This is an optimization exercise on Yosys and OpenROAD, whose aim is small area, not a production implementation. RTL that was checked went through simulation tests only; none was proved equivalent to the original. Not every run is shown, and edits may drop behaviour that the tests do not exercise. Function not checked in run 3: the RTL went through the layout flow alone.

==> design.v <==
module UART_RX(
    input clk,
    input reset,
    input rx,
    output rxd,           
    output smp,           
    output [2:0] pos,     
    output in_data,       
    output done,          
    output cnt6           
    );
    reg rx_synch1, rx_synch2;
    always @(posedge clk) begin
        rx_synch1 <= rx;
        rx_synch2 <= rx_synch1;
    end
    assign rxd = rx_synch2;
    reg [4:0] counter;
    wire tick = (counter == 5'd26);
    always @(posedge clk)
        if (!reset || tick) counter <= 5'd0;
        else counter <= counter + 5'd1;
    assign cnt6 = (counter == 5'd6);
    localparam DATA8 = 4'd0, IDLE = 4'd1, START = 4'd2, STOP = 4'd3, DONE = 4'd4, DATA0 = 4'd8;
    reg [3:0] state;
    reg [3:0] bt;
    always @(posedge clk) begin
        if (!reset) begin
            state <= IDLE;
        end else begin
            case (state)
                IDLE:  if (!rx_synch2) state <= START;
                START: if (tick && bt == 4'd7) state <= rx_synch2 ? IDLE : DATA0;
                DATA8: if (tick) state <= STOP;
                STOP:  if (tick && bt == 4'd15 && rx_synch2) state <= DONE;
                DONE:  state <= IDLE;
                default: if (state[3] && tick && bt == 4'd15) state <= state + 4'd1;
            endcase
        end
    end
    always @(posedge clk) begin
        if (state == IDLE || (state == START && tick && bt == 4'd7))
            bt <= 4'd0;
        else if (tick)
            bt <= bt + 4'd1;
    end
    assign in_data = state[3];
    assign pos = state[2:0];
    assign smp = state[3] && tick && bt == 4'd15;
    assign done = (state == DONE);
endmodule
module UART_TX(
    input clk,
    input reset,
    input start,
    input [7:0] tap,
    input hit,
    output busy,
    output TX
    );
    reg [3:0] tbc;
    wire enable = (tbc == 4'd9);
    always @(posedge clk)
        if (!reset || enable) tbc <= 4'd0;
        else tbc <= tbc + 4'd1;
    localparam IDLE = 4'd0, PEND = 4'd1, DONE = 4'd2, S0 = 4'd6, S1 = 4'd7;
    reg [3:0] state;
    always @(posedge clk) begin
        if (!reset) state <= IDLE;
        else if (state == IDLE) begin
            if (start) state <= PEND;
        end else if (enable) begin
            case (state)
                PEND: state <= S0;
                DONE: state <= IDLE;
                4'd15: state <= DONE;
                default: state <= state + 4'd1;
            endcase
        end
    end
    reg [7:0] buf_q;
    wire idle = (state == IDLE || state == PEND);
    always @(posedge clk)
        if (idle && hit) buf_q <= tap;
    assign busy = !idle;
    assign TX = state[3] ? buf_q[state[2:0]] : (state != S1);
endmodule
module cmd_parser(
    input clk,
    input reset,
    input rxd,
    input smp,
    input [2:0] pos,
    input in_data,
    input done,
    input cnt6,
    output reg wv,       
    output wen,
    output reg [5:0] addr,
    output reg [7:0] data,
    output start
    );
    localparam CMD_R = 3'd0, CMD_W = 3'd1, ADDR_R = 3'd2, ADDR_W = 3'd3, DATA = 3'd5, RWAIT = 3'd4, RDW = 3'd6;
    reg [2:0] state;
    wire last = smp && pos == 3'd7;
    always @(posedge clk) begin
        if (!reset) begin
            state <= CMD_R;
            wv <= 1'b0;
        end else begin
            case (state)
                CMD_R, CMD_W: if (last) state <= rxd ? ADDR_W : ADDR_R;
                ADDR_W: if (last) state <= DATA;
                ADDR_R: if (last) state <= RWAIT;
                RWAIT: if (done) state <= RDW;
                DATA: if (last) begin state <= CMD_W; wv <= 1'b1; end
                RDW: if (cnt6) state <= CMD_R;
                default: state <= CMD_R;
            endcase
        end
    end
    always @(posedge clk)
        if ((state == ADDR_R || state == ADDR_W) && smp && !(pos[2] && pos[1]))
            addr <= {rxd, addr[5:1]};
    always @(posedge clk)
        if (state == DATA && smp)
            data <= {rxd, data[7:1]};
    assign wen = state == CMD_W || (state == ADDR_W && !in_data);
    assign start = (state == RDW) && cnt6;
endmodule
module register_file(
    input clk,
    input reset,
    input wv,
    input wen,
    input [5:0] addr,
    input [7:0] data,
    output [7:0] tap,
    output hit
    );
    reg [511:0] ring;
    reg [5:0] ptr;
    wire fb = ptr[5] ^ ptr[4] ^ (ptr[4:0] == 5'd0);
    always @(posedge clk) begin
        if (!reset) ptr <= 6'd0;
        else ptr <= {ptr[4:0], fb};
    end
    assign tap = ring[7:0];
    assign hit = (ptr == addr);
    wire [7:0] ins = !wv ? 8'd0 : (wen && hit) ? data : tap;
    always @(posedge clk)
        ring <= {ins, ring[511:8]};
endmodule
module uart_parser_register_TOP(
    input clk,
    input reset,
    input RX,
    output TX,
    output busy
    );
    wire rxd, smp, in_data, done, cnt6;
    wire [2:0] pos;
    UART_RX uart_rx(.clk(clk), .reset(reset), .rx(RX), .rxd(rxd), .smp(smp), .pos(pos),
                    .in_data(in_data), .done(done), .cnt6(cnt6));
    wire wv, wen, start;
    wire [5:0] addr;
    wire [7:0] data;
    cmd_parser parser(.clk(clk), .reset(reset), .rxd(rxd), .smp(smp), .pos(pos),
                      .in_data(in_data), .done(done), .cnt6(cnt6), .wv(wv), .wen(wen),
                      .addr(addr), .data(data), .start(start));
    wire [7:0] tap;
    wire hit;
    register_file reg_file(.clk(clk), .reset(reset), .wv(wv), .wen(wen), .addr(addr), .data(data),
                           .tap(tap), .hit(hit));
    UART_TX uart_tx(.clk(clk), .reset(reset), .start(start), .tap(tap), .hit(hit),
                    .busy(busy), .TX(TX));
endmodule
==> run.sh <==
#!/bin/bash
# synth_recipe.tcl (not shown) runs the flow's synth.tcl, then flattens the netlist and writes it again
# the make line also repeats each setting of config.mk as NAME=value (left out here)
make -C /OpenROAD-flow-scripts/flow DESIGN_CONFIG=/design/flow/config.mk WORK_HOME=/design/flow/orfs CLKGATE_MAP_FILE= SYNTH_SCRIPT=/design/flow/synth_recipe.tcl finish
==> config.mk <==
export PLATFORM = sky130hd
export DESIGN_NAME = uart_parser_register_TOP
export DESIGN_NICKNAME = uart_parser_register_TOP
export VERILOG_FILES = /design/flow/design.v
export SDC_FILE = /design/flow/constraint.sdc
export NUM_CORES = 4
export LEC_CHECK = 0
export CAP_MARGIN = 20
export CORE_MARGIN = 2
export CORE_UTILIZATION = 40
export CTS_BUF_LIST = sky130_fd_sc_hd__clkbuf_8
export CTS_CLUSTER_DIAMETER = 60
export CTS_CLUSTER_SIZE = 18
export PLACE_DENSITY = 0.6
export SLEW_MARGIN = 20
==> constraint.sdc <==
create_clock -name core_clock -period 10.0 [get_ports {clk}]
set_input_delay 2.0000 -clock core_clock [delete_from_list [all_inputs] [get_ports {clk}]]
set_output_delay 2.0000 -clock core_clock [all_outputs]
set_load 0.01 [all_outputs]
==> flow_summary.ini, run 1 <==
[run_status]
status = timing/DRC/antenna clean

[synthesis]
synth_xor_area_share_pct = 0.943
synth_top_family_by_area = simple AND/OR/NAND/NOR gates
syn_nets = 794
synthAdderAreaFrac_pct = 1.35
yosys_warnings = 4
synth_most_common_cell = dfxtp_1
ys_seq_elements = 567
async_flop_share_pct = 0
synth_area_um2 = 13000
avgSynthCellArea_um2 = 16.7
synth_mux_area_share_pct = 1.28
synthCells = 777

[cells_and_area]
area_growth_syn_to_layout_pct = 9.15
nFlopsAndLatches = 567
fillers = 2822
multi_input_comb_cells = 190
clk_share_pct = 4.39
drive_above_1_share_pct = 7.17
fin_nets = 831
buffer_area_share_pct = 0.388
sh_seq_area_pct = 81.5
design_area_um2 = 14200
post-route-util_pct = 43.9

[setup_path]
critical_path_class = reg2out
crit_end = TX
cp.arrival_ns = 2.32
ff2ff_path_depth = 6
worstSetupStartpointType = register
r2r_end = parser.addr[1]
cp-end-kind = output pin

[die]
dieArea_um2 = 34000
die_w_um = 184
placement_rows = 66
core_um2 = 32300

[sta]
setup_viol = 0
fmaxAchievable_mhz = 232
finalHoldWorstSlack_ns = 0.312
finalCritPeriodShare_pct = 43.2
slew_viol_final = 0
layout_min_cycle_time_ns = 4.32
timing.final.ws_setup_ns = 5.68
slew_headroom_pct = 56.7

[global_route]
grt_overflow = 0
antenna_found_initial = 0
use_met2_pct = 10.9
met1_usage_pct = 13.5
grt_max_degree = 20

[clock_network]
cts.sinks = 567
cts.clk_slew.worst_paths_ns = 0.10
clk_latency_ns = 0.56
h-tree-depth = 2
postCtsHoldBufs = 0
clk_path_buf_depth = 3
post-cts-setup-buffer-count = 0

[hold_path]
min_path_type = reg2reg
hold_start = reg_file.ring[501]
hold_end = reg_file.ring[493]

[routing]
met3_wirelength_um = 569
num_vias = 4997
route.met2.wl_um = 5020
wl_per_cell_um = 11.0
ant_nets = 0
m1WireLength_um = 7920
dr.max_layer_used = met4
vias_per_cell = 3.95
drc = 0

[placement]
dp_cells = 1216
dp_slack_ns = 6.24
place_congestion = 0.750
[run 1: sequential cells by signal, indices dropped and copies added (netlist names)]
register / count
parser.addr: 6
parser.data: 8
parser.state: 3
parser.wv: 1
reg_file.ptr: 6
reg_file.ring: 512
uart_rx.bt: 4
uart_rx.counter: 5
uart_rx.rx_synch1: 1
uart_rx.rx_synch2: 1
uart_rx.state: 4
uart_tx.buf_q: 8
uart_tx.state: 4
uart_tx.tbc: 4
[run 1: logic make-up after synthesis]
logic type	count (synthesis)
xor+xnor	14
flops	567
simple gates	102
mux	14
compound gates	46
buf+inv	20
fa+ha+maj	14
[run 1: cell usage in the layout, fill, tap and decap left out, types with 10 or more instances in the layout]
cell type	count
clkbuf_8	38
inv_1	14
ha_1	14
dfxtp_1	545
mux2i_1	11
nand3_1	11
nor2_1	24
a21oi_1	13
nor2b_1	10
edfxtp_1	22
nand2_1	19
[run 1: critical path: stages, from the launching register on]
cell and delay (ns):
dfxtp_1 0.52, mux4_2 0.54, mux2i_1 0.14, a21oi_1 0.08
clkdlybuf4s50_1 0.49
run_1/sizing.png
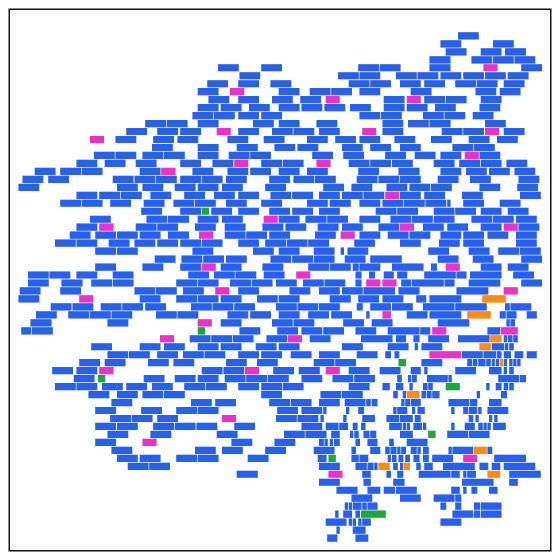
[green] x3 and x4 | cells: 8 | share: 0.97%
[blue] x1 and smaller | cells: 764 | share: 93%
[orange] x2 | cells: 10 | share: 1.2%
[magenta] x6 and larger | cells: 41 | share: 5.0%

run_1/port_trees.png
Scale bar: 50 um.
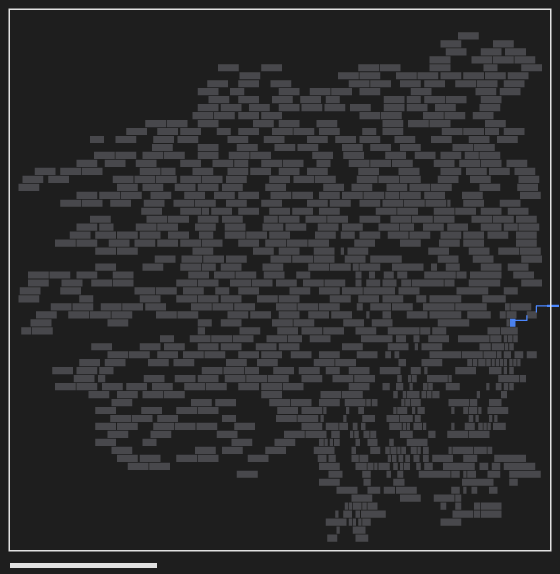
[blue] `TX` | bits: 1 | direction: output | edge: right | end cells: 1 | buffers: 1 | wire: 12.9 um
IO buf count: 4
Top Ports: 5

run_1/util_map.png
Scale bar: 50 um. 18 x 18 tiles, from black (low) to pale yellow (high), 0 to 100% covered.
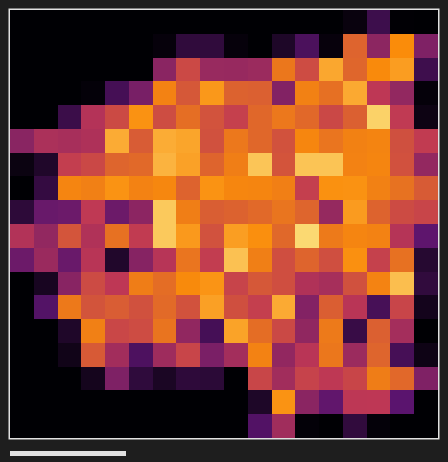
densest ninth of the die: centre
tiles over 75% full: 11%
fullest tile: 92%
mean over tiles: 40%
emptiest ninth of the die: upper left
nearly empty tiles: 24%

==> run 2: changes to the inputs <==
--- a/config.mk
+++ b/config.mk
@@ -9,7 +9,7 @@
 export CORE_MARGIN = 2
 export CORE_UTILIZATION = 40
-export CTS_BUF_LIST = sky130_fd_sc_hd__clkbuf_8
-export CTS_CLUSTER_DIAMETER = 60
-export CTS_CLUSTER_SIZE = 18
+export CTS_BUF_LIST = sky130_fd_sc_hd__clkbuf_16
+export CTS_CLUSTER_DIAMETER = 80
+export CTS_CLUSTER_SIZE = 32
 export PLACE_DENSITY = 0.6
 export SLEW_MARGIN = 20
run_2/ff_map.png
Other sequential cells in the stronger grey, the rest of the logic in the fainter grey.
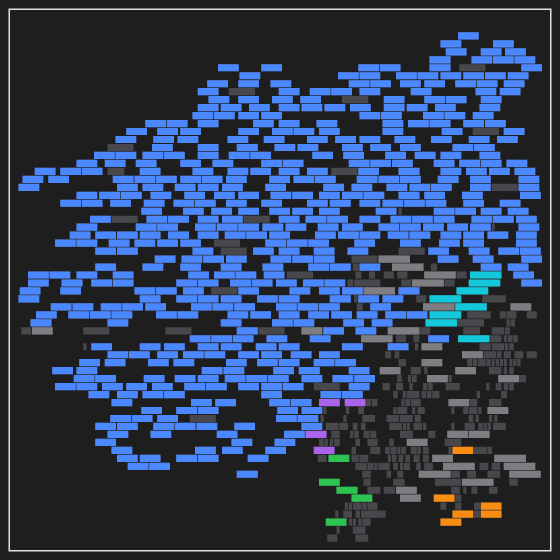
[green] `uart_rx.counter` | flops: 5 | where: bottom centre
[blue] `reg_file.ring` | flops: 512
[cyan] `uart_tx.buf_q` | flops: 8 | where: middle right
[purple] `uart_rx.bt` | flops: 4 | where: bottom centre
[orange] `reg_file.ptr` | flops: 6 | where: lower right
not coloured: 32

run_2/critical_path.png
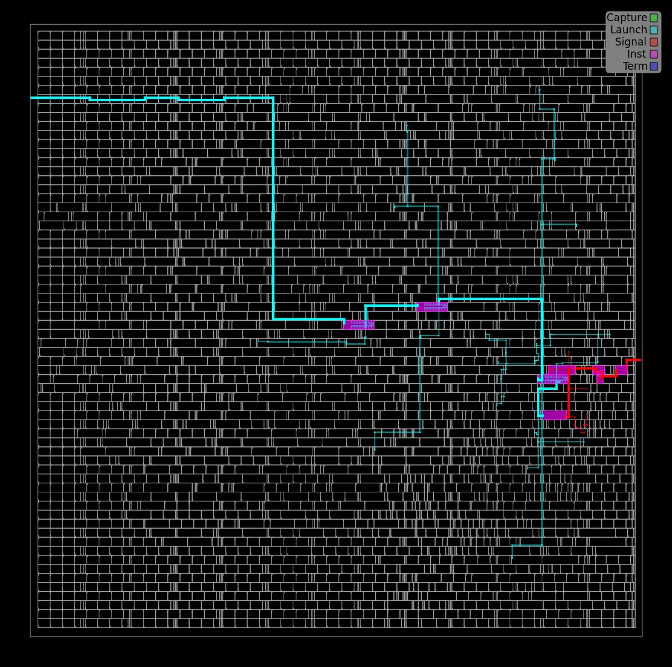
total negative setup slack: 0 ns
Final Worst Setup Slack: 5.70 ns

run_2/port_trees.png
Scale bar: 50 um.
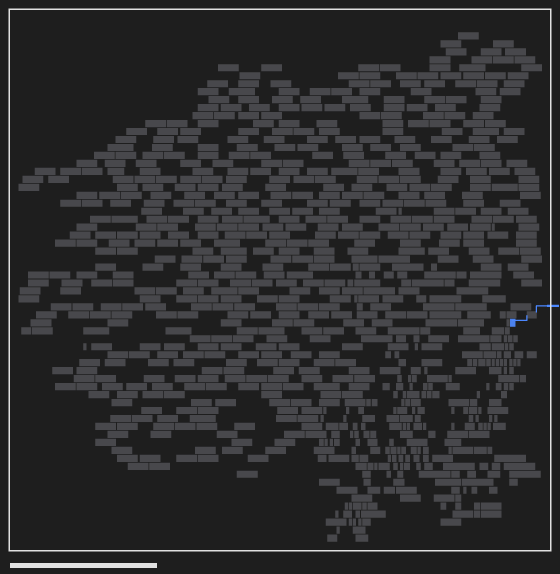

==> run 2 against run 1 <==
  * Area after synthesis did not move
  * Routed wire length fell by 2.0%
  * Global-route usage fell by 0.33 points
  * First-iteration DRC count fell by 15%
  * Flip-flop and latch count did not move
  * Non-clock buffer count did not move
  * Register-to-register slack got worse by 0.02 ns
  * Hold slack improved by 0.0070 ns
  * Critical path depth did not move
  * Synthesized cell count did not move
  * Critical path type unchanged
  * Critical endpoint unchanged
  * Largest cell class unchanged
  * Highest routed layer unchanged
==> flow_summary.ini, run 2 <==
[cells_and_area]
area_growth_syn_to_layout_pct = 9.28
largest_register_ffs = 512
fin_nets = 815
post-route-util_pct = 44.0
design_area_um2 = 14200
top_register = reg_file.ring
drive_above_1_share_pct = 4.98
layout_commonest_cell = dfxtp_1
reg_top3 = reg_file.ring (512), parser.data (8), uart_tx.buf_q (8)

[clock_network]
clk_path_buf_depth = 3
clk_latency_ns = 0.54
cts.sinks = 567
post-cts-setup-buffer-count = 0
cts.clk_slew.worst_paths_ns = 0.11
h-tree-depth = 1
postCtsHoldBufs = 0

[synthesis]
yosys_warnings = 4
synth_most_common_cell = dfxtp_1
syn_nets = 794
synthCells = 777
async_flop_share_pct = 0
ys_seq_elements = 567
avgSynthCellArea_um2 = 16.7

[setup_path]
ff2ff_path_depth = 6
r2r_end = parser.addr[3]
cp_slowest_cell = mux4_2
cp-end-kind = output pin
critPathBufInv = 1
critical_path_class = reg2out
crit_chain = mux4_2 -> mux2i_1 -> a21oi_1 -> clkdlybuf4s50_1
path_delay_family = multiplexers
max_stage_delay_ns = 0.54
cp.arrival_ns = 2.30
worstSetupStartpointType = register

[run_status]
status = timing/DRC/antenna clean

[die]
core_um2 = 32300
dieArea_um2 = 34000
placement_rows = 66
die_h_um = 184
ios = 5

[sta]
finalHoldWorstSlack_ns = 0.319
layout_min_cycle_time_ns = 4.30
finalCritPeriodShare_pct = 43.0
slew_viol_final = 0
tightest_slew_ns = 0.659
fmaxAchievable_mhz = 233

[placement]
port_buffers = 4
place_congestion = 0.750
dp_cells = 1216

[routing]
vias_per_cell = 3.95
num_vias = 4922
ant_nets = 0
wl_per_cell_um = 10.9
drc = 0

[global_route]
antenna_found_initial = 0
met1_usage_pct = 13.5
use_met2_pct = 10.7
grt_max_degree = 34

[hold_path]
hold_start = reg_file.ring[86]
hold_end = reg_file.ring[78]
## run 2: logic make-up (layout without fill, tap and decap cells)
family | after synthesis | in the layout | synth area share [%]
xor+xnor | 14 | 14 | 0.943
fa+ha+maj | 14 | 14 | 1.35
compound gates | 46 | 46 | 2.47
buf+inv | 20 | 47 | 0.645
simple gates | 102 | 102 | 4.30
mux | 14 | 14 | 1.28
flops | 567 | 567 | 89.0
## run 2: final cells by class
class	count	area, um2
clock buffer	23	576
clock inverter	7	63.8
fill	2814	18100
inverter	11	41.3
multi-input combinational	190	1350
sequential	567	11600
tap	442	553
timing repair buffer	6	55.1
## run 2: per-layer routing
metal / routed length [um] / share of wire, %
met2: 4830 / 35
met3: 456 / 3.4
met1: 7940 / 58
met4: 381 / 2.8
met5: 0 / 0
## run 2: worst max-delay path by stage
| stage | from | to | slack (ns) | cells after the start |
|---|---|---|---|---|
| floorplan | uart_tx.state[0] | TX | 6.79 | 3 |
| global placement | uart_tx.state[0] | TX | 6.24 | 4 |
| detailed placement | uart_tx.state[0] | TX | 6.24 | 4 |
| CTS | uart_tx.state[0] | TX | 5.65 | 4 |
| global route | uart_tx.state[0] | TX | 5.57 | 4 |
| finish | uart_tx.state[0] | TX | 5.70 | 4 |
run_2/util_map.png
Scale bar: 50 um. 18 x 18 tiles, from black (low) to pale yellow (high), 0 to 100% covered.
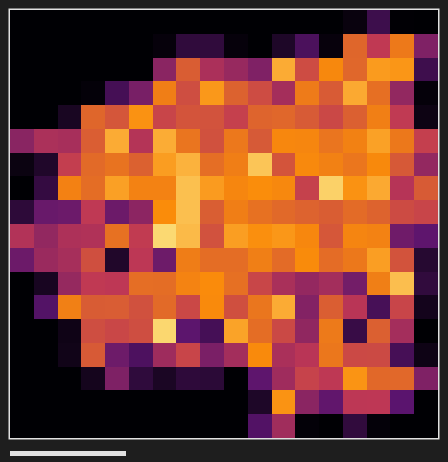

==> run 3: changes to the inputs <==
--- a/design.v
+++ b/design.v
@@ -95,5 +95,4 @@
     input done,
     input cnt6,
-    output reg wv,       
     output wen,
     output reg [5:0] addr,
@@ -103,4 +102,5 @@
     localparam CMD_R = 3'd0, CMD_W = 3'd1, ADDR_R = 3'd2, ADDR_W = 3'd3, DATA = 3'd5, RWAIT = 3'd4, RDW = 3'd6;
     reg [2:0] state;
+    reg wv;  
     wire last = smp && pos == 3'd7;
     always @(posedge clk) begin
@@ -126,5 +126,5 @@
         if (state == DATA && smp)
             data <= {rxd, data[7:1]};
-    assign wen = state == CMD_W || (state == ADDR_W && !in_data);
+    assign wen = wv && (state == CMD_W || state == ADDR_W) && !in_data;
     assign start = (state == RDW) && cnt6;
 endmodule
@@ -132,5 +132,4 @@
     input clk,
     input reset,
-    input wv,
     input wen,
     input [5:0] addr,
@@ -141,12 +140,16 @@
     reg [511:0] ring;
     reg [5:0] ptr;
+    reg clr;
     wire fb = ptr[5] ^ ptr[4] ^ (ptr[4:0] == 5'd0);
+    wire ptr_last = (ptr == 6'b100000);
     always @(posedge clk) begin
         if (!reset) ptr <= 6'd0;
         else ptr <= {ptr[4:0], fb};
     end
+    always @(posedge clk)
+        clr <= !reset || (clr && !ptr_last);
     assign tap = ring[7:0];
     assign hit = (ptr == addr);
-    wire [7:0] ins = !wv ? 8'd0 : (wen && hit) ? data : tap;
+    wire [7:0] ins = clr ? 8'd0 : (wen && hit) ? data : tap;
     always @(posedge clk)
         ring <= {ins, ring[511:8]};
@@ -163,13 +166,13 @@
     UART_RX uart_rx(.clk(clk), .reset(reset), .rx(RX), .rxd(rxd), .smp(smp), .pos(pos),
                     .in_data(in_data), .done(done), .cnt6(cnt6));
-    wire wv, wen, start;
+    wire wen, start;
     wire [5:0] addr;
     wire [7:0] data;
     cmd_parser parser(.clk(clk), .reset(reset), .rxd(rxd), .smp(smp), .pos(pos),
-                      .in_data(in_data), .done(done), .cnt6(cnt6), .wv(wv), .wen(wen),
+                      .in_data(in_data), .done(done), .cnt6(cnt6), .wen(wen),
                       .addr(addr), .data(data), .start(start));
     wire [7:0] tap;
     wire hit;
-    register_file reg_file(.clk(clk), .reset(reset), .wv(wv), .wen(wen), .addr(addr), .data(data),
+    register_file reg_file(.clk(clk), .reset(reset), .wen(wen), .addr(addr), .data(data),
                            .tap(tap), .hit(hit));
     UART_TX uart_tx(.clk(clk), .reset(reset), .start(start), .tap(tap), .hit(hit),
--- a/config.mk
+++ b/config.mk
@@ -9,7 +9,4 @@
 export CORE_MARGIN = 2
 export CORE_UTILIZATION = 40
-export CTS_BUF_LIST = sky130_fd_sc_hd__clkbuf_16
-export CTS_CLUSTER_DIAMETER = 80
-export CTS_CLUSTER_SIZE = 32
 export PLACE_DENSITY = 0.6
 export SLEW_MARGIN = 20
run_3/util_map.png
Scale bar: 50 um. 18 x 18 tiles, from black (low) to pale yellow (high), 0 to 100% covered.
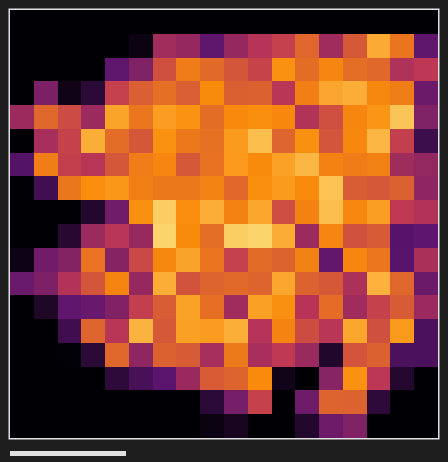
densest ninth of the die: centre
fullest tile: 91%
emptiest ninth of the die: lower left
nearly empty tiles: 22%
Layout Utilization: 47.5%
Core Area: 32300 um2
Starting Density: 40.3%

run_3/critical_path.png
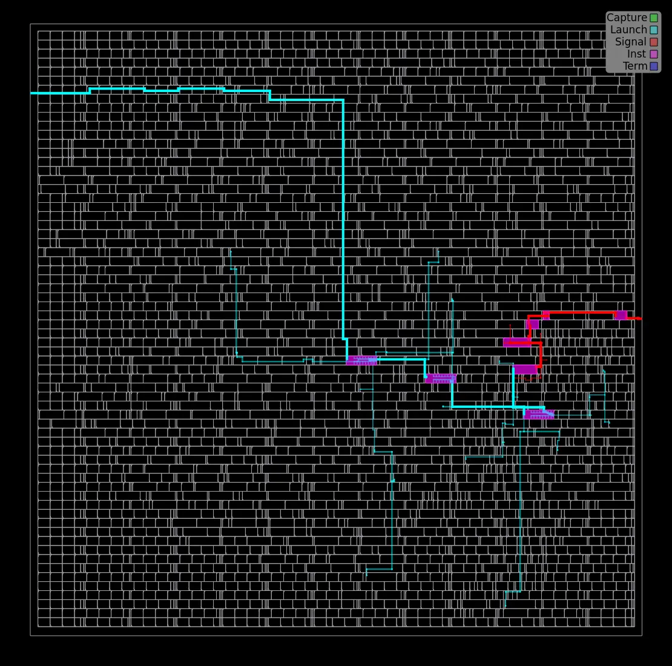
Non-Filler Instances: 1309
Final Worst Setup Slack: 5.68 ns
Final min period: 4.32 ns

run_3/port_trees.png
Scale bar: 50 um.
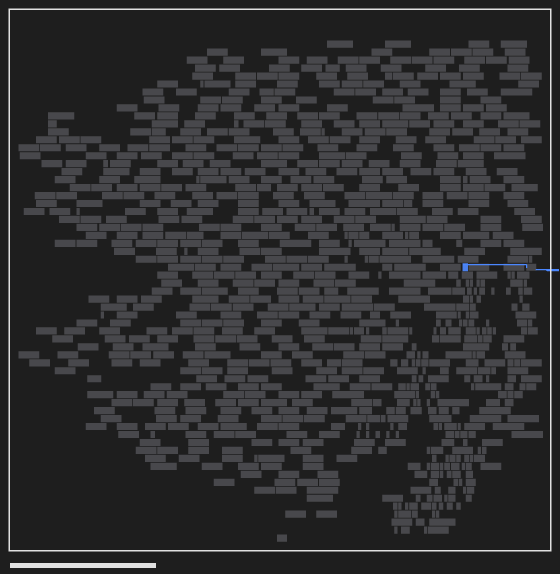

==> run 3 against run 2 <==
  * Still clean on timing, DRC and antenna
  * Critical path depth stayed put
  * Worst setup slack worse by 0.025 ns
  * Synthesized cell count is 0.90% higher
  * Cell count is 5.1% higher
  * First-iteration DRC count is 4.0% lower
  * Die area is 0.14% higher
  * Non-clock buffer count stayed put
==> flow_summary.ini, run 3 <==
[routing]
dr.max_layer_used = met4
route.met2.wl_um = 5490
wl_per_cell_um = 11.1
met3_wirelength_um = 621
drc = 0
num_vias = 5193
vias_per_cell = 3.97
ant_nets = 0
m1WireLength_um = 7930

[cells_and_area]
multi_input_comb_area_um2 = 1320
largestClassByArea = sequential cells
sh_seq_area_pct = 75.6
area_growth_syn_to_layout_pct = 17.8
inverters = 13
nClkBuffers = 68
fin_nets = 848
final_cell_mix = dfxtp_1 (546), clkbuf_16 (51), nor2_1 (35)
largest_register_ffs = 512
regArea_um2 = 11600
multi_input_comb_cells = 191
buffer_area_share_pct = 0.359
drive_above_1_share_pct = 10.7
layout_commonest_cell = dfxtp_1
fillers = 2745
multi_input_area_share_pct = 8.62
top_register = reg_file.ring
clk_share_pct = 11.5

[synthesis]
synth_mux_area_share_pct = 1.20
synth_xor_area_share_pct = 0.942
async_flop_share_pct = 0
avgSynthCellArea_um2 = 16.6
syn_nets = 802
synth_most_common_cell = dfxtp_1
synth_area_um2 = 13000
yosys.area_share.simple_pct = 3.90
synth_compound_area_share_pct = 2.65
yosys_warnings = 4
ys_seq_elements = 568
synthAdderAreaFrac_pct = 1.44
synthCells = 784

[die]
die_w_um = 184
placement_rows = 66
die_h_um = 184
ios = 5

[hold_path]
min_path_type = reg2reg

[setup_path]
path_delay_family = multiplexers
crit_chain = mux4_2 -> mux2i_1 -> a21oi_1 -> clkdlybuf4s50_1
critPathBufInv = 1
max_stage_delay_ns = 0.53
required_ns = 8.00
worstSetupStartpointType = register
cp.arrival_ns = 2.32

[clock_network]
clk_latency_ns = 0.56
post-cts-setup-buffer-count = 0
cts.sinks = 568
h-tree-depth = 2
cts.clk_slew.worst_paths_ns = 0.07

[sta]
setup_viol = 0
slew_headroom_pct = 44.2
tightest_slew_ns = 0.834
fmaxAchievable_mhz = 231
finalHoldWorstSlack_ns = 0.310
finalCritPeriodShare_pct = 43.2

[placement]
dp_slack_ns = 6.25
port_buffers = 4
place_congestion = 0.800

[global_route]
use_met2_pct = 11.6
grt_max_degree = 27
met1_usage_pct = 13.4
grt_overflow = 0
antenna_found_initial = 0

[run_status]
status = timing/DRC/antenna clean
run 3: worst paths after layout:
| check | start | to | slack (ns) | cells after the start |
|---|---|---|---|---|
| min reg2reg | reg_file.ring[133] | reg_file.ring[125] | 0.31 | 0 |
| max | uart_tx.state[0] | TX | 5.68 | 4 |
| min | reg_file.ring[133] | reg_file.ring[125] | 0.31 | 0 |
| max reg2reg | uart_rx.counter[0] | parser.addr[0] | 7.85 | 6 |
run 3: kinds of logic after synthesis:
family / after synthesis
AOI/OAI and AO/OA: 51
xor gates and xnor gates: 14
adders and majority gates: 15
buffers and inverters: 25
DFF: 568
muxes: 13
and+or+nand+nor: 98
run 3: per-stage QoR:
step,area (um2),util (%)
floorplan,13000,-
global placement,13600,42.0
detailed placement,13600,42.0
CTS,15300,47.5
global route,15300,47.5
finish,15300,47.5
--- run 4 (changed files replaced; the others as in run 3) ---
==> design.v <==
module UART_RX(
    input clk,
    input reset,
    input rx,
    output rxd,           
    output smp,           
    output [2:0] pos,     
    output in_data,       
    output done,          
    output cnt6           
    );
    reg rx_synch1, rx_synch2;
    always @(posedge clk) begin
        rx_synch1 <= rx;
        rx_synch2 <= rx_synch1;
    end
    assign rxd = rx_synch2;
    reg [4:0] counter;
    wire fa = !(counter[3] || (counter[2] && counter[1]));
    wire fb = counter[4] ? fa : !((counter[2] || counter[1]) && fa);
    always @(posedge clk)
        if (!reset) counter <= 5'b00001;
        else counter <= {counter[3:0], fb};
    wire tick = !(counter[3] || counter[2] || counter[1] || counter[0]);
    assign cnt6 = !(counter[4] || counter[1] || counter[0]);
    localparam STOP = 4'd0, IDLE = 4'd1, START = 4'd2, DONE = 4'd3, DATA0 = 4'd8;
    reg [3:0] state;
    reg [3:0] bt;
    wire t15 = tick && bt == 4'd15;
    always @(posedge clk) begin
        if (!reset) begin
            state <= IDLE;
        end else begin
            case (state)
                IDLE:  if (!rx_synch2) state <= START;
                START: if (t15) state <= rx_synch2 ? IDLE : DATA0;
                STOP:  if (t15 && rx_synch2) state <= DONE;
                DONE:  state <= IDLE;
                default: if (t15) state <= state + 4'd1;
            endcase
        end
    end
    always @(posedge clk) begin
        if (state == IDLE)
            bt <= 4'd8;
        else if (tick)
            bt <= bt + 4'd1;
    end
    assign in_data = state[3];
    assign pos = state[2:0];
    assign smp = state[3] && t15;
    assign done = (state == DONE);
endmodule
module UART_TX(
    input clk,
    input reset,
    input start,
    input [7:0] tap,
    input hit,
    output busy,
    output TX
    );
    reg [3:0] tbc;
    wire enable = tbc[3] && tbc[0];    
    always @(posedge clk)
        if (!reset || enable) tbc <= 4'd0;
        else tbc <= tbc + 4'd1;
    localparam IDLE = 4'd2, PEND = 4'd3, DONE = 4'd0, S0 = 4'd6, S1 = 4'd7;
    reg [3:0] state;
    always @(posedge clk) begin
        if (!reset) state <= IDLE;
        else if (state == IDLE) begin
            if (start) state <= PEND;
        end else if (enable) begin
            case (state)
                PEND: state <= S0;
                S0: state <= S1;
                S1: state <= 4'd8;
                DONE: state <= IDLE;
                4'd15: state <= DONE;
                default: state <= state + 4'd1;
            endcase
        end
    end
    reg [7:0] buf_q;
    wire idle = (state == IDLE || state == PEND);
    always @(posedge clk)
        if (idle && hit) buf_q <= tap;
    assign busy = !idle;
    assign TX = state[3] ? buf_q[state[2:0]] : (state != S1);
endmodule
module cmd_parser(
    input clk,
    input reset,
    input rxd,
    input smp,
    input [2:0] pos,
    input in_data,
    input done,
    input cnt6,
    output reg wv,       
    output wen,
    output reg [5:0] addr,
    output reg [7:0] data,
    output start
    );
    localparam CMD_R = 3'd0, CMD_W = 3'd1, ADDR_R = 3'd2, ADDR_W = 3'd3, DATA = 3'd5, RWAIT = 3'd4, RDW = 3'd6;
    reg [2:0] state;
    wire last = smp && pos == 3'd7;
    always @(posedge clk) begin
        if (!reset) begin
            state <= CMD_R;
            wv <= 1'b0;
        end else begin
            case (state)
                CMD_R, CMD_W: if (last) state <= rxd ? ADDR_W : ADDR_R;
                ADDR_W: if (last) state <= DATA;
                ADDR_R: if (last) state <= RWAIT;
                RWAIT: if (done) state <= RDW;
                DATA: if (last) begin state <= CMD_W; wv <= 1'b1; end
                RDW: if (cnt6) state <= CMD_R;
                default: state <= CMD_R;
            endcase
        end
    end
    always @(posedge clk)
        if ((state == ADDR_R || state == ADDR_W) && smp && !(pos[2] && pos[1]))
            addr <= {rxd, addr[5:1]};
    always @(posedge clk)
        if (state == DATA && smp)
            data <= {rxd, data[7:1]};
    assign wen = state == CMD_W || (state == ADDR_W && !in_data);
    assign start = (state == RDW) && cnt6;
endmodule
module register_file(
    input clk,
    input reset,
    input wv,
    input wen,
    input [5:0] addr,
    input [7:0] data,
    output [7:0] tap,
    output hit
    );
    reg [511:0] ring;
    reg [5:0] ptr;
    wire fb = ptr[5] ^ ptr[4] ^ (ptr[4:0] == 5'd0);
    always @(posedge clk) begin
        if (!reset) ptr <= 6'd0;
        else ptr <= {ptr[4:0], fb};
    end
    assign tap = ring[7:0];
    assign hit = (ptr == addr);
    wire wr = wv && wen && hit;
    wire keep = wv && !(wen && hit);
    wire [7:0] ins = ({8{wr}} & data) | ({8{keep}} & tap);
    always @(posedge clk)
        ring <= {ins, ring[511:8]};
endmodule
module uart_parser_register_TOP(
    input clk,
    input reset,
    input RX,
    output TX,
    output busy
    );
    wire rxd, smp, in_data, done, cnt6;
    wire [2:0] pos;
    UART_RX uart_rx(.clk(clk), .reset(reset), .rx(RX), .rxd(rxd), .smp(smp), .pos(pos),
                    .in_data(in_data), .done(done), .cnt6(cnt6));
    wire wv, wen, start;
    wire [5:0] addr;
    wire [7:0] data;
    cmd_parser parser(.clk(clk), .reset(reset), .rxd(rxd), .smp(smp), .pos(pos),
                      .in_data(in_data), .done(done), .cnt6(cnt6), .wv(wv), .wen(wen),
                      .addr(addr), .data(data), .start(start));
    wire [7:0] tap;
    wire hit;
    register_file reg_file(.clk(clk), .reset(reset), .wv(wv), .wen(wen), .addr(addr), .data(data),
                           .tap(tap), .hit(hit));
    UART_TX uart_tx(.clk(clk), .reset(reset), .start(start), .tap(tap), .hit(hit),
                    .busy(busy), .TX(TX));
endmodule
==> config.mk <==
export PLATFORM = sky130hd
export DESIGN_NAME = uart_parser_register_TOP
export DESIGN_NICKNAME = uart_parser_register_TOP
export VERILOG_FILES = /design/flow/design.v
export SDC_FILE = /design/flow/constraint.sdc
export NUM_CORES = 4
export LEC_CHECK = 0
export CAP_MARGIN = 20
export CORE_MARGIN = 2
export CORE_UTILIZATION = 70
export CTS_BUF_LIST = sky130_fd_sc_hd__clkbuf_8
export CTS_CLUSTER_DIAMETER = 60
export CTS_CLUSTER_SIZE = 18
export PLACE_DENSITY = 0.85
export SLEW_MARGIN = 20
==> run 4 against run 3 <==
  * Area after synthesis shrank 1.2%
  * Critical path depth unchanged
  * Register-to-register slack worse by 0.15 ns
  * Design area fell by 10%
  * Cell count decreased by 21%
  * Global-route usage grew 8.1 points
  * Still clean
  * Die area decreased by 43%
  * Clock skew is 0.0013 ns lower
==> flow_summary.ini, run 4 <==
[cells_and_area]
design_area_um2 = 13700
nClkBuffers = 37
reg_top3 = reg_file.ring (512), parser.data (8), uart_tx.buf_q (8)
nFlopsAndLatches = 567
layout_commonest_cell = dfxtp_1
largest_register_ffs = 512
fin_nets = 804
inverters = 9
largestClassByArea = sequential cells
buffer_area_share_pct = 0.401
area_growth_syn_to_layout_pct = 6.74
sh_seq_area_pct = 84.3
final_cell_mix = dfxtp_1 (545), clkbuf_8 (37), nand2_1 (29)
buffers = 6
drive_above_1_share_pct = 6.76
regArea_um2 = 11600
multi_input_comb_cells = 170
top_register = reg_file.ring

[die]
ios = 5
initial_utilization_pct = 71.4
taps = 229
die_w_um = 140
placement_rows = 49

[global_route]
use_met2_pct = 27.1
grt_max_degree = 26
antenna_found_initial = 0
met1_usage_pct = 23.8
grt_overflow = 0

[placement]
port_buffers = 4
place_congestion = 0.797
dp_cells = 981
placed_cell_area_um2 = 13200
dp_slack_ns = 5.95

[setup_path]
path_delay_family = buffers and inverters
cp.arrival_ns = 2.50
r2r_end = uart_tx.buf_q[3]
timing.rr.start = uart_tx.state[0]
crit_start = uart_tx.state[0]
crit_chain = inv_1 -> ha_1 -> o21ai_0 -> clkdlybuf4s50_1
critPathBufInv = 2
cp_slowest_cell = clkdlybuf4s50_1
critical_path_class = reg2out
cp-end-kind = output pin
crit_end = busy
required_ns = 8.00
rrSetupSlack_ns = 7.70
max_stage_delay_ns = 0.60
path_depth = 4

[sta]
fmaxAchievable_mhz = 222
slew_headroom_pct = 33.4
finalCritPeriodShare_pct = 45.0
setup_viol = 0
slew_viol_final = 0
setup_tns_ns = 0

[clock_network]
cts.sinks = 567
h-tree-depth = 2
cts.clk_slew.worst_paths_ns = 0.10
post-cts-setup-buffer-count = 0
clk_path_buf_depth = 3

[routing]
met3_wirelength_um = 680
m1WireLength_um = 7490
num_vias = 4987
ant_nets = 0
dr.max_layer_used = met4
route.met2.wl_um = 7280
vias_per_cell = 4.85
wl_per_cell_um = 15.4

[synthesis]
syn_nets = 771
async_flop_share_pct = 0
yosys_warnings = 4
synth_most_common_cell = dfxtp_1
synthCells = 758
synth_area_um2 = 12900

[run_status]
status = timing/DRC/antenna clean

[hold_path]
min_path_type = reg2reg
## run 4: changes by cell type in the layout (fill, tap and decap cells not counted), moves of 7 or more
cell,before,now
clkbuf_1,8,0
nand2_1,19,29
clkbuf_16,51,0
bufinv_16,7,0
nor2_1,35,15
clkbuf_8,9,37
## run 4: worst min path at each step
stage	startpoint	endpoint	slack [ns]	depth (start not counted)
floorplan	reg_file.ring[8]	reg_file.ring[0]	0.31	0
global placement	reg_file.ring[30]	reg_file.ring[22]	0.31	0
detailed placement	reg_file.ring[216]	reg_file.ring[208]	0.31	0
CTS	reg_file.ring[294]	reg_file.ring[286]	0.32	0
global route	reg_file.ring[334]	reg_file.ring[326]	0.32	0
finish	reg_file.ring[294]	reg_file.ring[286]	0.32	0
## run 4: kinds of logic (layout without fill, tap and decap cells)
family | Yosys count | after routing | share of synthesized area [%]
flops | 567 | 567 | 90.0
simple gates | 95 | 95 | 4.04
compound gates | 36 | 36 | 2.00
buf+inv | 21 | 62 | 0.632
mux | 17 | 17 | 1.57
xor+xnor | 12 | 12 | 0.817
fa+ha+maj | 10 | 10 | 0.973
run_4/ff_map.png
Other sequential cells in the stronger grey, the rest of the logic in the fainter grey.
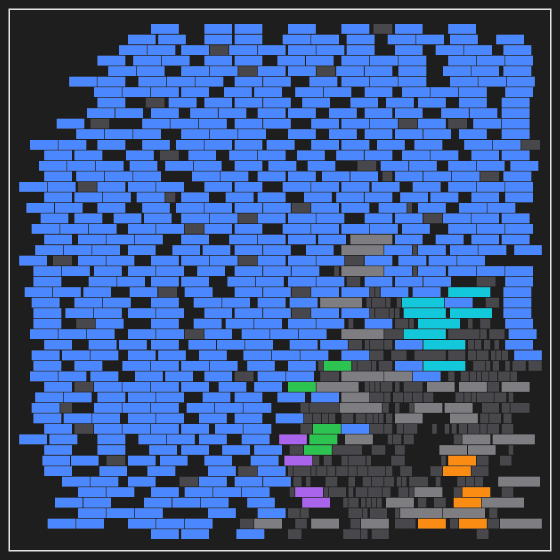
[blue] `reg_file.ring` | flops: 512 | where: all over the die
[purple] `uart_rx.bt` | flops: 4 | where: bottom centre
[orange] `reg_file.ptr` | flops: 6 | where: lower right
[cyan] `uart_tx.buf_q` | flops: 8 | where: middle right
[green] `uart_rx.counter` | flops: 5 | where: bottom centre

run_4/port_trees.png
Scale bar: 50 um.
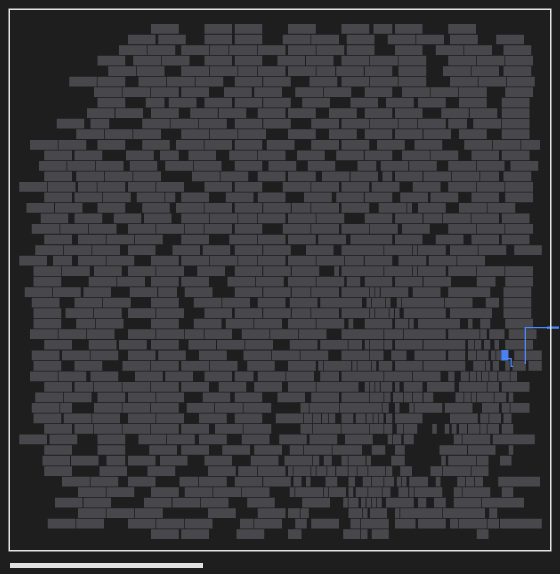
[blue] `TX` | bits: 1 | direction: output | edge: right | end cells: 1 | buffers: 1 | wire: 20.4 um

run_4/critical_path.png
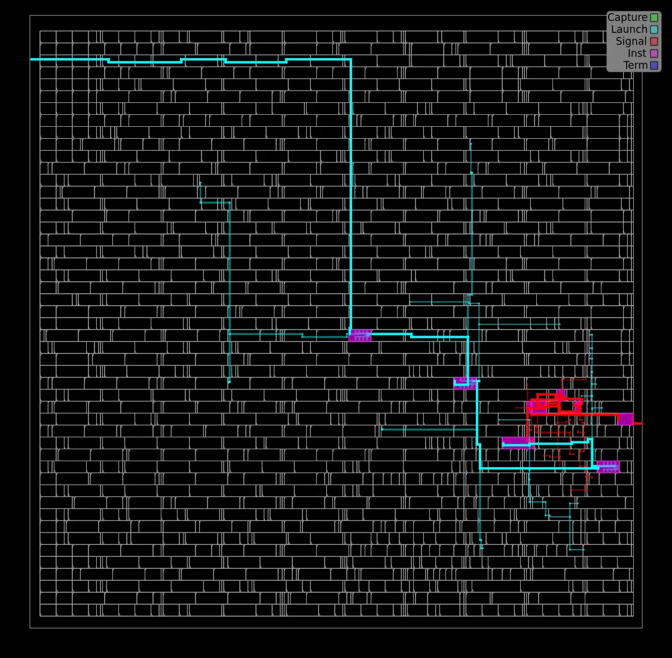
Non-Filler Instances: 1028
Layout Utilization: 76.2%
Final Worst Setup Slack: 5.50 ns
Final min period: 4.50 ns

==> run 5: changes to the inputs <==
--- a/config.mk
+++ b/config.mk
@@ -8,8 +8,8 @@
 export CAP_MARGIN = 20
 export CORE_MARGIN = 2
-export CORE_UTILIZATION = 70
+export CORE_UTILIZATION = 40
 export CTS_BUF_LIST = sky130_fd_sc_hd__clkbuf_8
 export CTS_CLUSTER_DIAMETER = 60
 export CTS_CLUSTER_SIZE = 18
-export PLACE_DENSITY = 0.85
+export PLACE_DENSITY = 0.6
 export SLEW_MARGIN = 20
==> run 5 against run 4 <==
  * Still clean on timing, DRC and antenna
  * Utilization decreased by 32 points
  * Synthesized cell count did not move
  * First-iteration DRC count down 25%
  * Die area is 73% higher
  * Flip-flop and latch count did not move
  * Via count decreased by 2.1%
  * Non-clock buffer count is 2 higher
  * Largest cell class unchanged
==> flow_summary.ini, run 5 <==
[cells_and_area]
buffers = 8
sh_seq_area_pct = 82.9
largestClassByArea = sequential cells
buffer_area_share_pct = 0.484
layoutNonFillerInstCount = 1203
largest_register_ffs = 512
layout_commonest_cell = dfxtp_1
area_growth_syn_to_layout_pct = 8.46
regArea_um2 = 11600
multi_input_comb_area_um2 = 1210
multi_input_area_share_pct = 8.71
nFlopsAndLatches = 567
nClkBuffers = 37
reg_top3 = reg_file.ring (512), parser.data (8), uart_tx.buf_q (8)
drive_above_1_share_pct = 6.99
inverters = 9
post-route-util_pct = 44.1
final_cell_mix = dfxtp_1 (545), clkbuf_8 (37), nand2_1 (29)
fin_nets = 806
fillers = 2748
top_register = reg_file.ring

[die]
die_w_um = 183
dieArea_um2 = 33600
die_h_um = 183
placement_rows = 65
core_um2 = 31600

[run_status]
status = timing/DRC/antenna clean

[sta]
setup_tns_ns = 0
fmaxAchievable_mhz = 228
slew_viol_final = 0
setup_viol = 0
finalCritPeriodShare_pct = 43.8
layout_min_cycle_time_ns = 4.38

[setup_path]
critPathBufInv = 2
cp.arrival_ns = 2.38
crit_start = uart_tx.state[0]
timing.rr.start = uart_rx.counter[2]
crit_chain = inv_1 -> ha_1 -> o21ai_0 -> clkdlybuf4s50_1
r2r_end = parser.data[4]
rrSetupSlack_ns = 7.91
crit_fanout = 7
worstSetupStartpointType = register
ff2ff_path_depth = 4
cp_slowest_cell = clkdlybuf4s50_1
max_stage_delay_ns = 0.60
critical_path_class = reg2out
path_delay_family = buffers and inverters

[clock_network]
cts.clk_slew.worst_paths_ns = 0.10
cts.sinks = 567
clk_path_buf_depth = 3
post-cts-setup-buffer-count = 0
clk_latency_ns = 0.54
h-tree-depth = 2

[global_route]
grt_max_degree = 26
met1_usage_pct = 13.2
antenna_found_initial = 0
use_met2_pct = 11.2
grt_util_all_layers_pct = 8.60

[routing]
vias_per_cell = 4.06
dr.max_layer_used = met4
drc = 0
num_vias = 4880
ant_nets = 0
route.met2.wl_um = 5020
met3_wirelength_um = 626
m1WireLength_um = 7880

[synthesis]
async_flop_share_pct = 0
synth_compound_area_share_pct = 2.00
avgSynthCellArea_um2 = 17.0
synth_area_um2 = 12900
syn_nets = 771
synth_most_common_cell = dfxtp_1
synthAdderAreaFrac_pct = 0.973
synth_xor_area_share_pct = 0.817
yosys_warnings = 4
yosys.area_share.simple_pct = 4.04
yosysUniqueCellTypes = 55
ys_seq_elements = 567
synthCells = 758
synth_top_family_by_area = simple AND/OR/NAND/NOR gates

[placement]
dp_cells = 1156

[hold_path]
hold_start = reg_file.ring[98]
hold_end = reg_file.ring[90]
min_path_cells = 0
min_path_type = reg2reg
==> run 5: worst max path at each step <==
stage / endpoint / slack, ns / cells after the start
2_1_floorplan: TX / 6.81 / 3
3_3_place_gp: TX / 6.28 / 4
3_5_place_dp: busy / 6.24 / 4
4_1_cts: busy / 5.61 / 4
5_1_grt: busy / 5.42 / 4
6_report: busy / 5.62 / 4
==> run 5: metrics by stage <==
| stage | setup slack, ns | hold slack (ns) | area [um2] |
|---|---|---|---|
| floorplan | 6.81 | 0.310 | 12900 |
| CTS | 5.61 | 0.308 | 13900 |
| detailed placement | 6.24 | 0.312 | 13400 |
| global route | 5.42 | 0.324 | 13900 |
| finish | 5.62 | 0.316 | 13900 |
| global placement | 6.28 | 0.310 | 13400 |
run_5/ff_map.png
Other sequential cells in the stronger grey, the rest of the logic in the fainter grey.
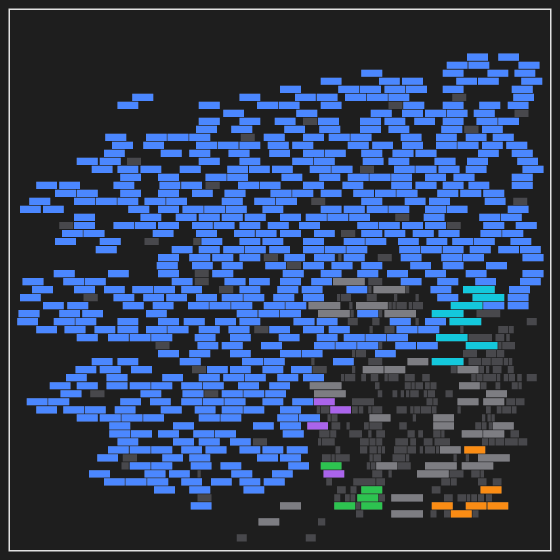
[blue] `reg_file.ring` | flops: 512
[green] `uart_rx.counter` | flops: 5
[cyan] `uart_tx.buf_q` | flops: 8 | where: middle right
[orange] `reg_file.ptr` | flops: 6 | where: lower right
[purple] `uart_rx.bt` | flops: 4 | where: bottom centre

run_5/sizing.png
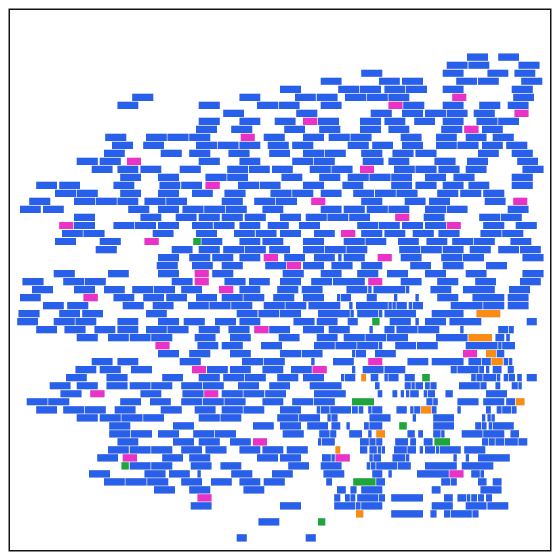
[blue] x1 and smaller | cells: 745 | share: 93%
[magenta] x6 and larger | cells: 37 | share: 4.6%
[orange] x2 | cells: 10 | share: 1.2%
[green] x3 and x4 | cells: 9 | share: 1.1%
Final Worst Setup Slack: 5.62 ns
post-route cell area: 13900 um2

run_5/port_trees.png
Scale bar: 50 um.
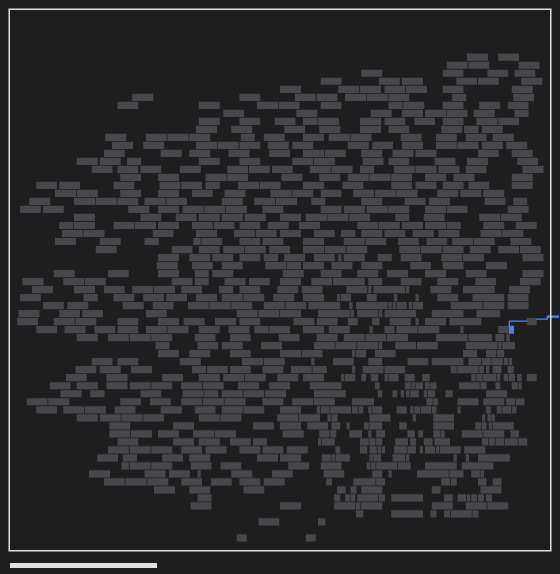

==> run 6: changes to the inputs <==
==> flow/run.sh (new file) <==
#!/bin/bash
# The standard layout (standard.sh), with two changes: clock tree synthesis
# without dummy load cells, and plain buf_1 cells as the port buffers.
# make's full output goes to standard.log; each tool's log is under orfs/logs.
set -euo pipefail
export CTS_ARGS="-sink_clustering_enable -repair_clock_nets -dont_use_dummy_load -buf_list sky130_fd_sc_hd__clkbuf_8 -sink_clustering_size 18 -sink_clustering_max_diameter 60"
export BUFFER_PORTS_ARGS="-buffer_cell sky130_fd_sc_hd__buf_1"
bash standard.sh > standard.log 2>&1
==> standard.sh (new file) <==
#!/bin/bash
# synth_recipe.tcl (not shown) runs the flow's synth.tcl, then flattens the netlist and writes it again
# the make line also repeats each setting of config.mk as NAME=value (left out here)
make -C /OpenROAD-flow-scripts/flow DESIGN_CONFIG=/design/flow/config.mk WORK_HOME=/design/flow/orfs CLKGATE_MAP_FILE= SYNTH_SCRIPT=/design/flow/synth_recipe.tcl "${@:-finish}"
removed: run.sh
run_6/critical_path.png
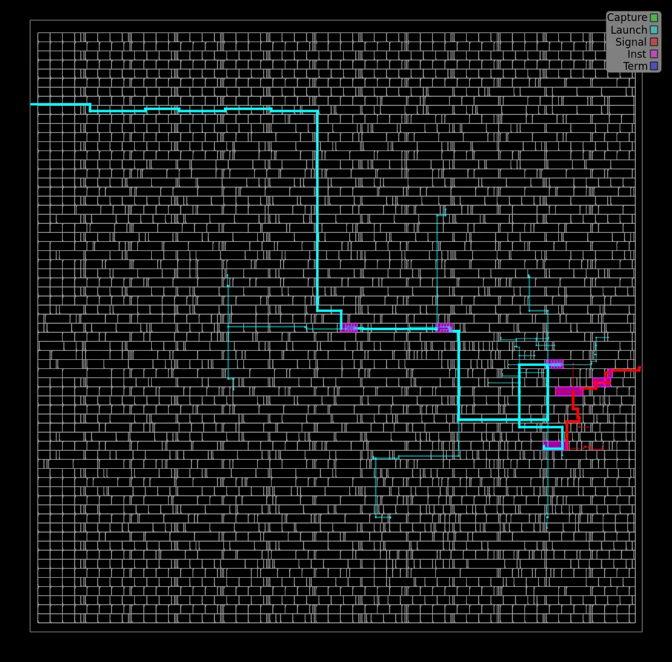
Non-Filler Instances: 1193
Final min period: 3.94 ns
Layout Utilization: 43.9%
Final Worst Setup Slack: 6.06 ns

run_6/ff_map.png
Other sequential cells in the stronger grey, the rest of the logic in the fainter grey.
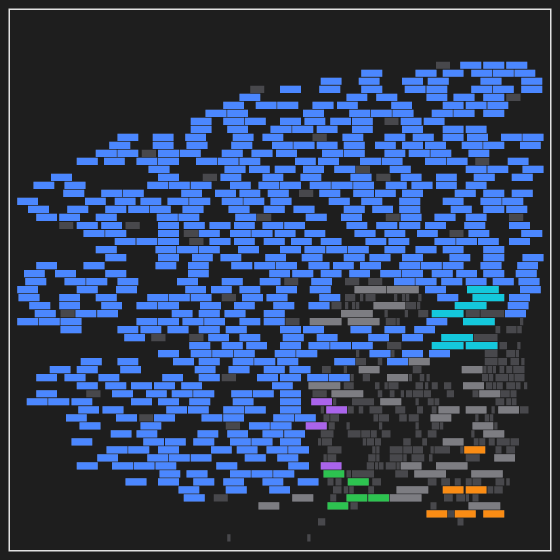
[orange] `reg_file.ptr` | flops: 6 | where: lower right
[cyan] `uart_tx.buf_q` | flops: 8 | where: middle right
[green] `uart_rx.counter` | flops: 5
[blue] `reg_file.ring` | flops: 512
[purple] `uart_rx.bt` | flops: 4 | where: bottom centre

run_6/port_trees.png
Scale bar: 50 um.
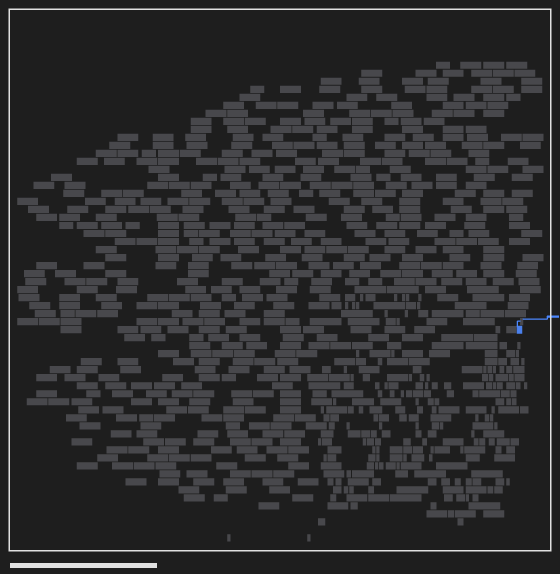
[blue] `TX` | bits: 1 | direction: output | edge: right | end cells: 1 | buffers: 1 | wire: 12.3 um

==> run 6 against run 5 <==
  * Worst setup slack improved by 0.44 ns
  * Global-route usage decreased by 0.13 points
  * Highest routed layer unchanged
  * Critical path type unchanged
  * Routed wire length decreased by 2.0%
  * Utilization fell by 0.24 points
  * Clock skew is 0.0021 ns higher
==> flow_summary.ini, run 6 <==
[sta]
tightest_slew_ns = 0.769
slew_headroom_pct = 48.0
fin_skew_ns = 0.0267
finalCritPeriodShare_pct = 39.4
finalHoldWorstSlack_ns = 0.309
setup_tns_ns = 0
setup_viol = 0
hold_viol_final = 0
fmaxAchievable_mhz = 254
slew_viol_final = 0

[placement]
place_congestion = 0.752
placed_cell_area_um2 = 13400
dp_cells = 1156
hpwl_um = 7230
port_buffers = 4
dp_slack_ns = 6.63

[clock_network]
clk_latency_ns = 0.53
cts_tree = yes
cts_root_buffer = clkbuf_8
cts.sinks = 567
post-cts-setup-buffer-count = 0
h-tree-depth = 2
clk_path_buf_depth = 3
cts.clk_slew.worst_paths_ns = 0.10
postCtsHoldBufs = 0

[global_route]
use_met2_pct = 10.9
antenna_found_initial = 0
grt_overflow = 0
grt-busiest-layer = met1
grt_max_degree = 26
grt_pass1_vias = 4697
met1_usage_pct = 13.0
grt_util_all_layers_pct = 8.47

[synthesis]
synth_most_common_cell = dfxtp_1
async_flop_share_pct = 0
synth_edf_count = 22
syn_nets = 771
synthCells = 758
ys_seq_elements = 567
yosys.area_share.simple_pct = 4.04
synth_top_area_cell = dfxtp_1
synthAdderAreaFrac_pct = 0.973
synth_xor_area_share_pct = 0.817
yosysSeqAreaShare_pct = 90.0
yosys_warnings = 4
synth_compound_area_share_pct = 2.00
synthFlopType = dfxtp_1
synth_area_um2 = 12900
synth_top_area_share_pct = 84.8
synth_top_family_by_area = simple AND/OR/NAND/NOR gates
yosysUniqueCellTypes = 55
avgSynthCellArea_um2 = 17.0
synth_mux_area_share_pct = 1.57

[die]
core_um2 = 31600
ios = 5
die_h_um = 183
die_w_um = 183
dieArea_um2 = 33600
initial_utilization_pct = 40.7
placement_rows = 65

[cells_and_area]
design_area_um2 = 13900
layout_commonest_cell = dfxtp_1
final_cell_mix = dfxtp_1 (545), clkbuf_8 (37), nand2_1 (29)
fin_nets = 806
n_antenna_cell = 0
drive_above_1_share_pct = 6.57
top_register = reg_file.ring
area_growth_syn_to_layout_pct = 7.88
reg_top3 = reg_file.ring (512), parser.data (8), uart_tx.buf_q (8)
largest_register_ffs = 512

[routing]
vias_per_cell = 4.07
route.met2.wl_um = 4920
wl_um = 13600
num_vias = 4854
ant_nets = 0
m1WireLength_um = 7630
drc = 0
dr.max_layer_used = met4
met3_wirelength_um = 594
wl_per_cell_um = 11.4

[setup_path]
cp.arrival_ns = 1.94
critical_path_class = reg2out
ff2ff_path_depth = 4
worstSetupStartpointType = register
crit_fanout = 7
cp-end-kind = output pin
required_ns = 8.00

[hold_path]
min_path_cells = 0
min_path_type = reg2reg

[run_status]
status = timing/DRC/antenna clean
==> run 6: cell counts after synthesis <==
No cell type changed its count.
==> run 6: final timing paths <==
| kind | start | endpoint | slack [ns] |
|---|---|---|---|
| setup / recovery | uart_tx.state[0] | TX | 6.06 |
| hold / removal | reg_file.ring[107] | reg_file.ring[99] | 0.31 |
| setup reg to reg | uart_rx.counter[3] | parser.data[4] | 7.88 |
| hold reg to reg | reg_file.ring[107] | reg_file.ring[99] | 0.31 |
==> run 6: final cells by class <==
cell class	instances	area, um2
multi-input cells	170	1210
fillers	2780	17800
inverters	9	33.8
clock buffers	37	509
well taps	402	503
flip-flops and latches	567	11600
repair buffers	8	42.5
==> run 6: critical path, stage by stage (launching register included) <==
cell and delay (ns):
dfxtp_1 0.51, mux4_2 0.54, mux2i_1 0.14, a21oi_1 0.08
buf_1 0.14
==> run 7: changes to the inputs <==
==> flow/run.sh (replaced) <==
#!/bin/bash
# The standard layout (standard.sh), with two changes: clock tree synthesis
# without dummy load cells, and plain buf_1 cells as the port buffers.
# make's full output goes to standard.log; each tool's log is under orfs/logs.
set -euo pipefail
export CTS_ARGS="-sink_clustering_enable -repair_clock_nets -dont_use_dummy_load -buf_list sky130_fd_sc_hd__clkbuf_8 -sink_clustering_size 22 -sink_clustering_max_diameter 60"
export BUFFER_PORTS_ARGS="-buffer_cell sky130_fd_sc_hd__buf_1"
bash standard.sh > standard.log 2>&1
run_7/ff_map.png
Other sequential cells in the stronger grey, the rest of the logic in the fainter grey.
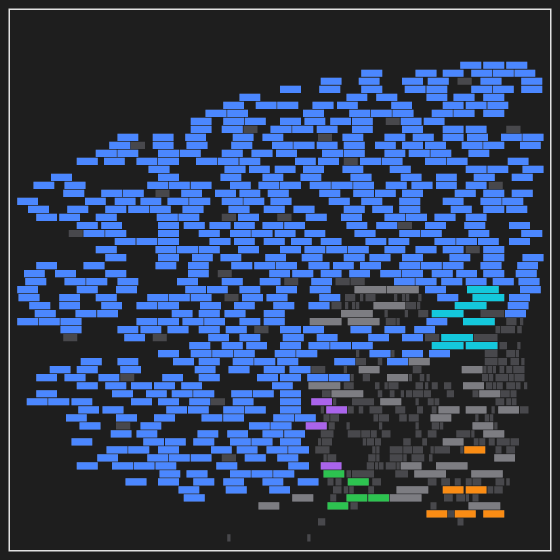
sequential cell area share: 83.9%
register area: 11600 um2
Layout Utilization: 43.6%

run_7/critical_path.png
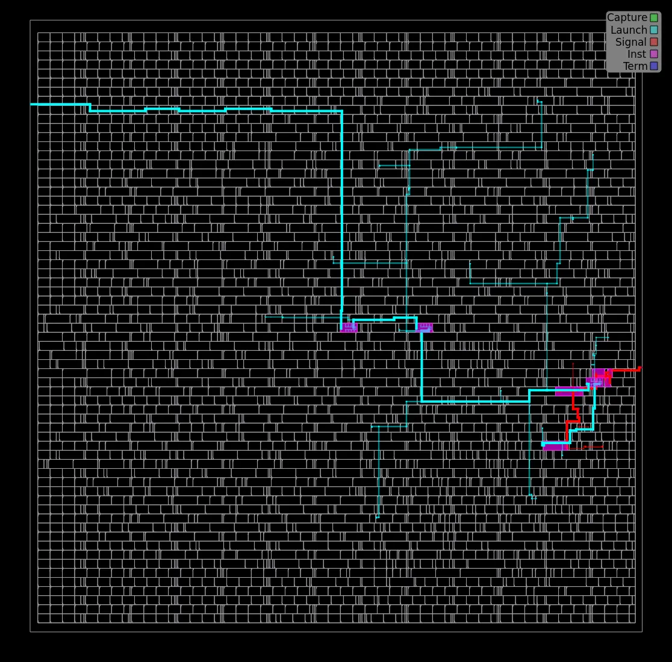
Non-Filler Instances: 1187
Final min period: 3.98 ns
Final Worst Setup Slack: 6.02 ns

run_7/sizing.png
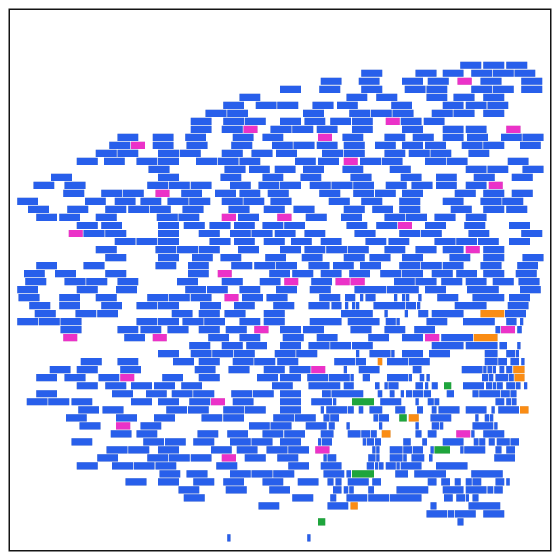
[green] x3 and x4 | cells: 6 | share: 0.76%
[blue] x1 and smaller | cells: 739 | share: 94%
[orange] x2 | cells: 9 | share: 1.1%
[magenta] x6 and larger | cells: 31 | share: 3.9%

==> run 7 against run 6 <==
  * Via count is 0.87% lower
  * Critical endpoint unchanged
  * Global-route usage is 0.16 points lower
  * Area after synthesis is the same
  * Utilization decreased by 0.26 points
  * Design area is 0.60% lower
  * Die area unchanged
  * Cell count shrank 0.50%
  * Synthesized cell count is the same
  * Highest routed layer unchanged
  * First-iteration DRC count increased by 0.38%
  * Fmax is 0.88% lower
==> flow_summary.ini, run 7 <==
[cells_and_area]
drive_above_1_share_pct = 5.86
fillers = 2785
area_growth_syn_to_layout_pct = 7.24
top_register = reg_file.ring
layout_commonest_cell = dfxtp_1
reg_top3 = reg_file.ring (512), parser.data (8), uart_tx.buf_q (8)
n_antenna_cell = 0
largest_register_ffs = 512

[clock_network]
cts_root_buffer = clkbuf_8
postCtsHoldBufs = 0
clk_path_buf_depth = 3
h-tree-depth = 1
post-cts-setup-buffer-count = 0
cts.sinks = 567
cts.clk_slew.worst_paths_ns = 0.12
clk_latency_ns = 0.57

[placement]
hpwl_um = 7230
place_congestion = 0.752
port_buffers = 4
dp_slack_ns = 6.63
dp_cells = 1156

[synthesis]
synthFlopType = dfxtp_1
synthAdderAreaFrac_pct = 0.973
yosys_warnings = 4
yosysSeqAreaShare_pct = 90.0
avgSynthCellArea_um2 = 17.0
syn_nets = 771
synth_area_um2 = 12900
async_flop_share_pct = 0
synth_top_family_by_area = simple AND/OR/NAND/NOR gates
synth_xor_area_share_pct = 0.817
synth_top_area_cell = dfxtp_1
synth_edf_count = 22
yosys.area_share.simple_pct = 4.04
yosysUniqueCellTypes = 55
synth_compound_area_share_pct = 2.00

[sta]
setup_viol = 0
finalHoldWorstSlack_ns = 0.248
hold_viol_final = 0
slew_viol_final = 0
finalCritPeriodShare_pct = 39.8
slew_headroom_pct = 48.0
tightest_slew_ns = 0.769
fin_skew_ns = 0.0760

[routing]
route.met2.wl_um = 4840
vias_per_cell = 4.05
met3_wirelength_um = 530
wl_um = 13600
m1WireLength_um = 7880
drc = 0

[hold_path]
min_path_type = reg2reg

[setup_path]
path_delay_family = multiplexers
rrSetupSlack_ns = 7.90
cp_slowest_cell = mux4_2
timing.rr.start = uart_rx.counter[3]
crit_chain = mux4_2 -> mux2i_1 -> a21oi_1 -> buf_1
cp-end-kind = output pin
crit_fanout = 7
critPathBufInv = 1
worstSetupStartpointType = register
max_stage_delay_ns = 0.54
critical_path_class = reg2out
r2r_end = parser.data[2]

[die]
dieArea_um2 = 33600
ios = 5
die_h_um = 183
placement_rows = 65
core_um2 = 31600

[global_route]
grt_max_degree = 26
antenna_found_initial = 0
grt_overflow = 0

[run_status]
status = timing/DRC/antenna clean
==> run 7: cell types whose count changed in the layout (fill, tap and decap cells not counted), sizes merged <==
cell,before,now
clkbuf,37,31
==> run 7: through the flow <==
step	instance area [um2]	util, %
6_report	13800	43.6
5_1_grt	13800	43.6
4_1_cts	13800	43.6
3_5_place_dp	13400	42.2
3_3_place_gp	13400	42.2
2_1_floorplan	12900	-
==> run 7: how the worst max path moves through the flow <==
stage / startpoint / cells after the start / to / slack, ns
finish: uart_tx.state[0] / 4 / TX / 6.02
floorplan: uart_tx.state[0] / 3 / TX / 6.81
CTS: uart_tx.state[0] / 4 / TX / 5.97
global route: uart_tx.state[0] / 4 / busy / 5.83
detailed placement: uart_tx.state[0] / 4 / TX / 6.63
global placement: uart_tx.state[0] / 4 / TX / 6.61
==> run 7: final cells by class <==
class	count	area [um2]	area share (%)
multi-input combinational	170	1210	8.81
sequential	567	11600	83.9
inverter	9	33.8	0.245
timing repair buffer	8	42.5	0.308
clock buffer	31	427	3.09
tap	402	503	3.65
==> run 7: metal layers <==
layer  global-route usage [%]  vias to the layer above
met5                        0                        -
met4                     2.94                        0
met3                     1.99                       38
met2                     10.8                       47
met1                     13.2                     2247
li1                         -                     2480
run_7/util_map.png
Scale bar: 50 um. 18 x 18 tiles, from black (low) to pale yellow (high), 0 to 100% covered.
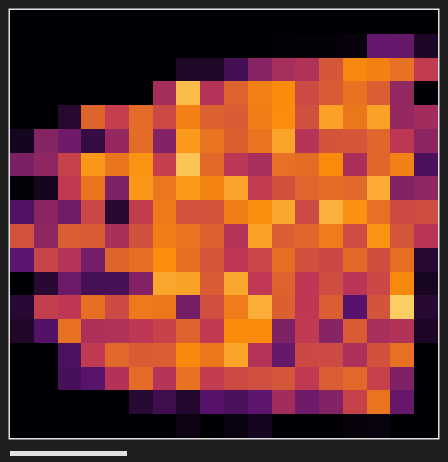

==> run 8: changes to the inputs <==
==> flow/run.sh (replaced) <==
#!/bin/bash
# The standard layout (standard.sh), with two changes: clock tree synthesis
# without dummy load cells, and plain buf_1 cells as the port buffers.
# make's full output goes to standard.log; each tool's log is under orfs/logs.
set -euo pipefail
export CTS_ARGS="-sink_clustering_enable -repair_clock_nets -dont_use_dummy_load -buf_list sky130_fd_sc_hd__clkbuf_8 -sink_clustering_size 20 -sink_clustering_max_diameter 50"
export BUFFER_PORTS_ARGS="-buffer_cell sky130_fd_sc_hd__buf_1"
bash standard.sh > standard.log 2>&1
--- a/config.mk
+++ b/config.mk
@@ -8,8 +8,8 @@
 export CAP_MARGIN = 20
 export CORE_MARGIN = 2
-export CORE_UTILIZATION = 40
+export CORE_UTILIZATION = 70
 export CTS_BUF_LIST = sky130_fd_sc_hd__clkbuf_8
-export CTS_CLUSTER_DIAMETER = 60
-export CTS_CLUSTER_SIZE = 18
-export PLACE_DENSITY = 0.6
+export CTS_CLUSTER_DIAMETER = 50
+export CTS_CLUSTER_SIZE = 20
+export PLACE_DENSITY = 0.85
 export SLEW_MARGIN = 20
run_8/util_map.png
Scale bar: 50 um. 14 x 14 tiles, from black (low) to pale yellow (high), 0 to 100% covered.
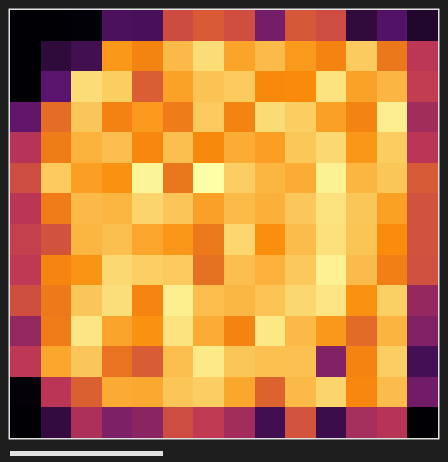
emptiest ninth of the die: upper left
mean over tiles: 69%
nearly empty tiles: 4.1%
fullest tile: 100%
tiles over 75% full: 54%

run_8/sizing.png
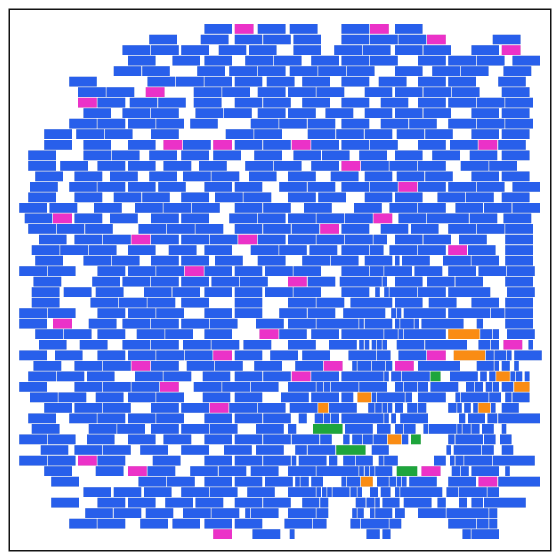
[blue] x1 and smaller | cells: 738 | share: 94%
[orange] x2 | cells: 9 | share: 1.1%
[magenta] x6 and larger | cells: 36 | share: 4.6%
[green] x3 and x4 | cells: 5 | share: 0.63%

==> run 8 against run 7 <==
  * Still clean on timing, DRC and antenna
  * Fmax down 0.54%
  * Routed wire length increased by 15%
  * First-iteration DRC count grew 6.0%
  * Non-clock buffer count down 2
  * Critical endpoint unchanged
  * Largest cell class unchanged
==> flow_summary.ini, run 8 <==
[sta]
finalCritPeriodShare_pct = 40.0
timing.final.ws_setup_ns = 6.00
fmaxAchievable_mhz = 250
setup_viol = 0
layout_min_cycle_time_ns = 4.00
slew_viol_final = 0
hold_viol_final = 0
rsz0062_at_grt = false
setup_tns_ns = 0
finalHoldWorstSlack_ns = 0.275
fin_skew_ns = 0.0594

[cells_and_area]
n_antenna_cell = 0
layout_commonest_cell = dfxtp_1
drive_above_1_share_pct = 6.35
top_register = reg_file.ring
design_area_um2 = 13600
final_cell_mix = dfxtp_1 (545), clkbuf_8 (36), nand2_1 (29)
layoutNonFillerInstCount = 1017
fin_nets = 803
area_growth_syn_to_layout_pct = 6.03
reg_top3 = reg_file.ring (512), parser.data (8), uart_tx.buf_q (8)
post-route-util_pct = 75.7
largest_register_ffs = 512

[clock_network]
cts.sinks = 567
clk_path_buf_depth = 3
clk_latency_ns = 0.54
h-tree-depth = 2
postCtsHoldBufs = 0
post-cts-setup-buffer-count = 0
ctsResizeCount = 0
cts_tree = yes
cts_root_buffer = clkbuf_8
cts.clk_slew.worst_paths_ns = 0.10

[global_route]
antenna_found_initial = 0
met1_usage_pct = 23.0
grt_pass1_vias = 5184
grt_overflow = 0
grt_max_degree = 26
grt_util_all_layers_pct = 16.8
use_met2_pct = 26.5
use_met3_pct = 3.48
grt-busiest-layer = met2

[placement]
hpwl_um = 9180
port_buffers = 4
place_congestion = 0.768
dp_slack_ns = 6.24
dp_cells = 981
placed_cell_area_um2 = 13100

[synthesis]
synthFlopType = dfxtp_1
async_flop_share_pct = 0
synth_mux_area_share_pct = 1.57
avgSynthCellArea_um2 = 17.0
synth_top_area_share_pct = 84.8
synthAdderAreaFrac_pct = 0.973
synth_area_um2 = 12900
synth_edf_count = 22
synth_xor_area_share_pct = 0.817
yosysUniqueCellTypes = 55
ys_seq_elements = 567
synth_top_area_cell = dfxtp_1
syn_nets = 771
synth_top_family_by_area = simple AND/OR/NAND/NOR gates
yosys.area_share.simple_pct = 4.04
synth_compound_area_share_pct = 2.00
yosysSeqAreaShare_pct = 90.0
synth_most_common_cell = dfxtp_1
yosys_warnings = 4

[setup_path]
critical_path_class = reg2out
cp-end-kind = output pin
worstSetupStartpointType = register
crit_fanout = 7
ff2ff_path_depth = 4
required_ns = 8.00
rrSetupSlack_ns = 7.86
cp.arrival_ns = 2.00

[hold_path]
min_path_type = reg2reg
min_path_cells = 0

[die]
placement_rows = 49
die_w_um = 140
ios = 5
initial_utilization_pct = 71.4
core_um2 = 18000
die_h_um = 140
dieArea_um2 = 19500

[run_status]
status = timing/DRC/antenna clean

[routing]
vias_per_cell = 4.93
met3_wirelength_um = 570
wl_per_cell_um = 15.4
wl_um = 15700
route.met2.wl_um = 7180
dr.max_layer_used = met4
ant_nets = 0
m1WireLength_um = 7470
drc = 0
run_8/ff_map.png
Other sequential cells in the stronger grey, the rest of the logic in the fainter grey.
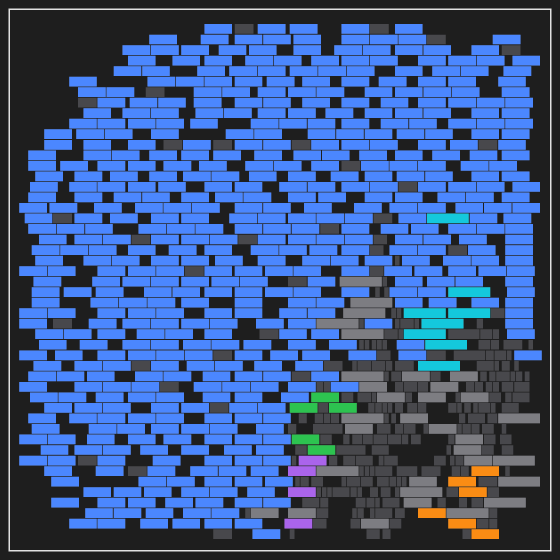
[orange] `reg_file.ptr` | flops: 6 | where: lower right
[green] `uart_rx.counter` | flops: 5 | where: bottom centre
[cyan] `uart_tx.buf_q` | flops: 8 | where: middle right
[purple] `uart_rx.bt` | flops: 4 | where: bottom centre
[blue] `reg_file.ring` | flops: 512 | where: all over the die
not coloured: 32

-- run 8: cell counts after synthesis --
Identical to the previous run, type by type.
-- run 8: final cells by class --
| cell class | count | area [um2] |
|---|---|---|
| Inverter | 9 | 33.8 |
| Timing Repair Buffer | 6 | 30.0 |
| Fill cell | 992 | 4390 |
| Tap cell | 229 | 287 |
| Clock buffer | 36 | 495 |
| Sequential cell | 567 | 11600 |
| Multi-Input combinational cell | 170 | 1220 |
-- run 8: worst paths after layout --
kind | start | to
worst min register to register | reg_file.ring[40] | reg_file.ring[32]
worst max register to register | uart_rx.counter[3] | parser.addr[5]
worst min-delay path | reg_file.ring[40] | reg_file.ring[32]
worst max-delay path | uart_tx.state[0] | TX
-- run 8: logic make-up (layout without fill, tap and decap cells) --
| family | Yosys count | in the layout |
|---|---|---|
| AOI/OAI and AO/OA | 36 | 36 |
| xor gates and xnor gates | 12 | 12 |
| adders and majority gates | 10 | 10 |
| buffers and inverters | 21 | 51 |
| DFF | 567 | 567 |
| muxes | 17 | 17 |
| and+or+nand+nor | 95 | 95 |
-- run 8: critical path: stages (launching register included) --
cell     delay [ns]
dfxtp_1        0.50
mux4_2         0.55
mux2i_1        0.19
a21oi_1        0.10
buf_1          0.14
==> run 9: changes to the inputs <==
--- a/design.v
+++ b/design.v
@@ -105,31 +105,30 @@
     output start
     );
-    localparam CMD_R = 3'd0, CMD_W = 3'd1, ADDR_R = 3'd2, ADDR_W = 3'd3, DATA = 3'd5, RWAIT = 3'd4, RDW = 3'd6;
-    reg [2:0] state;
+    reg w;
+    reg [1:0] phase;
     wire last = smp && pos == 3'd7;
     always @(posedge clk) begin
         if (!reset) begin
-            state <= CMD_R;
+            w <= 1'b0;
+            phase <= 2'd0;
             wv <= 1'b0;
         end else begin
-            case (state)
-                CMD_R, CMD_W: if (last) state <= rxd ? ADDR_W : ADDR_R;
-                ADDR_W: if (last) state <= DATA;
-                ADDR_R: if (last) state <= RWAIT;
-                RWAIT: if (done) state <= RDW;
-                DATA: if (last) begin state <= CMD_W; wv <= 1'b1; end
-                RDW: if (cnt6) state <= CMD_R;
-                default: state <= CMD_R;
+            case (phase)
+                2'd0: if (last) begin phase <= 2'd1; w <= rxd; end
+                2'd1: if (last) phase <= 2'd2;
+                2'd2: if (last) begin phase <= 2'd0; wv <= 1'b1; end
+                      else if (done && !w) phase <= 2'd3;
+                2'd3: if (cnt6) phase <= 2'd0;
             endcase
         end
     end
     always @(posedge clk)
-        if ((state == ADDR_R || state == ADDR_W) && smp && !(pos[2] && pos[1]))
+        if (phase == 2'd1 && smp && !(pos[2] && pos[1]))
             addr <= {rxd, addr[5:1]};
     always @(posedge clk)
-        if (state == DATA && smp)
+        if (phase == 2'd2 && smp)
             data <= {rxd, data[7:1]};
-    assign wen = state == CMD_W || (state == ADDR_W && !in_data);
-    assign start = (state == RDW) && cnt6;
+    assign wen = w && !in_data;
+    assign start = (phase == 2'd3) && cnt6;
 endmodule
 module register_file(
==> flow/run.sh (replaced) <==
#!/bin/bash
# The standard layout (standard.sh), with two changes: clock tree synthesis
# without dummy load cells, and plain buf_1 cells as the port buffers.
# make's full output goes to standard.log; each tool's log is under orfs/logs.
set -euo pipefail
export CTS_ARGS="-sink_clustering_enable -repair_clock_nets -dont_use_dummy_load -buf_list sky130_fd_sc_hd__clkbuf_8 -sink_clustering_size 22 -sink_clustering_max_diameter 60"
export BUFFER_PORTS_ARGS="-buffer_cell sky130_fd_sc_hd__buf_1"
bash standard.sh > standard.log 2>&1
--- a/config.mk
+++ b/config.mk
@@ -8,8 +8,8 @@
 export CAP_MARGIN = 20
 export CORE_MARGIN = 2
-export CORE_UTILIZATION = 70
+export CORE_UTILIZATION = 40
 export CTS_BUF_LIST = sky130_fd_sc_hd__clkbuf_8
-export CTS_CLUSTER_DIAMETER = 50
-export CTS_CLUSTER_SIZE = 20
-export PLACE_DENSITY = 0.85
+export CTS_CLUSTER_DIAMETER = 60
+export CTS_CLUSTER_SIZE = 18
+export PLACE_DENSITY = 0.6
 export SLEW_MARGIN = 20
run_9/port_trees.png
Scale bar: 50 um.
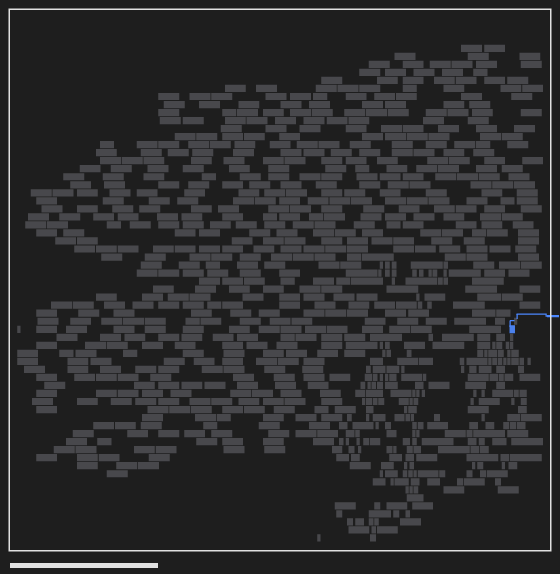
[blue] `TX` | bits: 1 | direction: output | edge: right | end cells: 1 | buffers: 1 | wire: 16.4 um

run_9/sizing.png
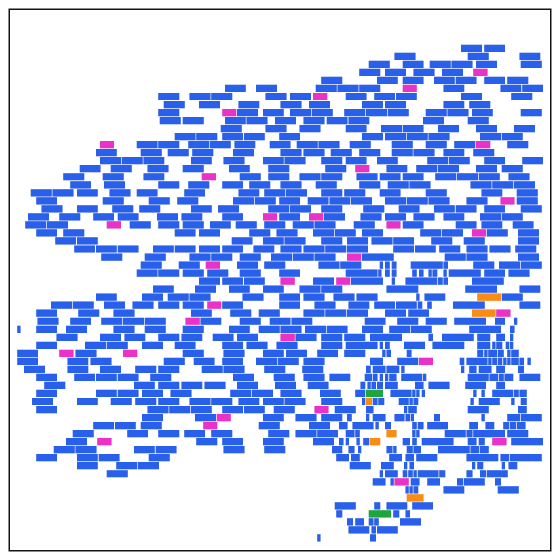
[blue] x1 and smaller | cells: 746 | share: 95%
[orange] x2 | cells: 6 | share: 0.76%
[magenta] x6 and larger | cells: 31 | share: 3.9%
[green] x3 and x4 | cells: 2 | share: 0.25%

run_9/critical_path.png
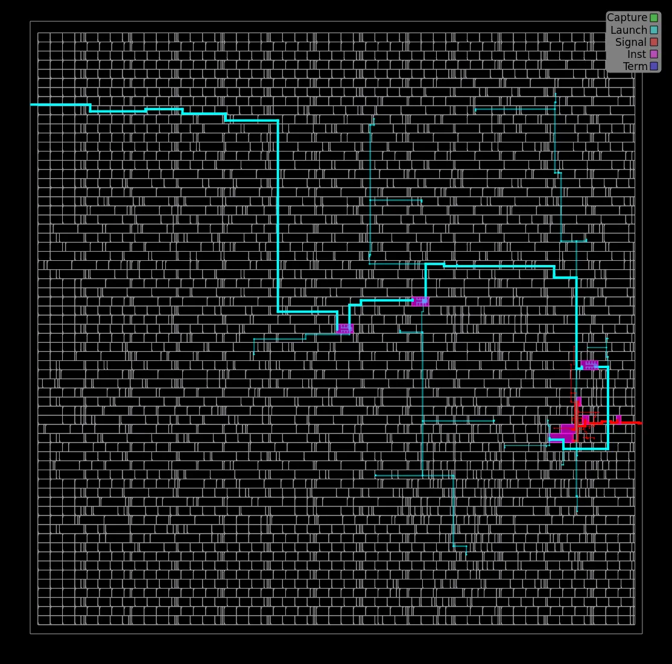
Final min period: 3.93 ns
Layout Utilization: 43.5%
Final Worst Setup Slack: 6.07 ns

==> run 9 against run 8 <==
  * Worst setup slack gained 0.070 ns
  * Area after synthesis decreased by 0.36%
  * Die area is 72% higher
==> flow_summary.ini, run 9 <==
[run_status]
status = timing/DRC/antenna clean

[cells_and_area]
design_area_um2 = 13700
layoutNonFillerInstCount = 1187
area_growth_syn_to_layout_pct = 7.19
largest_register_ffs = 512
reg_top3 = reg_file.ring (512), parser.data (8), uart_tx.buf_q (8)
final_cell_mix = dfxtp_1 (545), clkbuf_8 (31), nand2_1 (22), edfxtp_1 (22)
n_antenna_cell = 0
drive_above_1_share_pct = 4.97
fin_nets = 805

[sta]
tightest_slew_ns = 0.882
fmaxAchievable_mhz = 254
setup_tns_ns = 0
finalCritPeriodShare_pct = 39.3
rsz0062_at_grt = false
fin_skew_ns = 0.0589
hold_viol_final = 0
setup_viol = 0
slew_headroom_pct = 41.2
finalHoldWorstSlack_ns = 0.272
slew_viol_final = 0

[global_route]
met1_usage_pct = 13.0
use_met3_pct = 2.07
grt_pass1_vias = 4541
grt_max_degree = 24
use_met2_pct = 10.4
grt_util_all_layers_pct = 8.18
grt_overflow = 0

[synthesis]
yosysUniqueCellTypes = 44
synthFlopType = dfxtp_1
yosysSeqAreaShare_pct = 90.3
yosys_warnings = 4
async_flop_share_pct = 0
synth_top_area_cell = dfxtp_1
synth_edf_count = 22
synth_top_area_share_pct = 85.1
avgSynthCellArea_um2 = 17.0
ys_seq_elements = 567
synth_most_common_cell = dfxtp_1

[routing]
met3_wirelength_um = 517
wl_per_cell_um = 11.1
vias_per_cell = 4.06
drc = 0
wl_um = 13200

[setup_path]
path_depth = 4
critPathBufInv = 2
ff2ff_path_depth = 4
max_stage_delay_ns = 0.45
cp.arrival_ns = 1.93
timing.rr.start = parser.addr[3]
required_ns = 8.00
cp-end-kind = output pin
crit_fanout = 7
crit_end = busy
rrSetupSlack_ns = 7.70
critical_path_class = reg2out
path_delay_family = flip-flops
r2r_end = reg_file.ring[506]
crit_start = uart_tx.state[0]

[clock_network]
cts.clk_slew.worst_paths_ns = 0.12
cts.sinks = 567
post-cts-setup-buffer-count = 0
cts_tree = yes
h-tree-depth = 1
postCtsHoldBufs = 0
ctsResizeCount = 0
cts_root_buffer = clkbuf_8

[hold_path]
hold_start = reg_file.ring[426]
min_path_cells = 0
hold_end = reg_file.ring[418]
min_path_type = reg2reg

[placement]
dp_cells = 1156
place_congestion = 0.768
dp_slack_ns = 6.67
placed_cell_area_um2 = 13300

[die]
placement_rows = 65
initial_utilization_pct = 40.6
die_w_um = 183
die_h_um = 183
core_um2 = 31600
dieArea_um2 = 33500
[run 9: changes by cell type after synthesis, sizes merged, moves of 6 or more]
cell / before / now
xor2: 4 / 11
nand2: 29 / 22
clkbuf: 11 / 5
mux2i: 13 / 4
o21ai: 8 / 19
a21oi: 5 / 12
xnor2: 8 / 2
[run 9: final cells by class]
cell class                      instances  area [um2]
Fill cell                            2801       17800
Sequential cell                       567       11600
Multi-Input combinational cell        173        1180
Tap cell                              402         503
Clock buffer                           31         427
Inverter                               10        37.5
Timing Repair Buffer                    4        15.0
[run 9: logic make-up after synthesis]
logic type	after synthesis	share of synthesized area, %
flip-flops	567	90.3
AND/OR/NAND/NOR	89	3.65
AO/OA/AOI/OAI	50	2.56
buffers and inverters	16	0.478
adder cells (fa/ha/maj)	15	1.46
XOR/XNOR	13	0.889
multiplexers	6	0.664
==> run 10: changes to the inputs <==
--- a/design.v
+++ b/design.v
@@ -26,5 +26,5 @@
     localparam STOP = 4'd0, IDLE = 4'd1, START = 4'd2, DONE = 4'd3, DATA0 = 4'd8;
     reg [3:0] state;
-    reg [3:0] bt;
+    reg [3:0] bt;    
     wire t15 = tick && bt == 4'd15;
     always @(posedge clk) begin
@@ -37,5 +37,5 @@
                 STOP:  if (t15 && rx_synch2) state <= DONE;
                 DONE:  state <= IDLE;
-                default: if (t15) state <= state + 4'd1;
+                default: if (t15) state <= {!(state[2] && state[1] && state[0]), state[2] ^ (state[1] && state[0]), state[1] ^ state[0], !state[0]};
             endcase
         end
@@ -45,5 +45,5 @@
             bt <= 4'd8;
         else if (tick)
-            bt <= bt + 4'd1;
+            bt <= {bt[3] ^ (bt[2] && bt[1] && bt[0]), bt[2] ^ (bt[1] && bt[0]), bt[1] ^ bt[0], !bt[0]};
     end
     assign in_data = state[3];
@@ -65,5 +65,5 @@
     always @(posedge clk)
         if (!reset || enable) tbc <= 4'd0;
-        else tbc <= tbc + 4'd1;
+        else tbc <= {tbc[3] ^ (tbc[2] && tbc[1] && tbc[0]), tbc[2] ^ (tbc[1] && tbc[0]), tbc[1] ^ tbc[0], !tbc[0]};
     localparam IDLE = 4'd2, PEND = 4'd3, DONE = 4'd0, S0 = 4'd6, S1 = 4'd7;
     reg [3:0] state;
@@ -79,5 +79,5 @@
                 DONE: state <= IDLE;
                 4'd15: state <= DONE;
-                default: state <= state + 4'd1;
+                default: state <= {state[3] ^ (state[2] && state[1] && state[0]), state[2] ^ (state[1] && state[0]), state[1] ^ state[0], !state[0]};
             endcase
         end
==> flow/run.sh (replaced) <==
#!/bin/bash
# The standard layout (standard.sh) with these changes:
#  - synthesis: the standard synthesis script, but without the adder-extraction
#    step (ADDER_MAP_FILE empty) and with an area-oriented ABC script
#    (flow/abc_area.script, used in place of ORFS's abc_speed.script through a
#    copy of ORFS's scripts folder). Registers are mapped before ABC runs, so
#    they are the same as the standard synthesis's.
#  - clock tree synthesis without dummy load cells, with clkbuf_8 and clusters
#    of up to 22 sinks;
#  - plain buf_1 cells as the port buffers.
# make's full output goes to synth.log and standard.log; each tool's own log is
# under orfs/logs.
set -euo pipefail
here=$(pwd)
rm -rf "$here/scripts_area"
cp -r "$FLOW_HOME/scripts" "$here/scripts_area"
cp "$here/flow/abc_area.script" "$here/scripts_area/abc_speed.script"
ADDER_MAP_FILE= SCRIPTS_DIR="$here/scripts_area" bash standard.sh synth > synth.log 2>&1
export CTS_ARGS="-sink_clustering_enable -repair_clock_nets -dont_use_dummy_load -buf_list sky130_fd_sc_hd__clkbuf_8 -sink_clustering_size 22 -sink_clustering_max_diameter 60"
export BUFFER_PORTS_ARGS="-buffer_cell sky130_fd_sc_hd__buf_1"
bash standard.sh > standard.log 2>&1
==> flow/abc_area.script (new file) <==
&get -n
&st
&syn2
&dch -f
&nf -R 1000
&st
&syn2
&dch -f
&nf -R 1000
&st
&synch2
&nf -R 1000
&put
==> run 10 against run 9 <==
  * Routed wire length shrank 5.1%
  * Hold slack improved by 0.014 ns
  * Flip-flop and latch count is the same
  * Critical path type unchanged
==> flow_summary.ini, run 10 <==
[cells_and_area]
n_antenna_cell = 0
top_register = reg_file.ring
final_cell_mix = dfxtp_1 (545), clkbuf_8 (30), edfxtp_1 (22)
regArea_um2 = 11600
fin_nets = 742
reg_top3 = reg_file.ring (512), parser.data (8), uart_tx.buf_q (8)
drive_above_1_share_pct = 4.61
area_growth_syn_to_layout_pct = 7.65
design_area_um2 = 13300
layout_commonest_cell = dfxtp_1
largest_register_ffs = 512

[global_route]
use_met3_pct = 2.17
grt_util_all_layers_pct = 7.94
use_met2_pct = 9.96
grt-busiest-layer = met1
antenna_found_initial = 0
grt_max_degree = 23
met1_usage_pct = 12.6

[die]
ios = 5
die_h_um = 180
initial_utilization_pct = 40.5
placement_rows = 64
die_w_um = 180

[placement]
hpwl_um = 6430
place_congestion = 0.715
placed_cell_area_um2 = 12900
dp_cells = 1103
port_buffers = 4

[sta]
setup_tns_ns = 0
finalHoldWorstSlack_ns = 0.286
rsz0062_at_grt = false
setup_viol = 0
slew_headroom_pct = 44.9
hold_viol_final = 0
fmaxAchievable_mhz = 248

[clock_network]
cts.clk_slew.worst_paths_ns = 0.11
cts_root_buffer = clkbuf_8
cts.sinks = 567
cts_tree = yes
clk_path_buf_depth = 3
clk_latency_ns = 0.61
post-cts-setup-buffer-count = 0
h-tree-depth = 1
ctsResizeCount = 0

[hold_path]
min_path_type = reg2reg

[synthesis]
synth_xor_area_share_pct = 0.638
yosys.area_share.simple_pct = 2.76
synth_edf_count = 22
syn_nets = 703
synth_top_family_by_area = simple AND/OR/NAND/NOR gates
synthCells = 700
yosysSeqAreaShare_pct = 93.6
synth_area_um2 = 12400
synth_top_area_cell = dfxtp_1
synth_most_common_cell = dfxtp_1
ys_seq_elements = 567
avgSynthCellArea_um2 = 17.7
async_flop_share_pct = 0
yosysUniqueCellTypes = 28

[setup_path]
cp_slowest_cell = mux4_2
critPathBufInv = 1
cp.arrival_ns = 2.03
path_delay_family = multiplexers
crit_fanout = 9
worstSetupStartpointType = register
critical_path_class = reg2out
required_ns = 8.00
max_stage_delay_ns = 0.53

[routing]
wl_per_cell_um = 11.1
wl_um = 12500
vias_per_cell = 3.96

[run_status]
status = timing/DRC/antenna clean
run 10: path summary, 6_finish.rpt:
path / end / cells after the start / slack (ns) / from
worst max-delay path: TX / 4 / 5.97 / uart_tx.state[0]
worst min-delay path: reg_file.ring[190] / 0 / 0.29 / reg_file.ring[198]
worst max register to register: uart_rx.state[1] / 8 / 7.60 / uart_rx.counter[2]
worst min register to register: reg_file.ring[190] / 0 / 0.29 / reg_file.ring[198]
run 10: cell type report:
| type | count | area share [%] |
|---|---|---|
| clock buffer | 30 | 3.10 |
| inverter | 6 | 0.169 |
| multi-input combinational | 127 | 5.77 |
| sequential | 567 | 86.9 |
| tap | 396 | 3.72 |
| timing repair buffer | 7 | 0.282 |
run 10: layer usage:
metal  routed length (um)  up-vias
met3                  483       30
met5                    0        -
met4                  440        0
met1                 7240     2098
met2                 4380       45
li1                     -     2314
run_10/critical_path.png
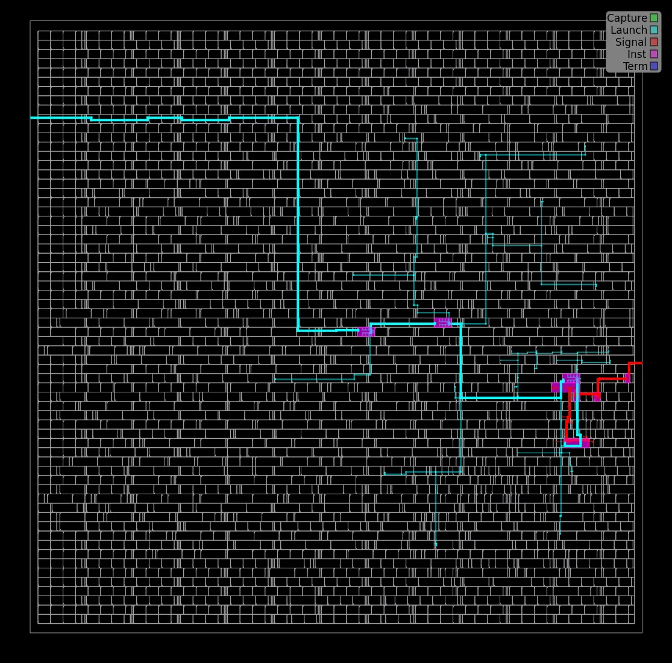
Final Worst Setup Slack: 5.97 ns
Non-Filler Instances: 1133

run_10/ff_map.png
Other sequential cells in the stronger grey, the rest of the logic in the fainter grey.
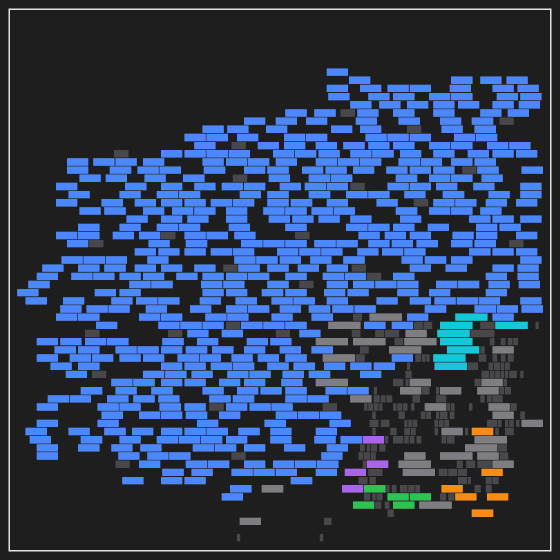
sequential cell area share: 86.9%
Layout Utilization: 43.6%

run_10/port_trees.png
Scale bar: 50 um.
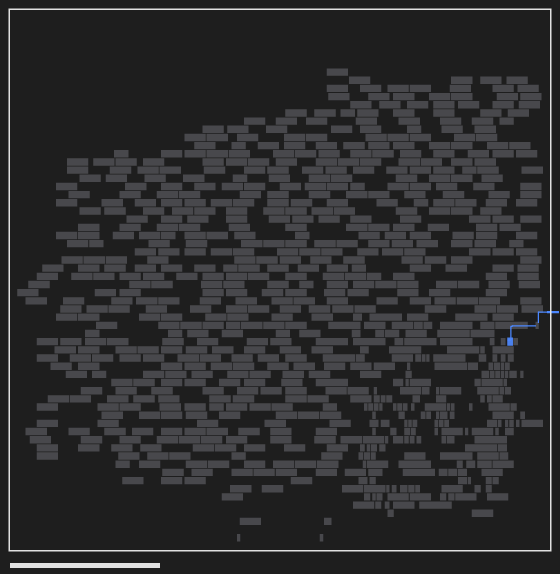
[blue] `TX` | bits: 1 | direction: output | edge: right | end cells: 1 | buffers: 1 | wire: 21.0 um

==> run 11: changes to the inputs <==
--- a/flow/run.sh
+++ b/flow/run.sh
@@ -3,5 +3,6 @@
 #  - synthesis: the standard synthesis script, but without the adder-extraction
 #    step (ADDER_MAP_FILE empty) and with an area-oriented ABC script
-#    (flow/abc_area.script, used in place of ORFS's abc_speed.script through a
+#    (flow/abc_area.script: a seeded, iteration-bounded &deepsyn, so it gives
+#    the same netlist every run; used in place of ORFS's abc_speed.script through a
 #    copy of ORFS's scripts folder). Registers are mapped before ABC runs, so
 #    they are the same as the standard synthesis's.
==> flow/abc_area.script (replaced) <==
&get -n
&st
&deepsyn -I 200 -J 10 -S 1
&dch -f
&nf -R 1000
&put
run_11/port_trees.png
Scale bar: 50 um.
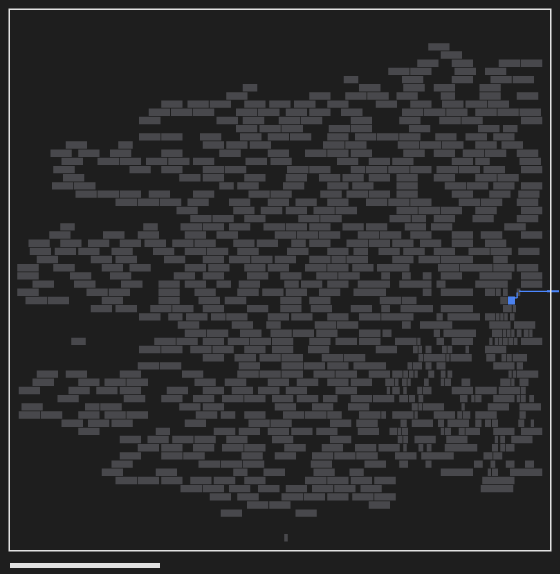

run_11/ff_map.png
Other sequential cells in the stronger grey, the rest of the logic in the fainter grey.
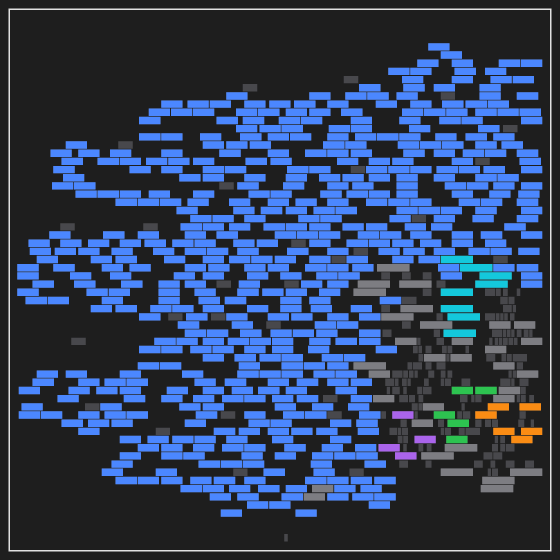
[purple] `uart_rx.bt` | flops: 4 | where: lower right
[green] `uart_rx.counter` | flops: 5 | where: lower right
[blue] `reg_file.ring` | flops: 512 | where: all over the die
[cyan] `uart_tx.buf_q` | flops: 8 | where: middle right
[orange] `reg_file.ptr` | flops: 6 | where: lower right
Layout Utilization: 43.6%
sequential cell area share: 87.3%

==> run 11 against run 10 <==
  * Still clean on timing, DRC and antenna
  * Register-to-register slack worse by 0.23 ns
  * Cell count down 0.71%
  * Fmax rose by 4.2%
  * Flip-flop and latch count did not move
  * Hold slack improved by 0.013 ns
  * Sequential share of layout area up 0.30 points
  * Critical path type unchanged
  * Critical endpoint unchanged
==> flow_summary.ini, run 11 <==
[run_status]
status = timing/DRC/antenna clean

[synthesis]
synth_edf_count = 22
yosysSeqAreaShare_pct = 93.9
yosysUniqueCellTypes = 37
synthAdderAreaFrac_pct = 0
yosys_warnings = 4
synth_xor_area_share_pct = 0.426
synth_top_family_by_area = simple AND/OR/NAND/NOR gates
synthCells = 694
ys_seq_elements = 567
synth_mux_area_share_pct = 0.162

[cells_and_area]
reg_top3 = reg_file.ring (512), parser.data (8), uart_tx.buf_q (8)
drive_above_1_share_pct = 4.25
top_register = reg_file.ring
multi_input_comb_area_um2 = 738
regArea_um2 = 11600
layout_commonest_cell = dfxtp_1

[setup_path]
max_stage_delay_ns = 0.49
ff2ff_path_depth = 9
cp.arrival_ns = 1.87
required_ns = 8.00
path_delay_family = compound AO/OA/AOI/OAI gates
crit_chain = mux2i_1 -> a211oi_1 -> o21ai_0 -> a31oi_1 -> buf_1
r2r_end = parser.phase[0]

[sta]
fin_skew_ns = 0.0455
finalHoldWorstSlack_ns = 0.299
tightest_slew_ns = 0.898

[hold_path]
min_path_cells = 0
hold_start = reg_file.ring[301]
hold_end = reg_file.ring[293]

[clock_network]
cts.clk_slew.worst_paths_ns = 0.12
cts.sinks = 567
cts_tree = yes
h-tree-depth = 1
post-cts-setup-buffer-count = 0
clk_path_buf_depth = 3

[die]
die_w_um = 180
ios = 5
dieArea_um2 = 32200

[global_route]
antenna_found_initial = 0
grt_pass1_vias = 4401
grt_util_all_layers_pct = 7.89

[routing]
ant_nets = 0
num_vias = 4425
run_11/sizing.png
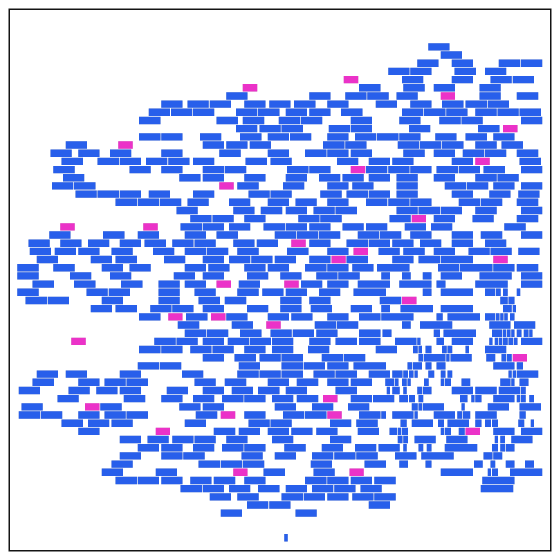
[magenta] x6 and larger | cells: 31 | share: 4.3%
[blue] x1 and smaller | cells: 698 | share: 96%
synthesis-to-finish area growth: 7.60%
Final Worst Setup Slack: 6.13 ns
Signal buffers: 4
post-route cell area: 13300 um2

## run 11: layout make-up
type	count	share of cell area [%]
sequential	567	87.3
inverter	4	0.113
multi-input combinational	123	5.57
timing repair buffer	4	0.113
tap	396	3.74
clock buffer	31	3.22
## run 11: worst max path at each step
stage                                start  cells past startpoint  slack (ns)              to
after floorplan           uart_tx.state[1]                      4        6.89              TX
after global placement               reset                      5        6.60  uart_tx.tbc[3]
after detailed placement             reset                      5        6.58  uart_tx.tbc[3]
after CTS                 uart_tx.state[1]                      5        6.09              TX
after global routing      uart_tx.state[1]                      5        5.96              TX
final                     uart_tx.state[1]                      5        6.13              TX
## run 11: metal layers
layer | track usage [%] | wire length [um] | up-vias
li1 | - | - | 2282
met1 | 12.6 | 7330 | 2055
met2 | 9.73 | 4200 | 50
met3 | 2.15 | 512 | 38
met4 | 3.54 | 496 | 0
met5 | 0 | 0 | -
## run 11: logic make-up after synthesis
logic type                after synthesis
DFF                                   567
and+or+nand+nor                        68
AOI/OAI and AO/OA                      47
xor gates and xnor gates                6
buffers and inverters                   4
muxes                                   2
==> run 12: changes to the inputs <==
--- a/config.mk
+++ b/config.mk
@@ -9,7 +9,4 @@
 export CORE_MARGIN = 2
 export CORE_UTILIZATION = 40
-export CTS_BUF_LIST = sky130_fd_sc_hd__clkbuf_8
-export CTS_CLUSTER_DIAMETER = 60
-export CTS_CLUSTER_SIZE = 18
-export PLACE_DENSITY = 0.6
+export PLACE_DENSITY = 0.5
 export SLEW_MARGIN = 20
run_12/sizing.png
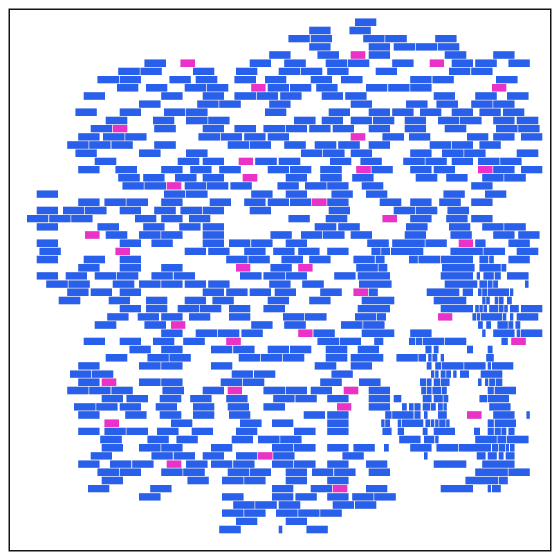
post-route cell area: 13300 um2
synthesis-to-finish area growth: 7.94%
Final Worst Setup Slack: 6.00 ns

run_12/ff_map.png
Other sequential cells in the stronger grey, the rest of the logic in the fainter grey.
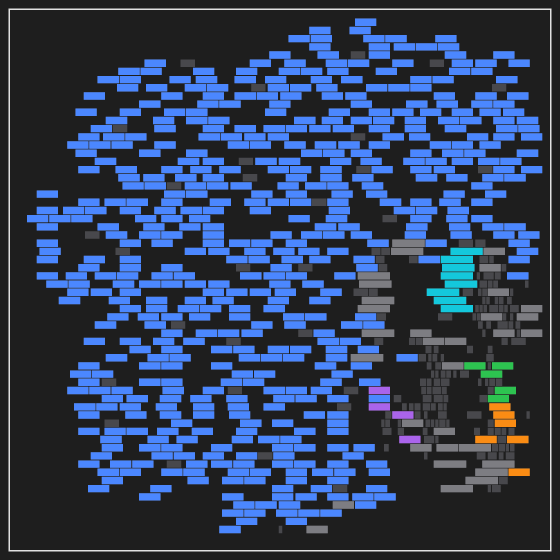
[purple] `uart_rx.bt` | flops: 4
[green] `uart_rx.counter` | flops: 5
[blue] `reg_file.ring` | flops: 512 | where: all over the die
[cyan] `uart_tx.buf_q` | flops: 8 | where: middle right
[orange] `reg_file.ptr` | flops: 6 | where: lower right
Layout Utilization: 43.7%

==> run 12 against run 11 <==
  * Via count increased by 2.6%
  * Non-clock buffer count did not move
  * Area after synthesis did not move
  * First-iteration DRC count down 22%
  * Routed wire length rose by 5.9%
  * Flip-flop and latch count unchanged
  * Die area stayed put
==> flow_summary.ini, run 12 <==
[routing]
drc = 0
ant_nets = 0
wl_um = 13300
wl_per_cell_um = 11.8

[clock_network]
clk_path_buf_depth = 3
cts_root_buffer = clkbuf_8
postCtsHoldBufs = 0
cts.sinks = 567
cts_tree = yes
post-cts-setup-buffer-count = 0
h-tree-depth = 2
clk_latency_ns = 0.55

[run_status]
status = timing/DRC/antenna clean

[synthesis]
synth_xor_area_share_pct = 0.426
synth_most_common_cell = dfxtp_1
synth_top_area_cell = dfxtp_1
async_flop_share_pct = 0
avgSynthCellArea_um2 = 17.8
syn_nets = 697
yosysUniqueCellTypes = 37
synth_top_area_share_pct = 88.5
ys_seq_elements = 567
synth_area_um2 = 12300
synthFlopType = dfxtp_1
yosys_warnings = 4
synth_edf_count = 22

[cells_and_area]
fillers = 2619
reg_top3 = reg_file.ring (512), parser.data (8), uart_tx.buf_q (8)
n_antenna_cell = 0
top_register = reg_file.ring
drive_above_1_share_pct = 4.64
largest_register_ffs = 512
fin_nets = 737

[die]
initial_utilization_pct = 40.5
core_um2 = 30400
placement_rows = 64
dieArea_um2 = 32200
ios = 5
die_w_um = 180

[sta]
hold_viol_final = 0
tightest_slew_ns = 0.884
fmaxAchievable_mhz = 250
finalCritPeriodShare_pct = 40.1
slew_headroom_pct = 41.1
finalHoldWorstSlack_ns = 0.281
rsz0062_at_grt = false
setup_tns_ns = 0

[setup_path]
cp-end-kind = output pin
critical_path_class = reg2out
ff2ff_path_depth = 9
crit_start = uart_tx.state[1]
path_depth = 5
timing.rr.start = uart_rx.counter[1]
path_delay_family = compound AO/OA/AOI/OAI gates
crit_chain = mux2i_1 -> a211oi_1 -> o21ai_0 -> a31oi_1 -> buf_1
max_stage_delay_ns = 0.52
cp.arrival_ns = 2.00
cp_slowest_cell = dfxtp_1

[placement]
dp_cells = 1094
dp_slack_ns = 6.55
placed_cell_area_um2 = 12800
place_congestion = 0.666
hpwl_um = 6940

[global_route]
antenna_found_initial = 0
grt_overflow = 0
grt_max_degree = 26
met1_usage_pct = 12.5
grt_util_all_layers_pct = 8.61
grt_pass1_vias = 4689

[hold_path]
min_path_type = reg2reg
hold_start = reg_file.ring[220]
run_12/critical_path.png
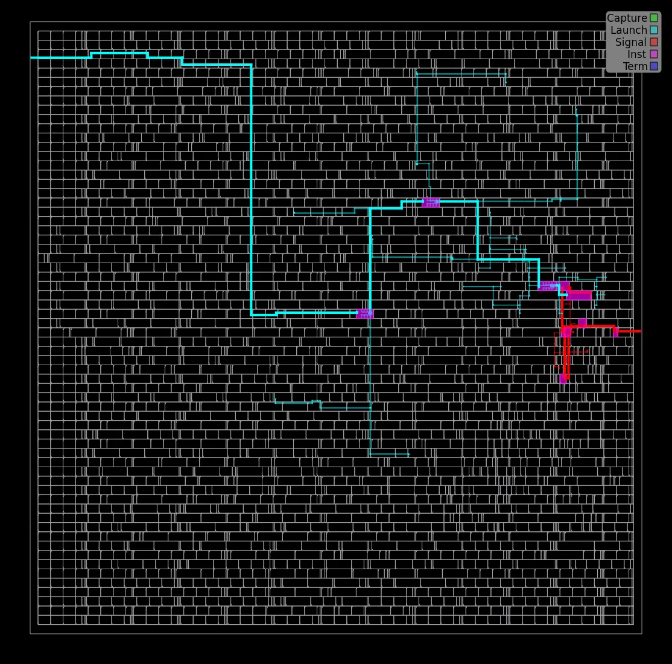
Non-Filler Instances: 1128
Final min period: 4.01 ns

## run 12: path summary, 6_finish.rpt
check | end | slack (ns)
max | TX | 6.00
min | reg_file.ring[212] | 0.28
max reg2reg | parser.phase[0] | 7.31
min reg2reg | reg_file.ring[212] | 0.28
## run 12: per-layer routing
metal | wire length, um | vias up
li1 | - | 2294
met1 | 7060 | 2134
met2 | 5070 | 72
met3 | 652 | 42
met4 | 493 | 0
met5 | 0 | -
## run 12: cell families (layout without fill, tap and decap cells)
logic type	Yosys count	in the layout
AOI/OAI and AO/OA	47	47
xor gates and xnor gates	6	6
buffers and inverters	4	42
DFF	567	567
muxes	2	2
and+or+nand+nor	68	68
## run 12: layout make-up
| type | instances | area [um2] | share of cell area [%] |
|---|---|---|---|
| Tap cell | 396 | 495 | 3.72 |
| Clock buffer | 34 | 468 | 3.52 |
| Timing Repair Buffer | 4 | 15.0 | 0.113 |
| Sequential cell | 567 | 11600 | 87.0 |
| Inverter | 4 | 15.0 | 0.113 |
| Multi-Input combinational cell | 123 | 738 | 5.55 |
run_12/util_map.png
Scale bar: 50 um. 18 x 18 tiles, from black (low) to pale yellow (high), 0 to 100% covered.
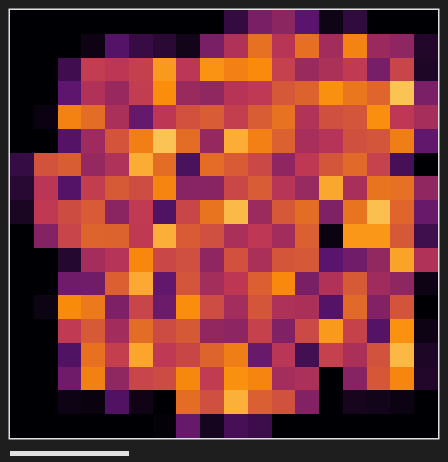

==> run 13: changes to the inputs <==
--- a/config.mk
+++ b/config.mk
@@ -8,5 +8,5 @@
 export CAP_MARGIN = 20
 export CORE_MARGIN = 2
-export CORE_UTILIZATION = 40
-export PLACE_DENSITY = 0.5
+export CORE_UTILIZATION = 50
+export PLACE_DENSITY = 0.65
 export SLEW_MARGIN = 20
run_13/util_map.png
Scale bar: 50 um. 16 x 16 tiles, from black (low) to pale yellow (high), 0 to 100% covered.
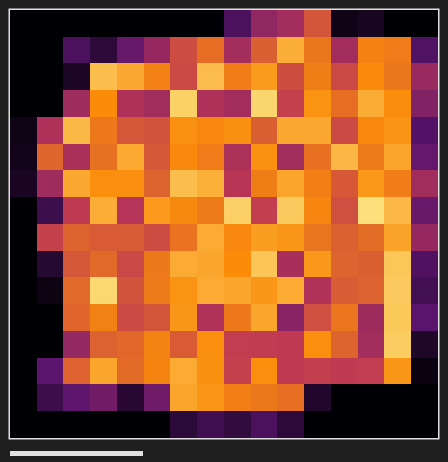
Layout Utilization: 54.3%
Core Area: 24200 um2
Starting Density: 50.8%

run_13/port_trees.png
Scale bar: 50 um.
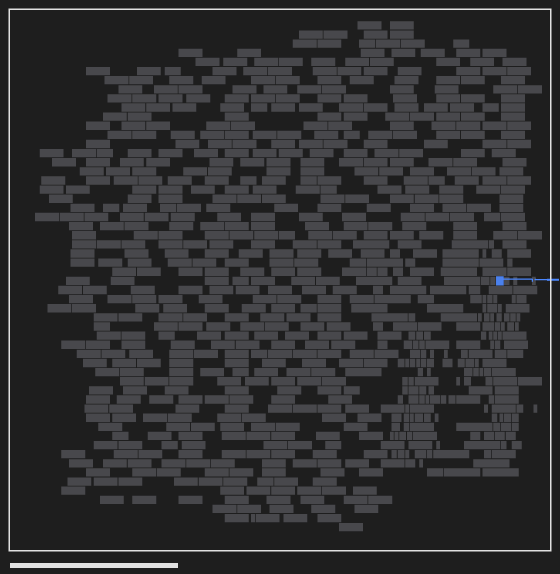

==> run 13 against run 12 <==
  * Still clean
  * Sequential share of layout area is 0.96 points higher
  * Synthesized cell count did not move
  * Count of clock-buffer cells in the layout fell by 4
  * Fmax is 3.2% higher
  * Utilization up 11 points
  * Cell count shrank 6.7%
  * Design area decreased by 1.1%
  * Critical endpoint unchanged
==> flow_summary.ini, run 13 <==
[run_status]
status = timing/DRC/antenna clean

[global_route]
antenna_found_initial = 0
grt-busiest-layer = met2
grt_overflow = 0
use_met2_pct = 15.5
met1_usage_pct = 15.3

[routing]
met3_wirelength_um = 664
dr.max_layer_used = met4
wl_per_cell_um = 12.7
vias_per_cell = 4.32
wl_um = 13400

[cells_and_area]
sh_seq_area_pct = 87.9
multi_input_comb_cells = 123
multi_input_area_share_pct = 5.61
layout_commonest_cell = dfxtp_1
largest_register_ffs = 512
n_antenna_cell = 0
buffers = 4

[synthesis]
synth_top_area_share_pct = 88.5
syn_nets = 697
synthCells = 694
avgSynthCellArea_um2 = 17.8
synth_area_um2 = 12300
synth_most_common_cell = dfxtp_1

[setup_path]
cp_slowest_cell = dfxtp_1
critical_path_class = reg2out
required_ns = 8.00
crit_fanout = 8
timing.rr.start = uart_rx.counter[1]
max_stage_delay_ns = 0.51
path_depth = 5
critPathBufInv = 1
cp-end-kind = output pin
crit_start = uart_tx.state[1]
ff2ff_path_depth = 11

[die]
placement_rows = 57
die_h_um = 161
ios = 5

[hold_path]
min_path_cells = 0
min_path_type = reg2reg
hold_end = reg_file.ring[222]

[sta]
slew_viol_final = 0
fin_skew_ns = 0.0333
tightest_slew_ns = 0.919
setup_viol = 0
rsz0062_at_grt = false
slew_headroom_pct = 38.7

[placement]
hpwl_um = 7350
placed_cell_area_um2 = 12700
place_congestion = 0.718

[clock_network]
cts.sinks = 567
run_13/critical_path.png
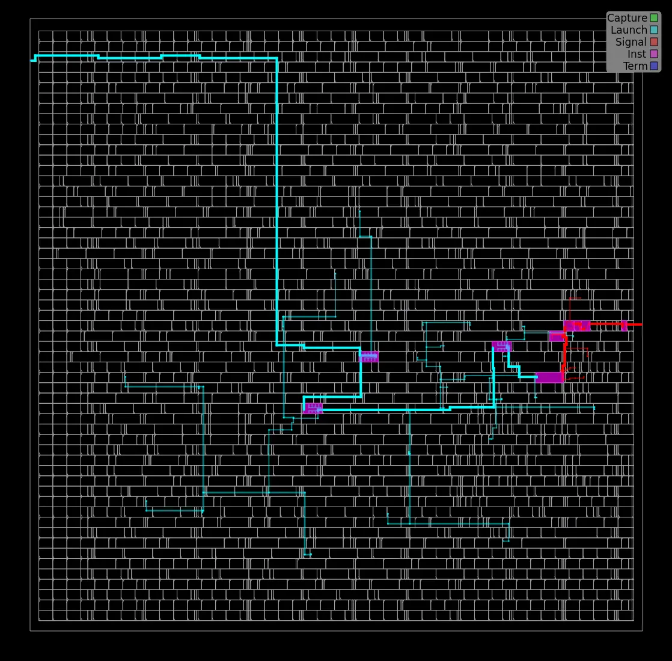
Final Worst Setup Slack: 6.12 ns
Non-Filler Instances: 1052
Final min period: 3.88 ns

## run 13: cell counts after synthesis
No cell type changed its count.
## run 13: metrics by stage
step | hold WS [ns] | setup slack [ns] | cells
after floorplan | 0.310 | 6.89 | 694
after global placement | 0.310 | 6.71 | 1022
after detailed placement | 0.312 | 6.55 | 1022
after CTS | 0.312 | 6.07 | 1052
after global routing | 0.303 | 5.97 | 1052
final | 0.315 | 6.12 | 1052
## run 13: cell families after synthesis
| kind of cell | Yosys count | share of synthesized area, % |
|---|---|---|
| and+or+nand+nor | 68 | 2.81 |
| buffers and inverters | 4 | 0.122 |
| DFF | 567 | 93.9 |
| xor gates and xnor gates | 6 | 0.426 |
| muxes | 2 | 0.162 |
| AOI/OAI and AO/OA | 47 | 2.59 |
==> run 14: changes to the inputs <==
--- a/flow/run.sh
+++ b/flow/run.sh
@@ -8,5 +8,5 @@
 #    they are the same as the standard synthesis's.
 #  - clock tree synthesis without dummy load cells, with clkbuf_8 and clusters
-#    of up to 22 sinks;
+#    of up to 20 sinks;
 #  - plain buf_1 cells as the port buffers.
 # make's full output goes to synth.log and standard.log; each tool's own log is
@@ -18,5 +18,5 @@
 cp "$here/flow/abc_area.script" "$here/scripts_area/abc_speed.script"
 ADDER_MAP_FILE= SCRIPTS_DIR="$here/scripts_area" bash standard.sh synth > synth.log 2>&1
-export CTS_ARGS="-sink_clustering_enable -repair_clock_nets -dont_use_dummy_load -buf_list sky130_fd_sc_hd__clkbuf_8 -sink_clustering_size 22 -sink_clustering_max_diameter 60"
+export CTS_ARGS="-sink_clustering_enable -repair_clock_nets -dont_use_dummy_load -buf_list sky130_fd_sc_hd__clkbuf_8 -sink_clustering_size 20 -sink_clustering_max_diameter 60"
 export BUFFER_PORTS_ARGS="-buffer_cell sky130_fd_sc_hd__buf_1"
 bash standard.sh > standard.log 2>&1
--- a/config.mk
+++ b/config.mk
@@ -8,5 +8,8 @@
 export CAP_MARGIN = 20
 export CORE_MARGIN = 2
-export CORE_UTILIZATION = 50
-export PLACE_DENSITY = 0.65
+export CORE_UTILIZATION = 40
+export CTS_BUF_LIST = sky130_fd_sc_hd__clkbuf_8
+export CTS_CLUSTER_DIAMETER = 60
+export CTS_CLUSTER_SIZE = 18
+export PLACE_DENSITY = 0.6
 export SLEW_MARGIN = 20
run_14/sizing.png
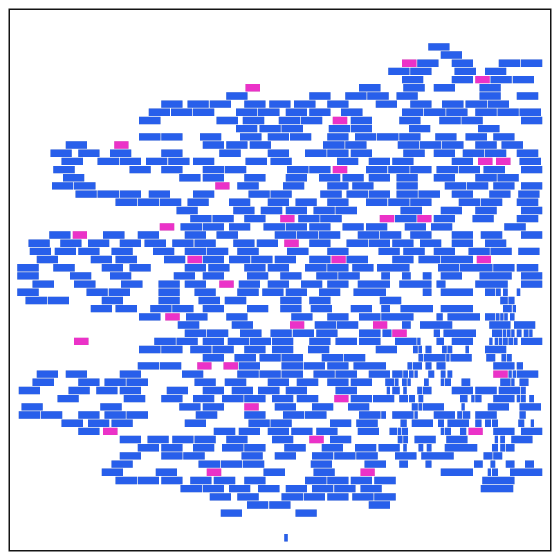
Final Worst Setup Slack: 6.19 ns

run_14/critical_path.png
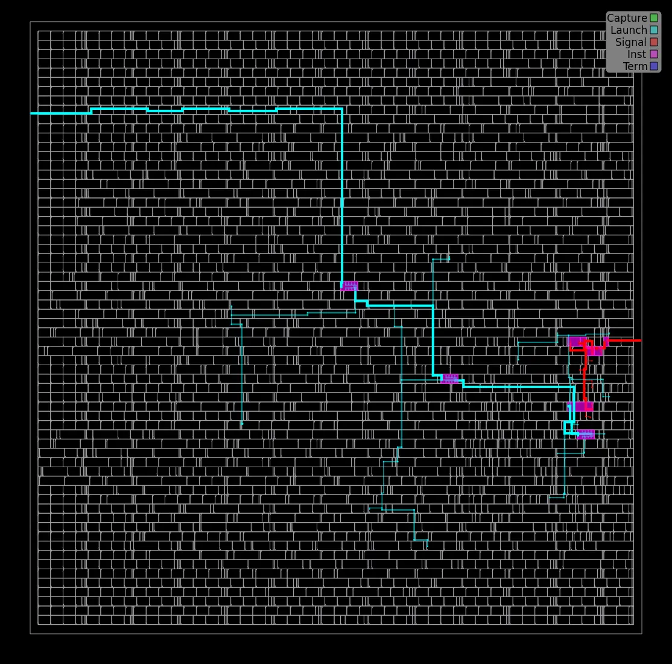
Layout Utilization: 43.7%
Final min period: 3.81 ns
Non-Filler Instances: 1128

run_14/port_trees.png
Scale bar: 50 um.
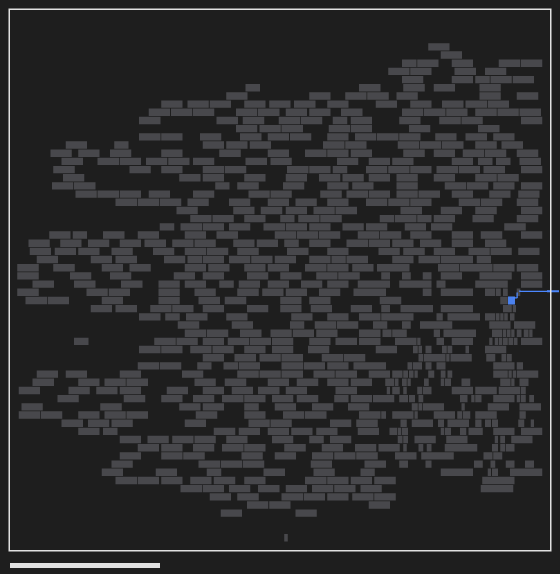
[blue] `TX` | bits: 1 | direction: output | edge: right | end cells: 1 | buffers: 1 | wire: 12.7 um

==> run 14 against run 13 <==
  * Still clean
  * Routed wire length down 6.6%
  * Fmax up 2.0%
  * Hold slack worse by 0.026 ns
  * Global-route usage down 2.6 points
  * Clock skew up 0.014 ns
  * Highest routed layer unchanged
==> flow_summary.ini, run 14 <==
[run_status]
status = timing/DRC/antenna clean

[synthesis]
synth_top_area_share_pct = 88.5
syn_nets = 697
yosys_warnings = 4
yosysSeqAreaShare_pct = 93.9
synth_area_um2 = 12300
async_flop_share_pct = 0
synth_top_area_cell = dfxtp_1
avgSynthCellArea_um2 = 17.8
synthFlopType = dfxtp_1
synth_most_common_cell = dfxtp_1
yosysUniqueCellTypes = 37
synth_edf_count = 22
ys_seq_elements = 567
synthCells = 694

[die]
core_um2 = 30400
die_w_um = 180
die_h_um = 180
initial_utilization_pct = 40.5
ios = 5
placement_rows = 64
dieArea_um2 = 32200

[global_route]
grt_util_all_layers_pct = 8.06
grt_max_degree = 26
use_met3_pct = 2.21
met1_usage_pct = 12.7
grt_pass1_wl_um = 21700
grt_overflow = 0
use_met2_pct = 9.82
grt_pass1_vias = 4474
grt-busiest-layer = met1

[cells_and_area]
multi_input_comb_area_um2 = 738
largest_register_ffs = 512
reg_top3 = reg_file.ring (512), parser.data (8), uart_tx.buf_q (8)
top_register = reg_file.ring
final_cell_mix = dfxtp_1 (545), clkbuf_8 (34), edfxtp_1 (22)
regArea_um2 = 11600
layout_commonest_cell = dfxtp_1
n_antenna_cell = 0
design_area_um2 = 13300
fillers = 2687
fin_nets = 737

[hold_path]
hold_end = reg_file.ring[90]
min_path_cells = 0
min_path_type = reg2reg
hold_start = reg_file.ring[98]

[routing]
drc = 0
num_vias = 4467
route.met2.wl_um = 4270
ant_nets = 0
wl_per_cell_um = 11.1
met3_wirelength_um = 479
dr.max_layer_used = met4
wl_um = 12500

[placement]
dp_cells = 1094
port_buffers = 4
dp_slack_ns = 6.58
placed_cell_area_um2 = 12800
hpwl_um = 6320
place_congestion = 0.693

[sta]
setup_viol = 0
slew_headroom_pct = 42.6
rsz0062_at_grt = false
hold_viol_final = 0
finalCritPeriodShare_pct = 38.1
finalHoldWorstSlack_ns = 0.289
fmaxAchievable_mhz = 263
fin_skew_ns = 0.0473
slew_viol_final = 0
setup_tns_ns = 0

[clock_network]
cts_tree = yes
clk_latency_ns = 0.55
cts.clk_slew.worst_paths_ns = 0.11
postCtsHoldBufs = 0
post-cts-setup-buffer-count = 0
clk_path_buf_depth = 3
cts.sinks = 567
ctsResizeCount = 0

[setup_path]
max_stage_delay_ns = 0.49
ff2ff_path_depth = 9
crit_chain = mux2i_1 -> a211oi_1 -> o21ai_0 -> a31oi_1 -> buf_1
r2r_end = parser.phase[0]
timing.rr.start = uart_rx.counter[1]
crit_start = uart_tx.state[1]
rrSetupSlack_ns = 7.36
cp_slowest_cell = dfxtp_1
crit_end = TX
cp-end-kind = output pin
critical_path_class = reg2out
worstSetupStartpointType = register
required_ns = 8.00
crit_fanout = 8
cp.arrival_ns = 1.81
[run 14: cell types whose count changed in the layout (fill, tap and decap cells not counted), sizes merged]
cell	previous run	this run
clkbuf	30	34
[run 14: critical path: cells and delay by family (launching register included)]
kind	cells	cell delay (ns)
muxes	1	0.12
DFF	1	0.49
AOI/OAI and AO/OA	3	0.52
buffers and inverters	1	0.17
[run 14: final cells by class]
class,instances,share of cell area [%]
Clock buffer,34,3.52
Inverter,4,0.113
Multi-Input combinational cell,123,5.55
Tap cell,396,3.72
Timing Repair Buffer,4,0.113
Sequential cell,567,87.0
[run 14: kinds of logic after synthesis]
kind of cell    count (synthesis)  share of synthesized area (%)
simple gates                   68                           2.81
buf+inv                         4                          0.122
mux                             2                          0.162
flops                         567                           93.9
compound gates                 47                           2.59
xor+xnor                        6                          0.426

-- static timing again, ports no longer ideal --
How much do the figures lean on ideal ports? The routed layouts below were timed once more, with nothing changed but the port constraints. Step 1 sets driving cells, clkbuf_16 on the clock port and buf_2 on the other inputs (assumed; they add their load-dependent delay and slew). Step 2 adds t to the input delays and takes it off the output delays; t is the mean of the earliest and latest rising clock arrival at the registers after step 1. Input paths then give back, and output paths get back, about the clock's delay inside the block. Slacks: ideal / step 1 / step 2; pairs: ideal / step 1.
run	t (ns)	setup slack, ns	worst setup path after step 2	worst register clock-pin slew, ns
run 1	0.587	5.684 / 5.643 / 6.229	register to output	0.11 / 0.11
run 2	0.569	5.704 / 5.658 / 6.227	register to output	0.11 / 0.11
run 3	0.597	5.679 / 5.631 / 6.228	register to output	0.07 / 0.07
run 4	0.589	5.503 / 5.463 / 5.943	input to register	0.11 / 0.11
run 5	0.572	5.620 / 5.579 / 6.151	register to output	0.11 / 0.11
run 6	0.561	6.057 / 6.015 / 6.576	register to output	0.10 / 0.10
run 7	0.598	6.022 / 5.982 / 6.579	register to output	0.12 / 0.12
run 8	0.556	6.000 / 5.960 / 6.182	input to register	0.11 / 0.11
run 9	0.625	6.069 / 6.028 / 6.653	register to output	0.12 / 0.12
run 10	0.611	5.968 / 5.929 / 6.540	register to output	0.12 / 0.12
run 11	0.625	6.130 / 6.088 / 6.533	input to register	0.12 / 0.12
run 12	0.570	5.995 / 5.951 / 6.521	register to output	0.12 / 0.12
run 13	0.617	6.120 / 6.076 / 6.461	input to register	0.12 / 0.12
run 14	0.561	6.195 / 6.156 / 6.581	input to register	0.11 / 0.11
After both steps setup and hold are still met in every run listed.
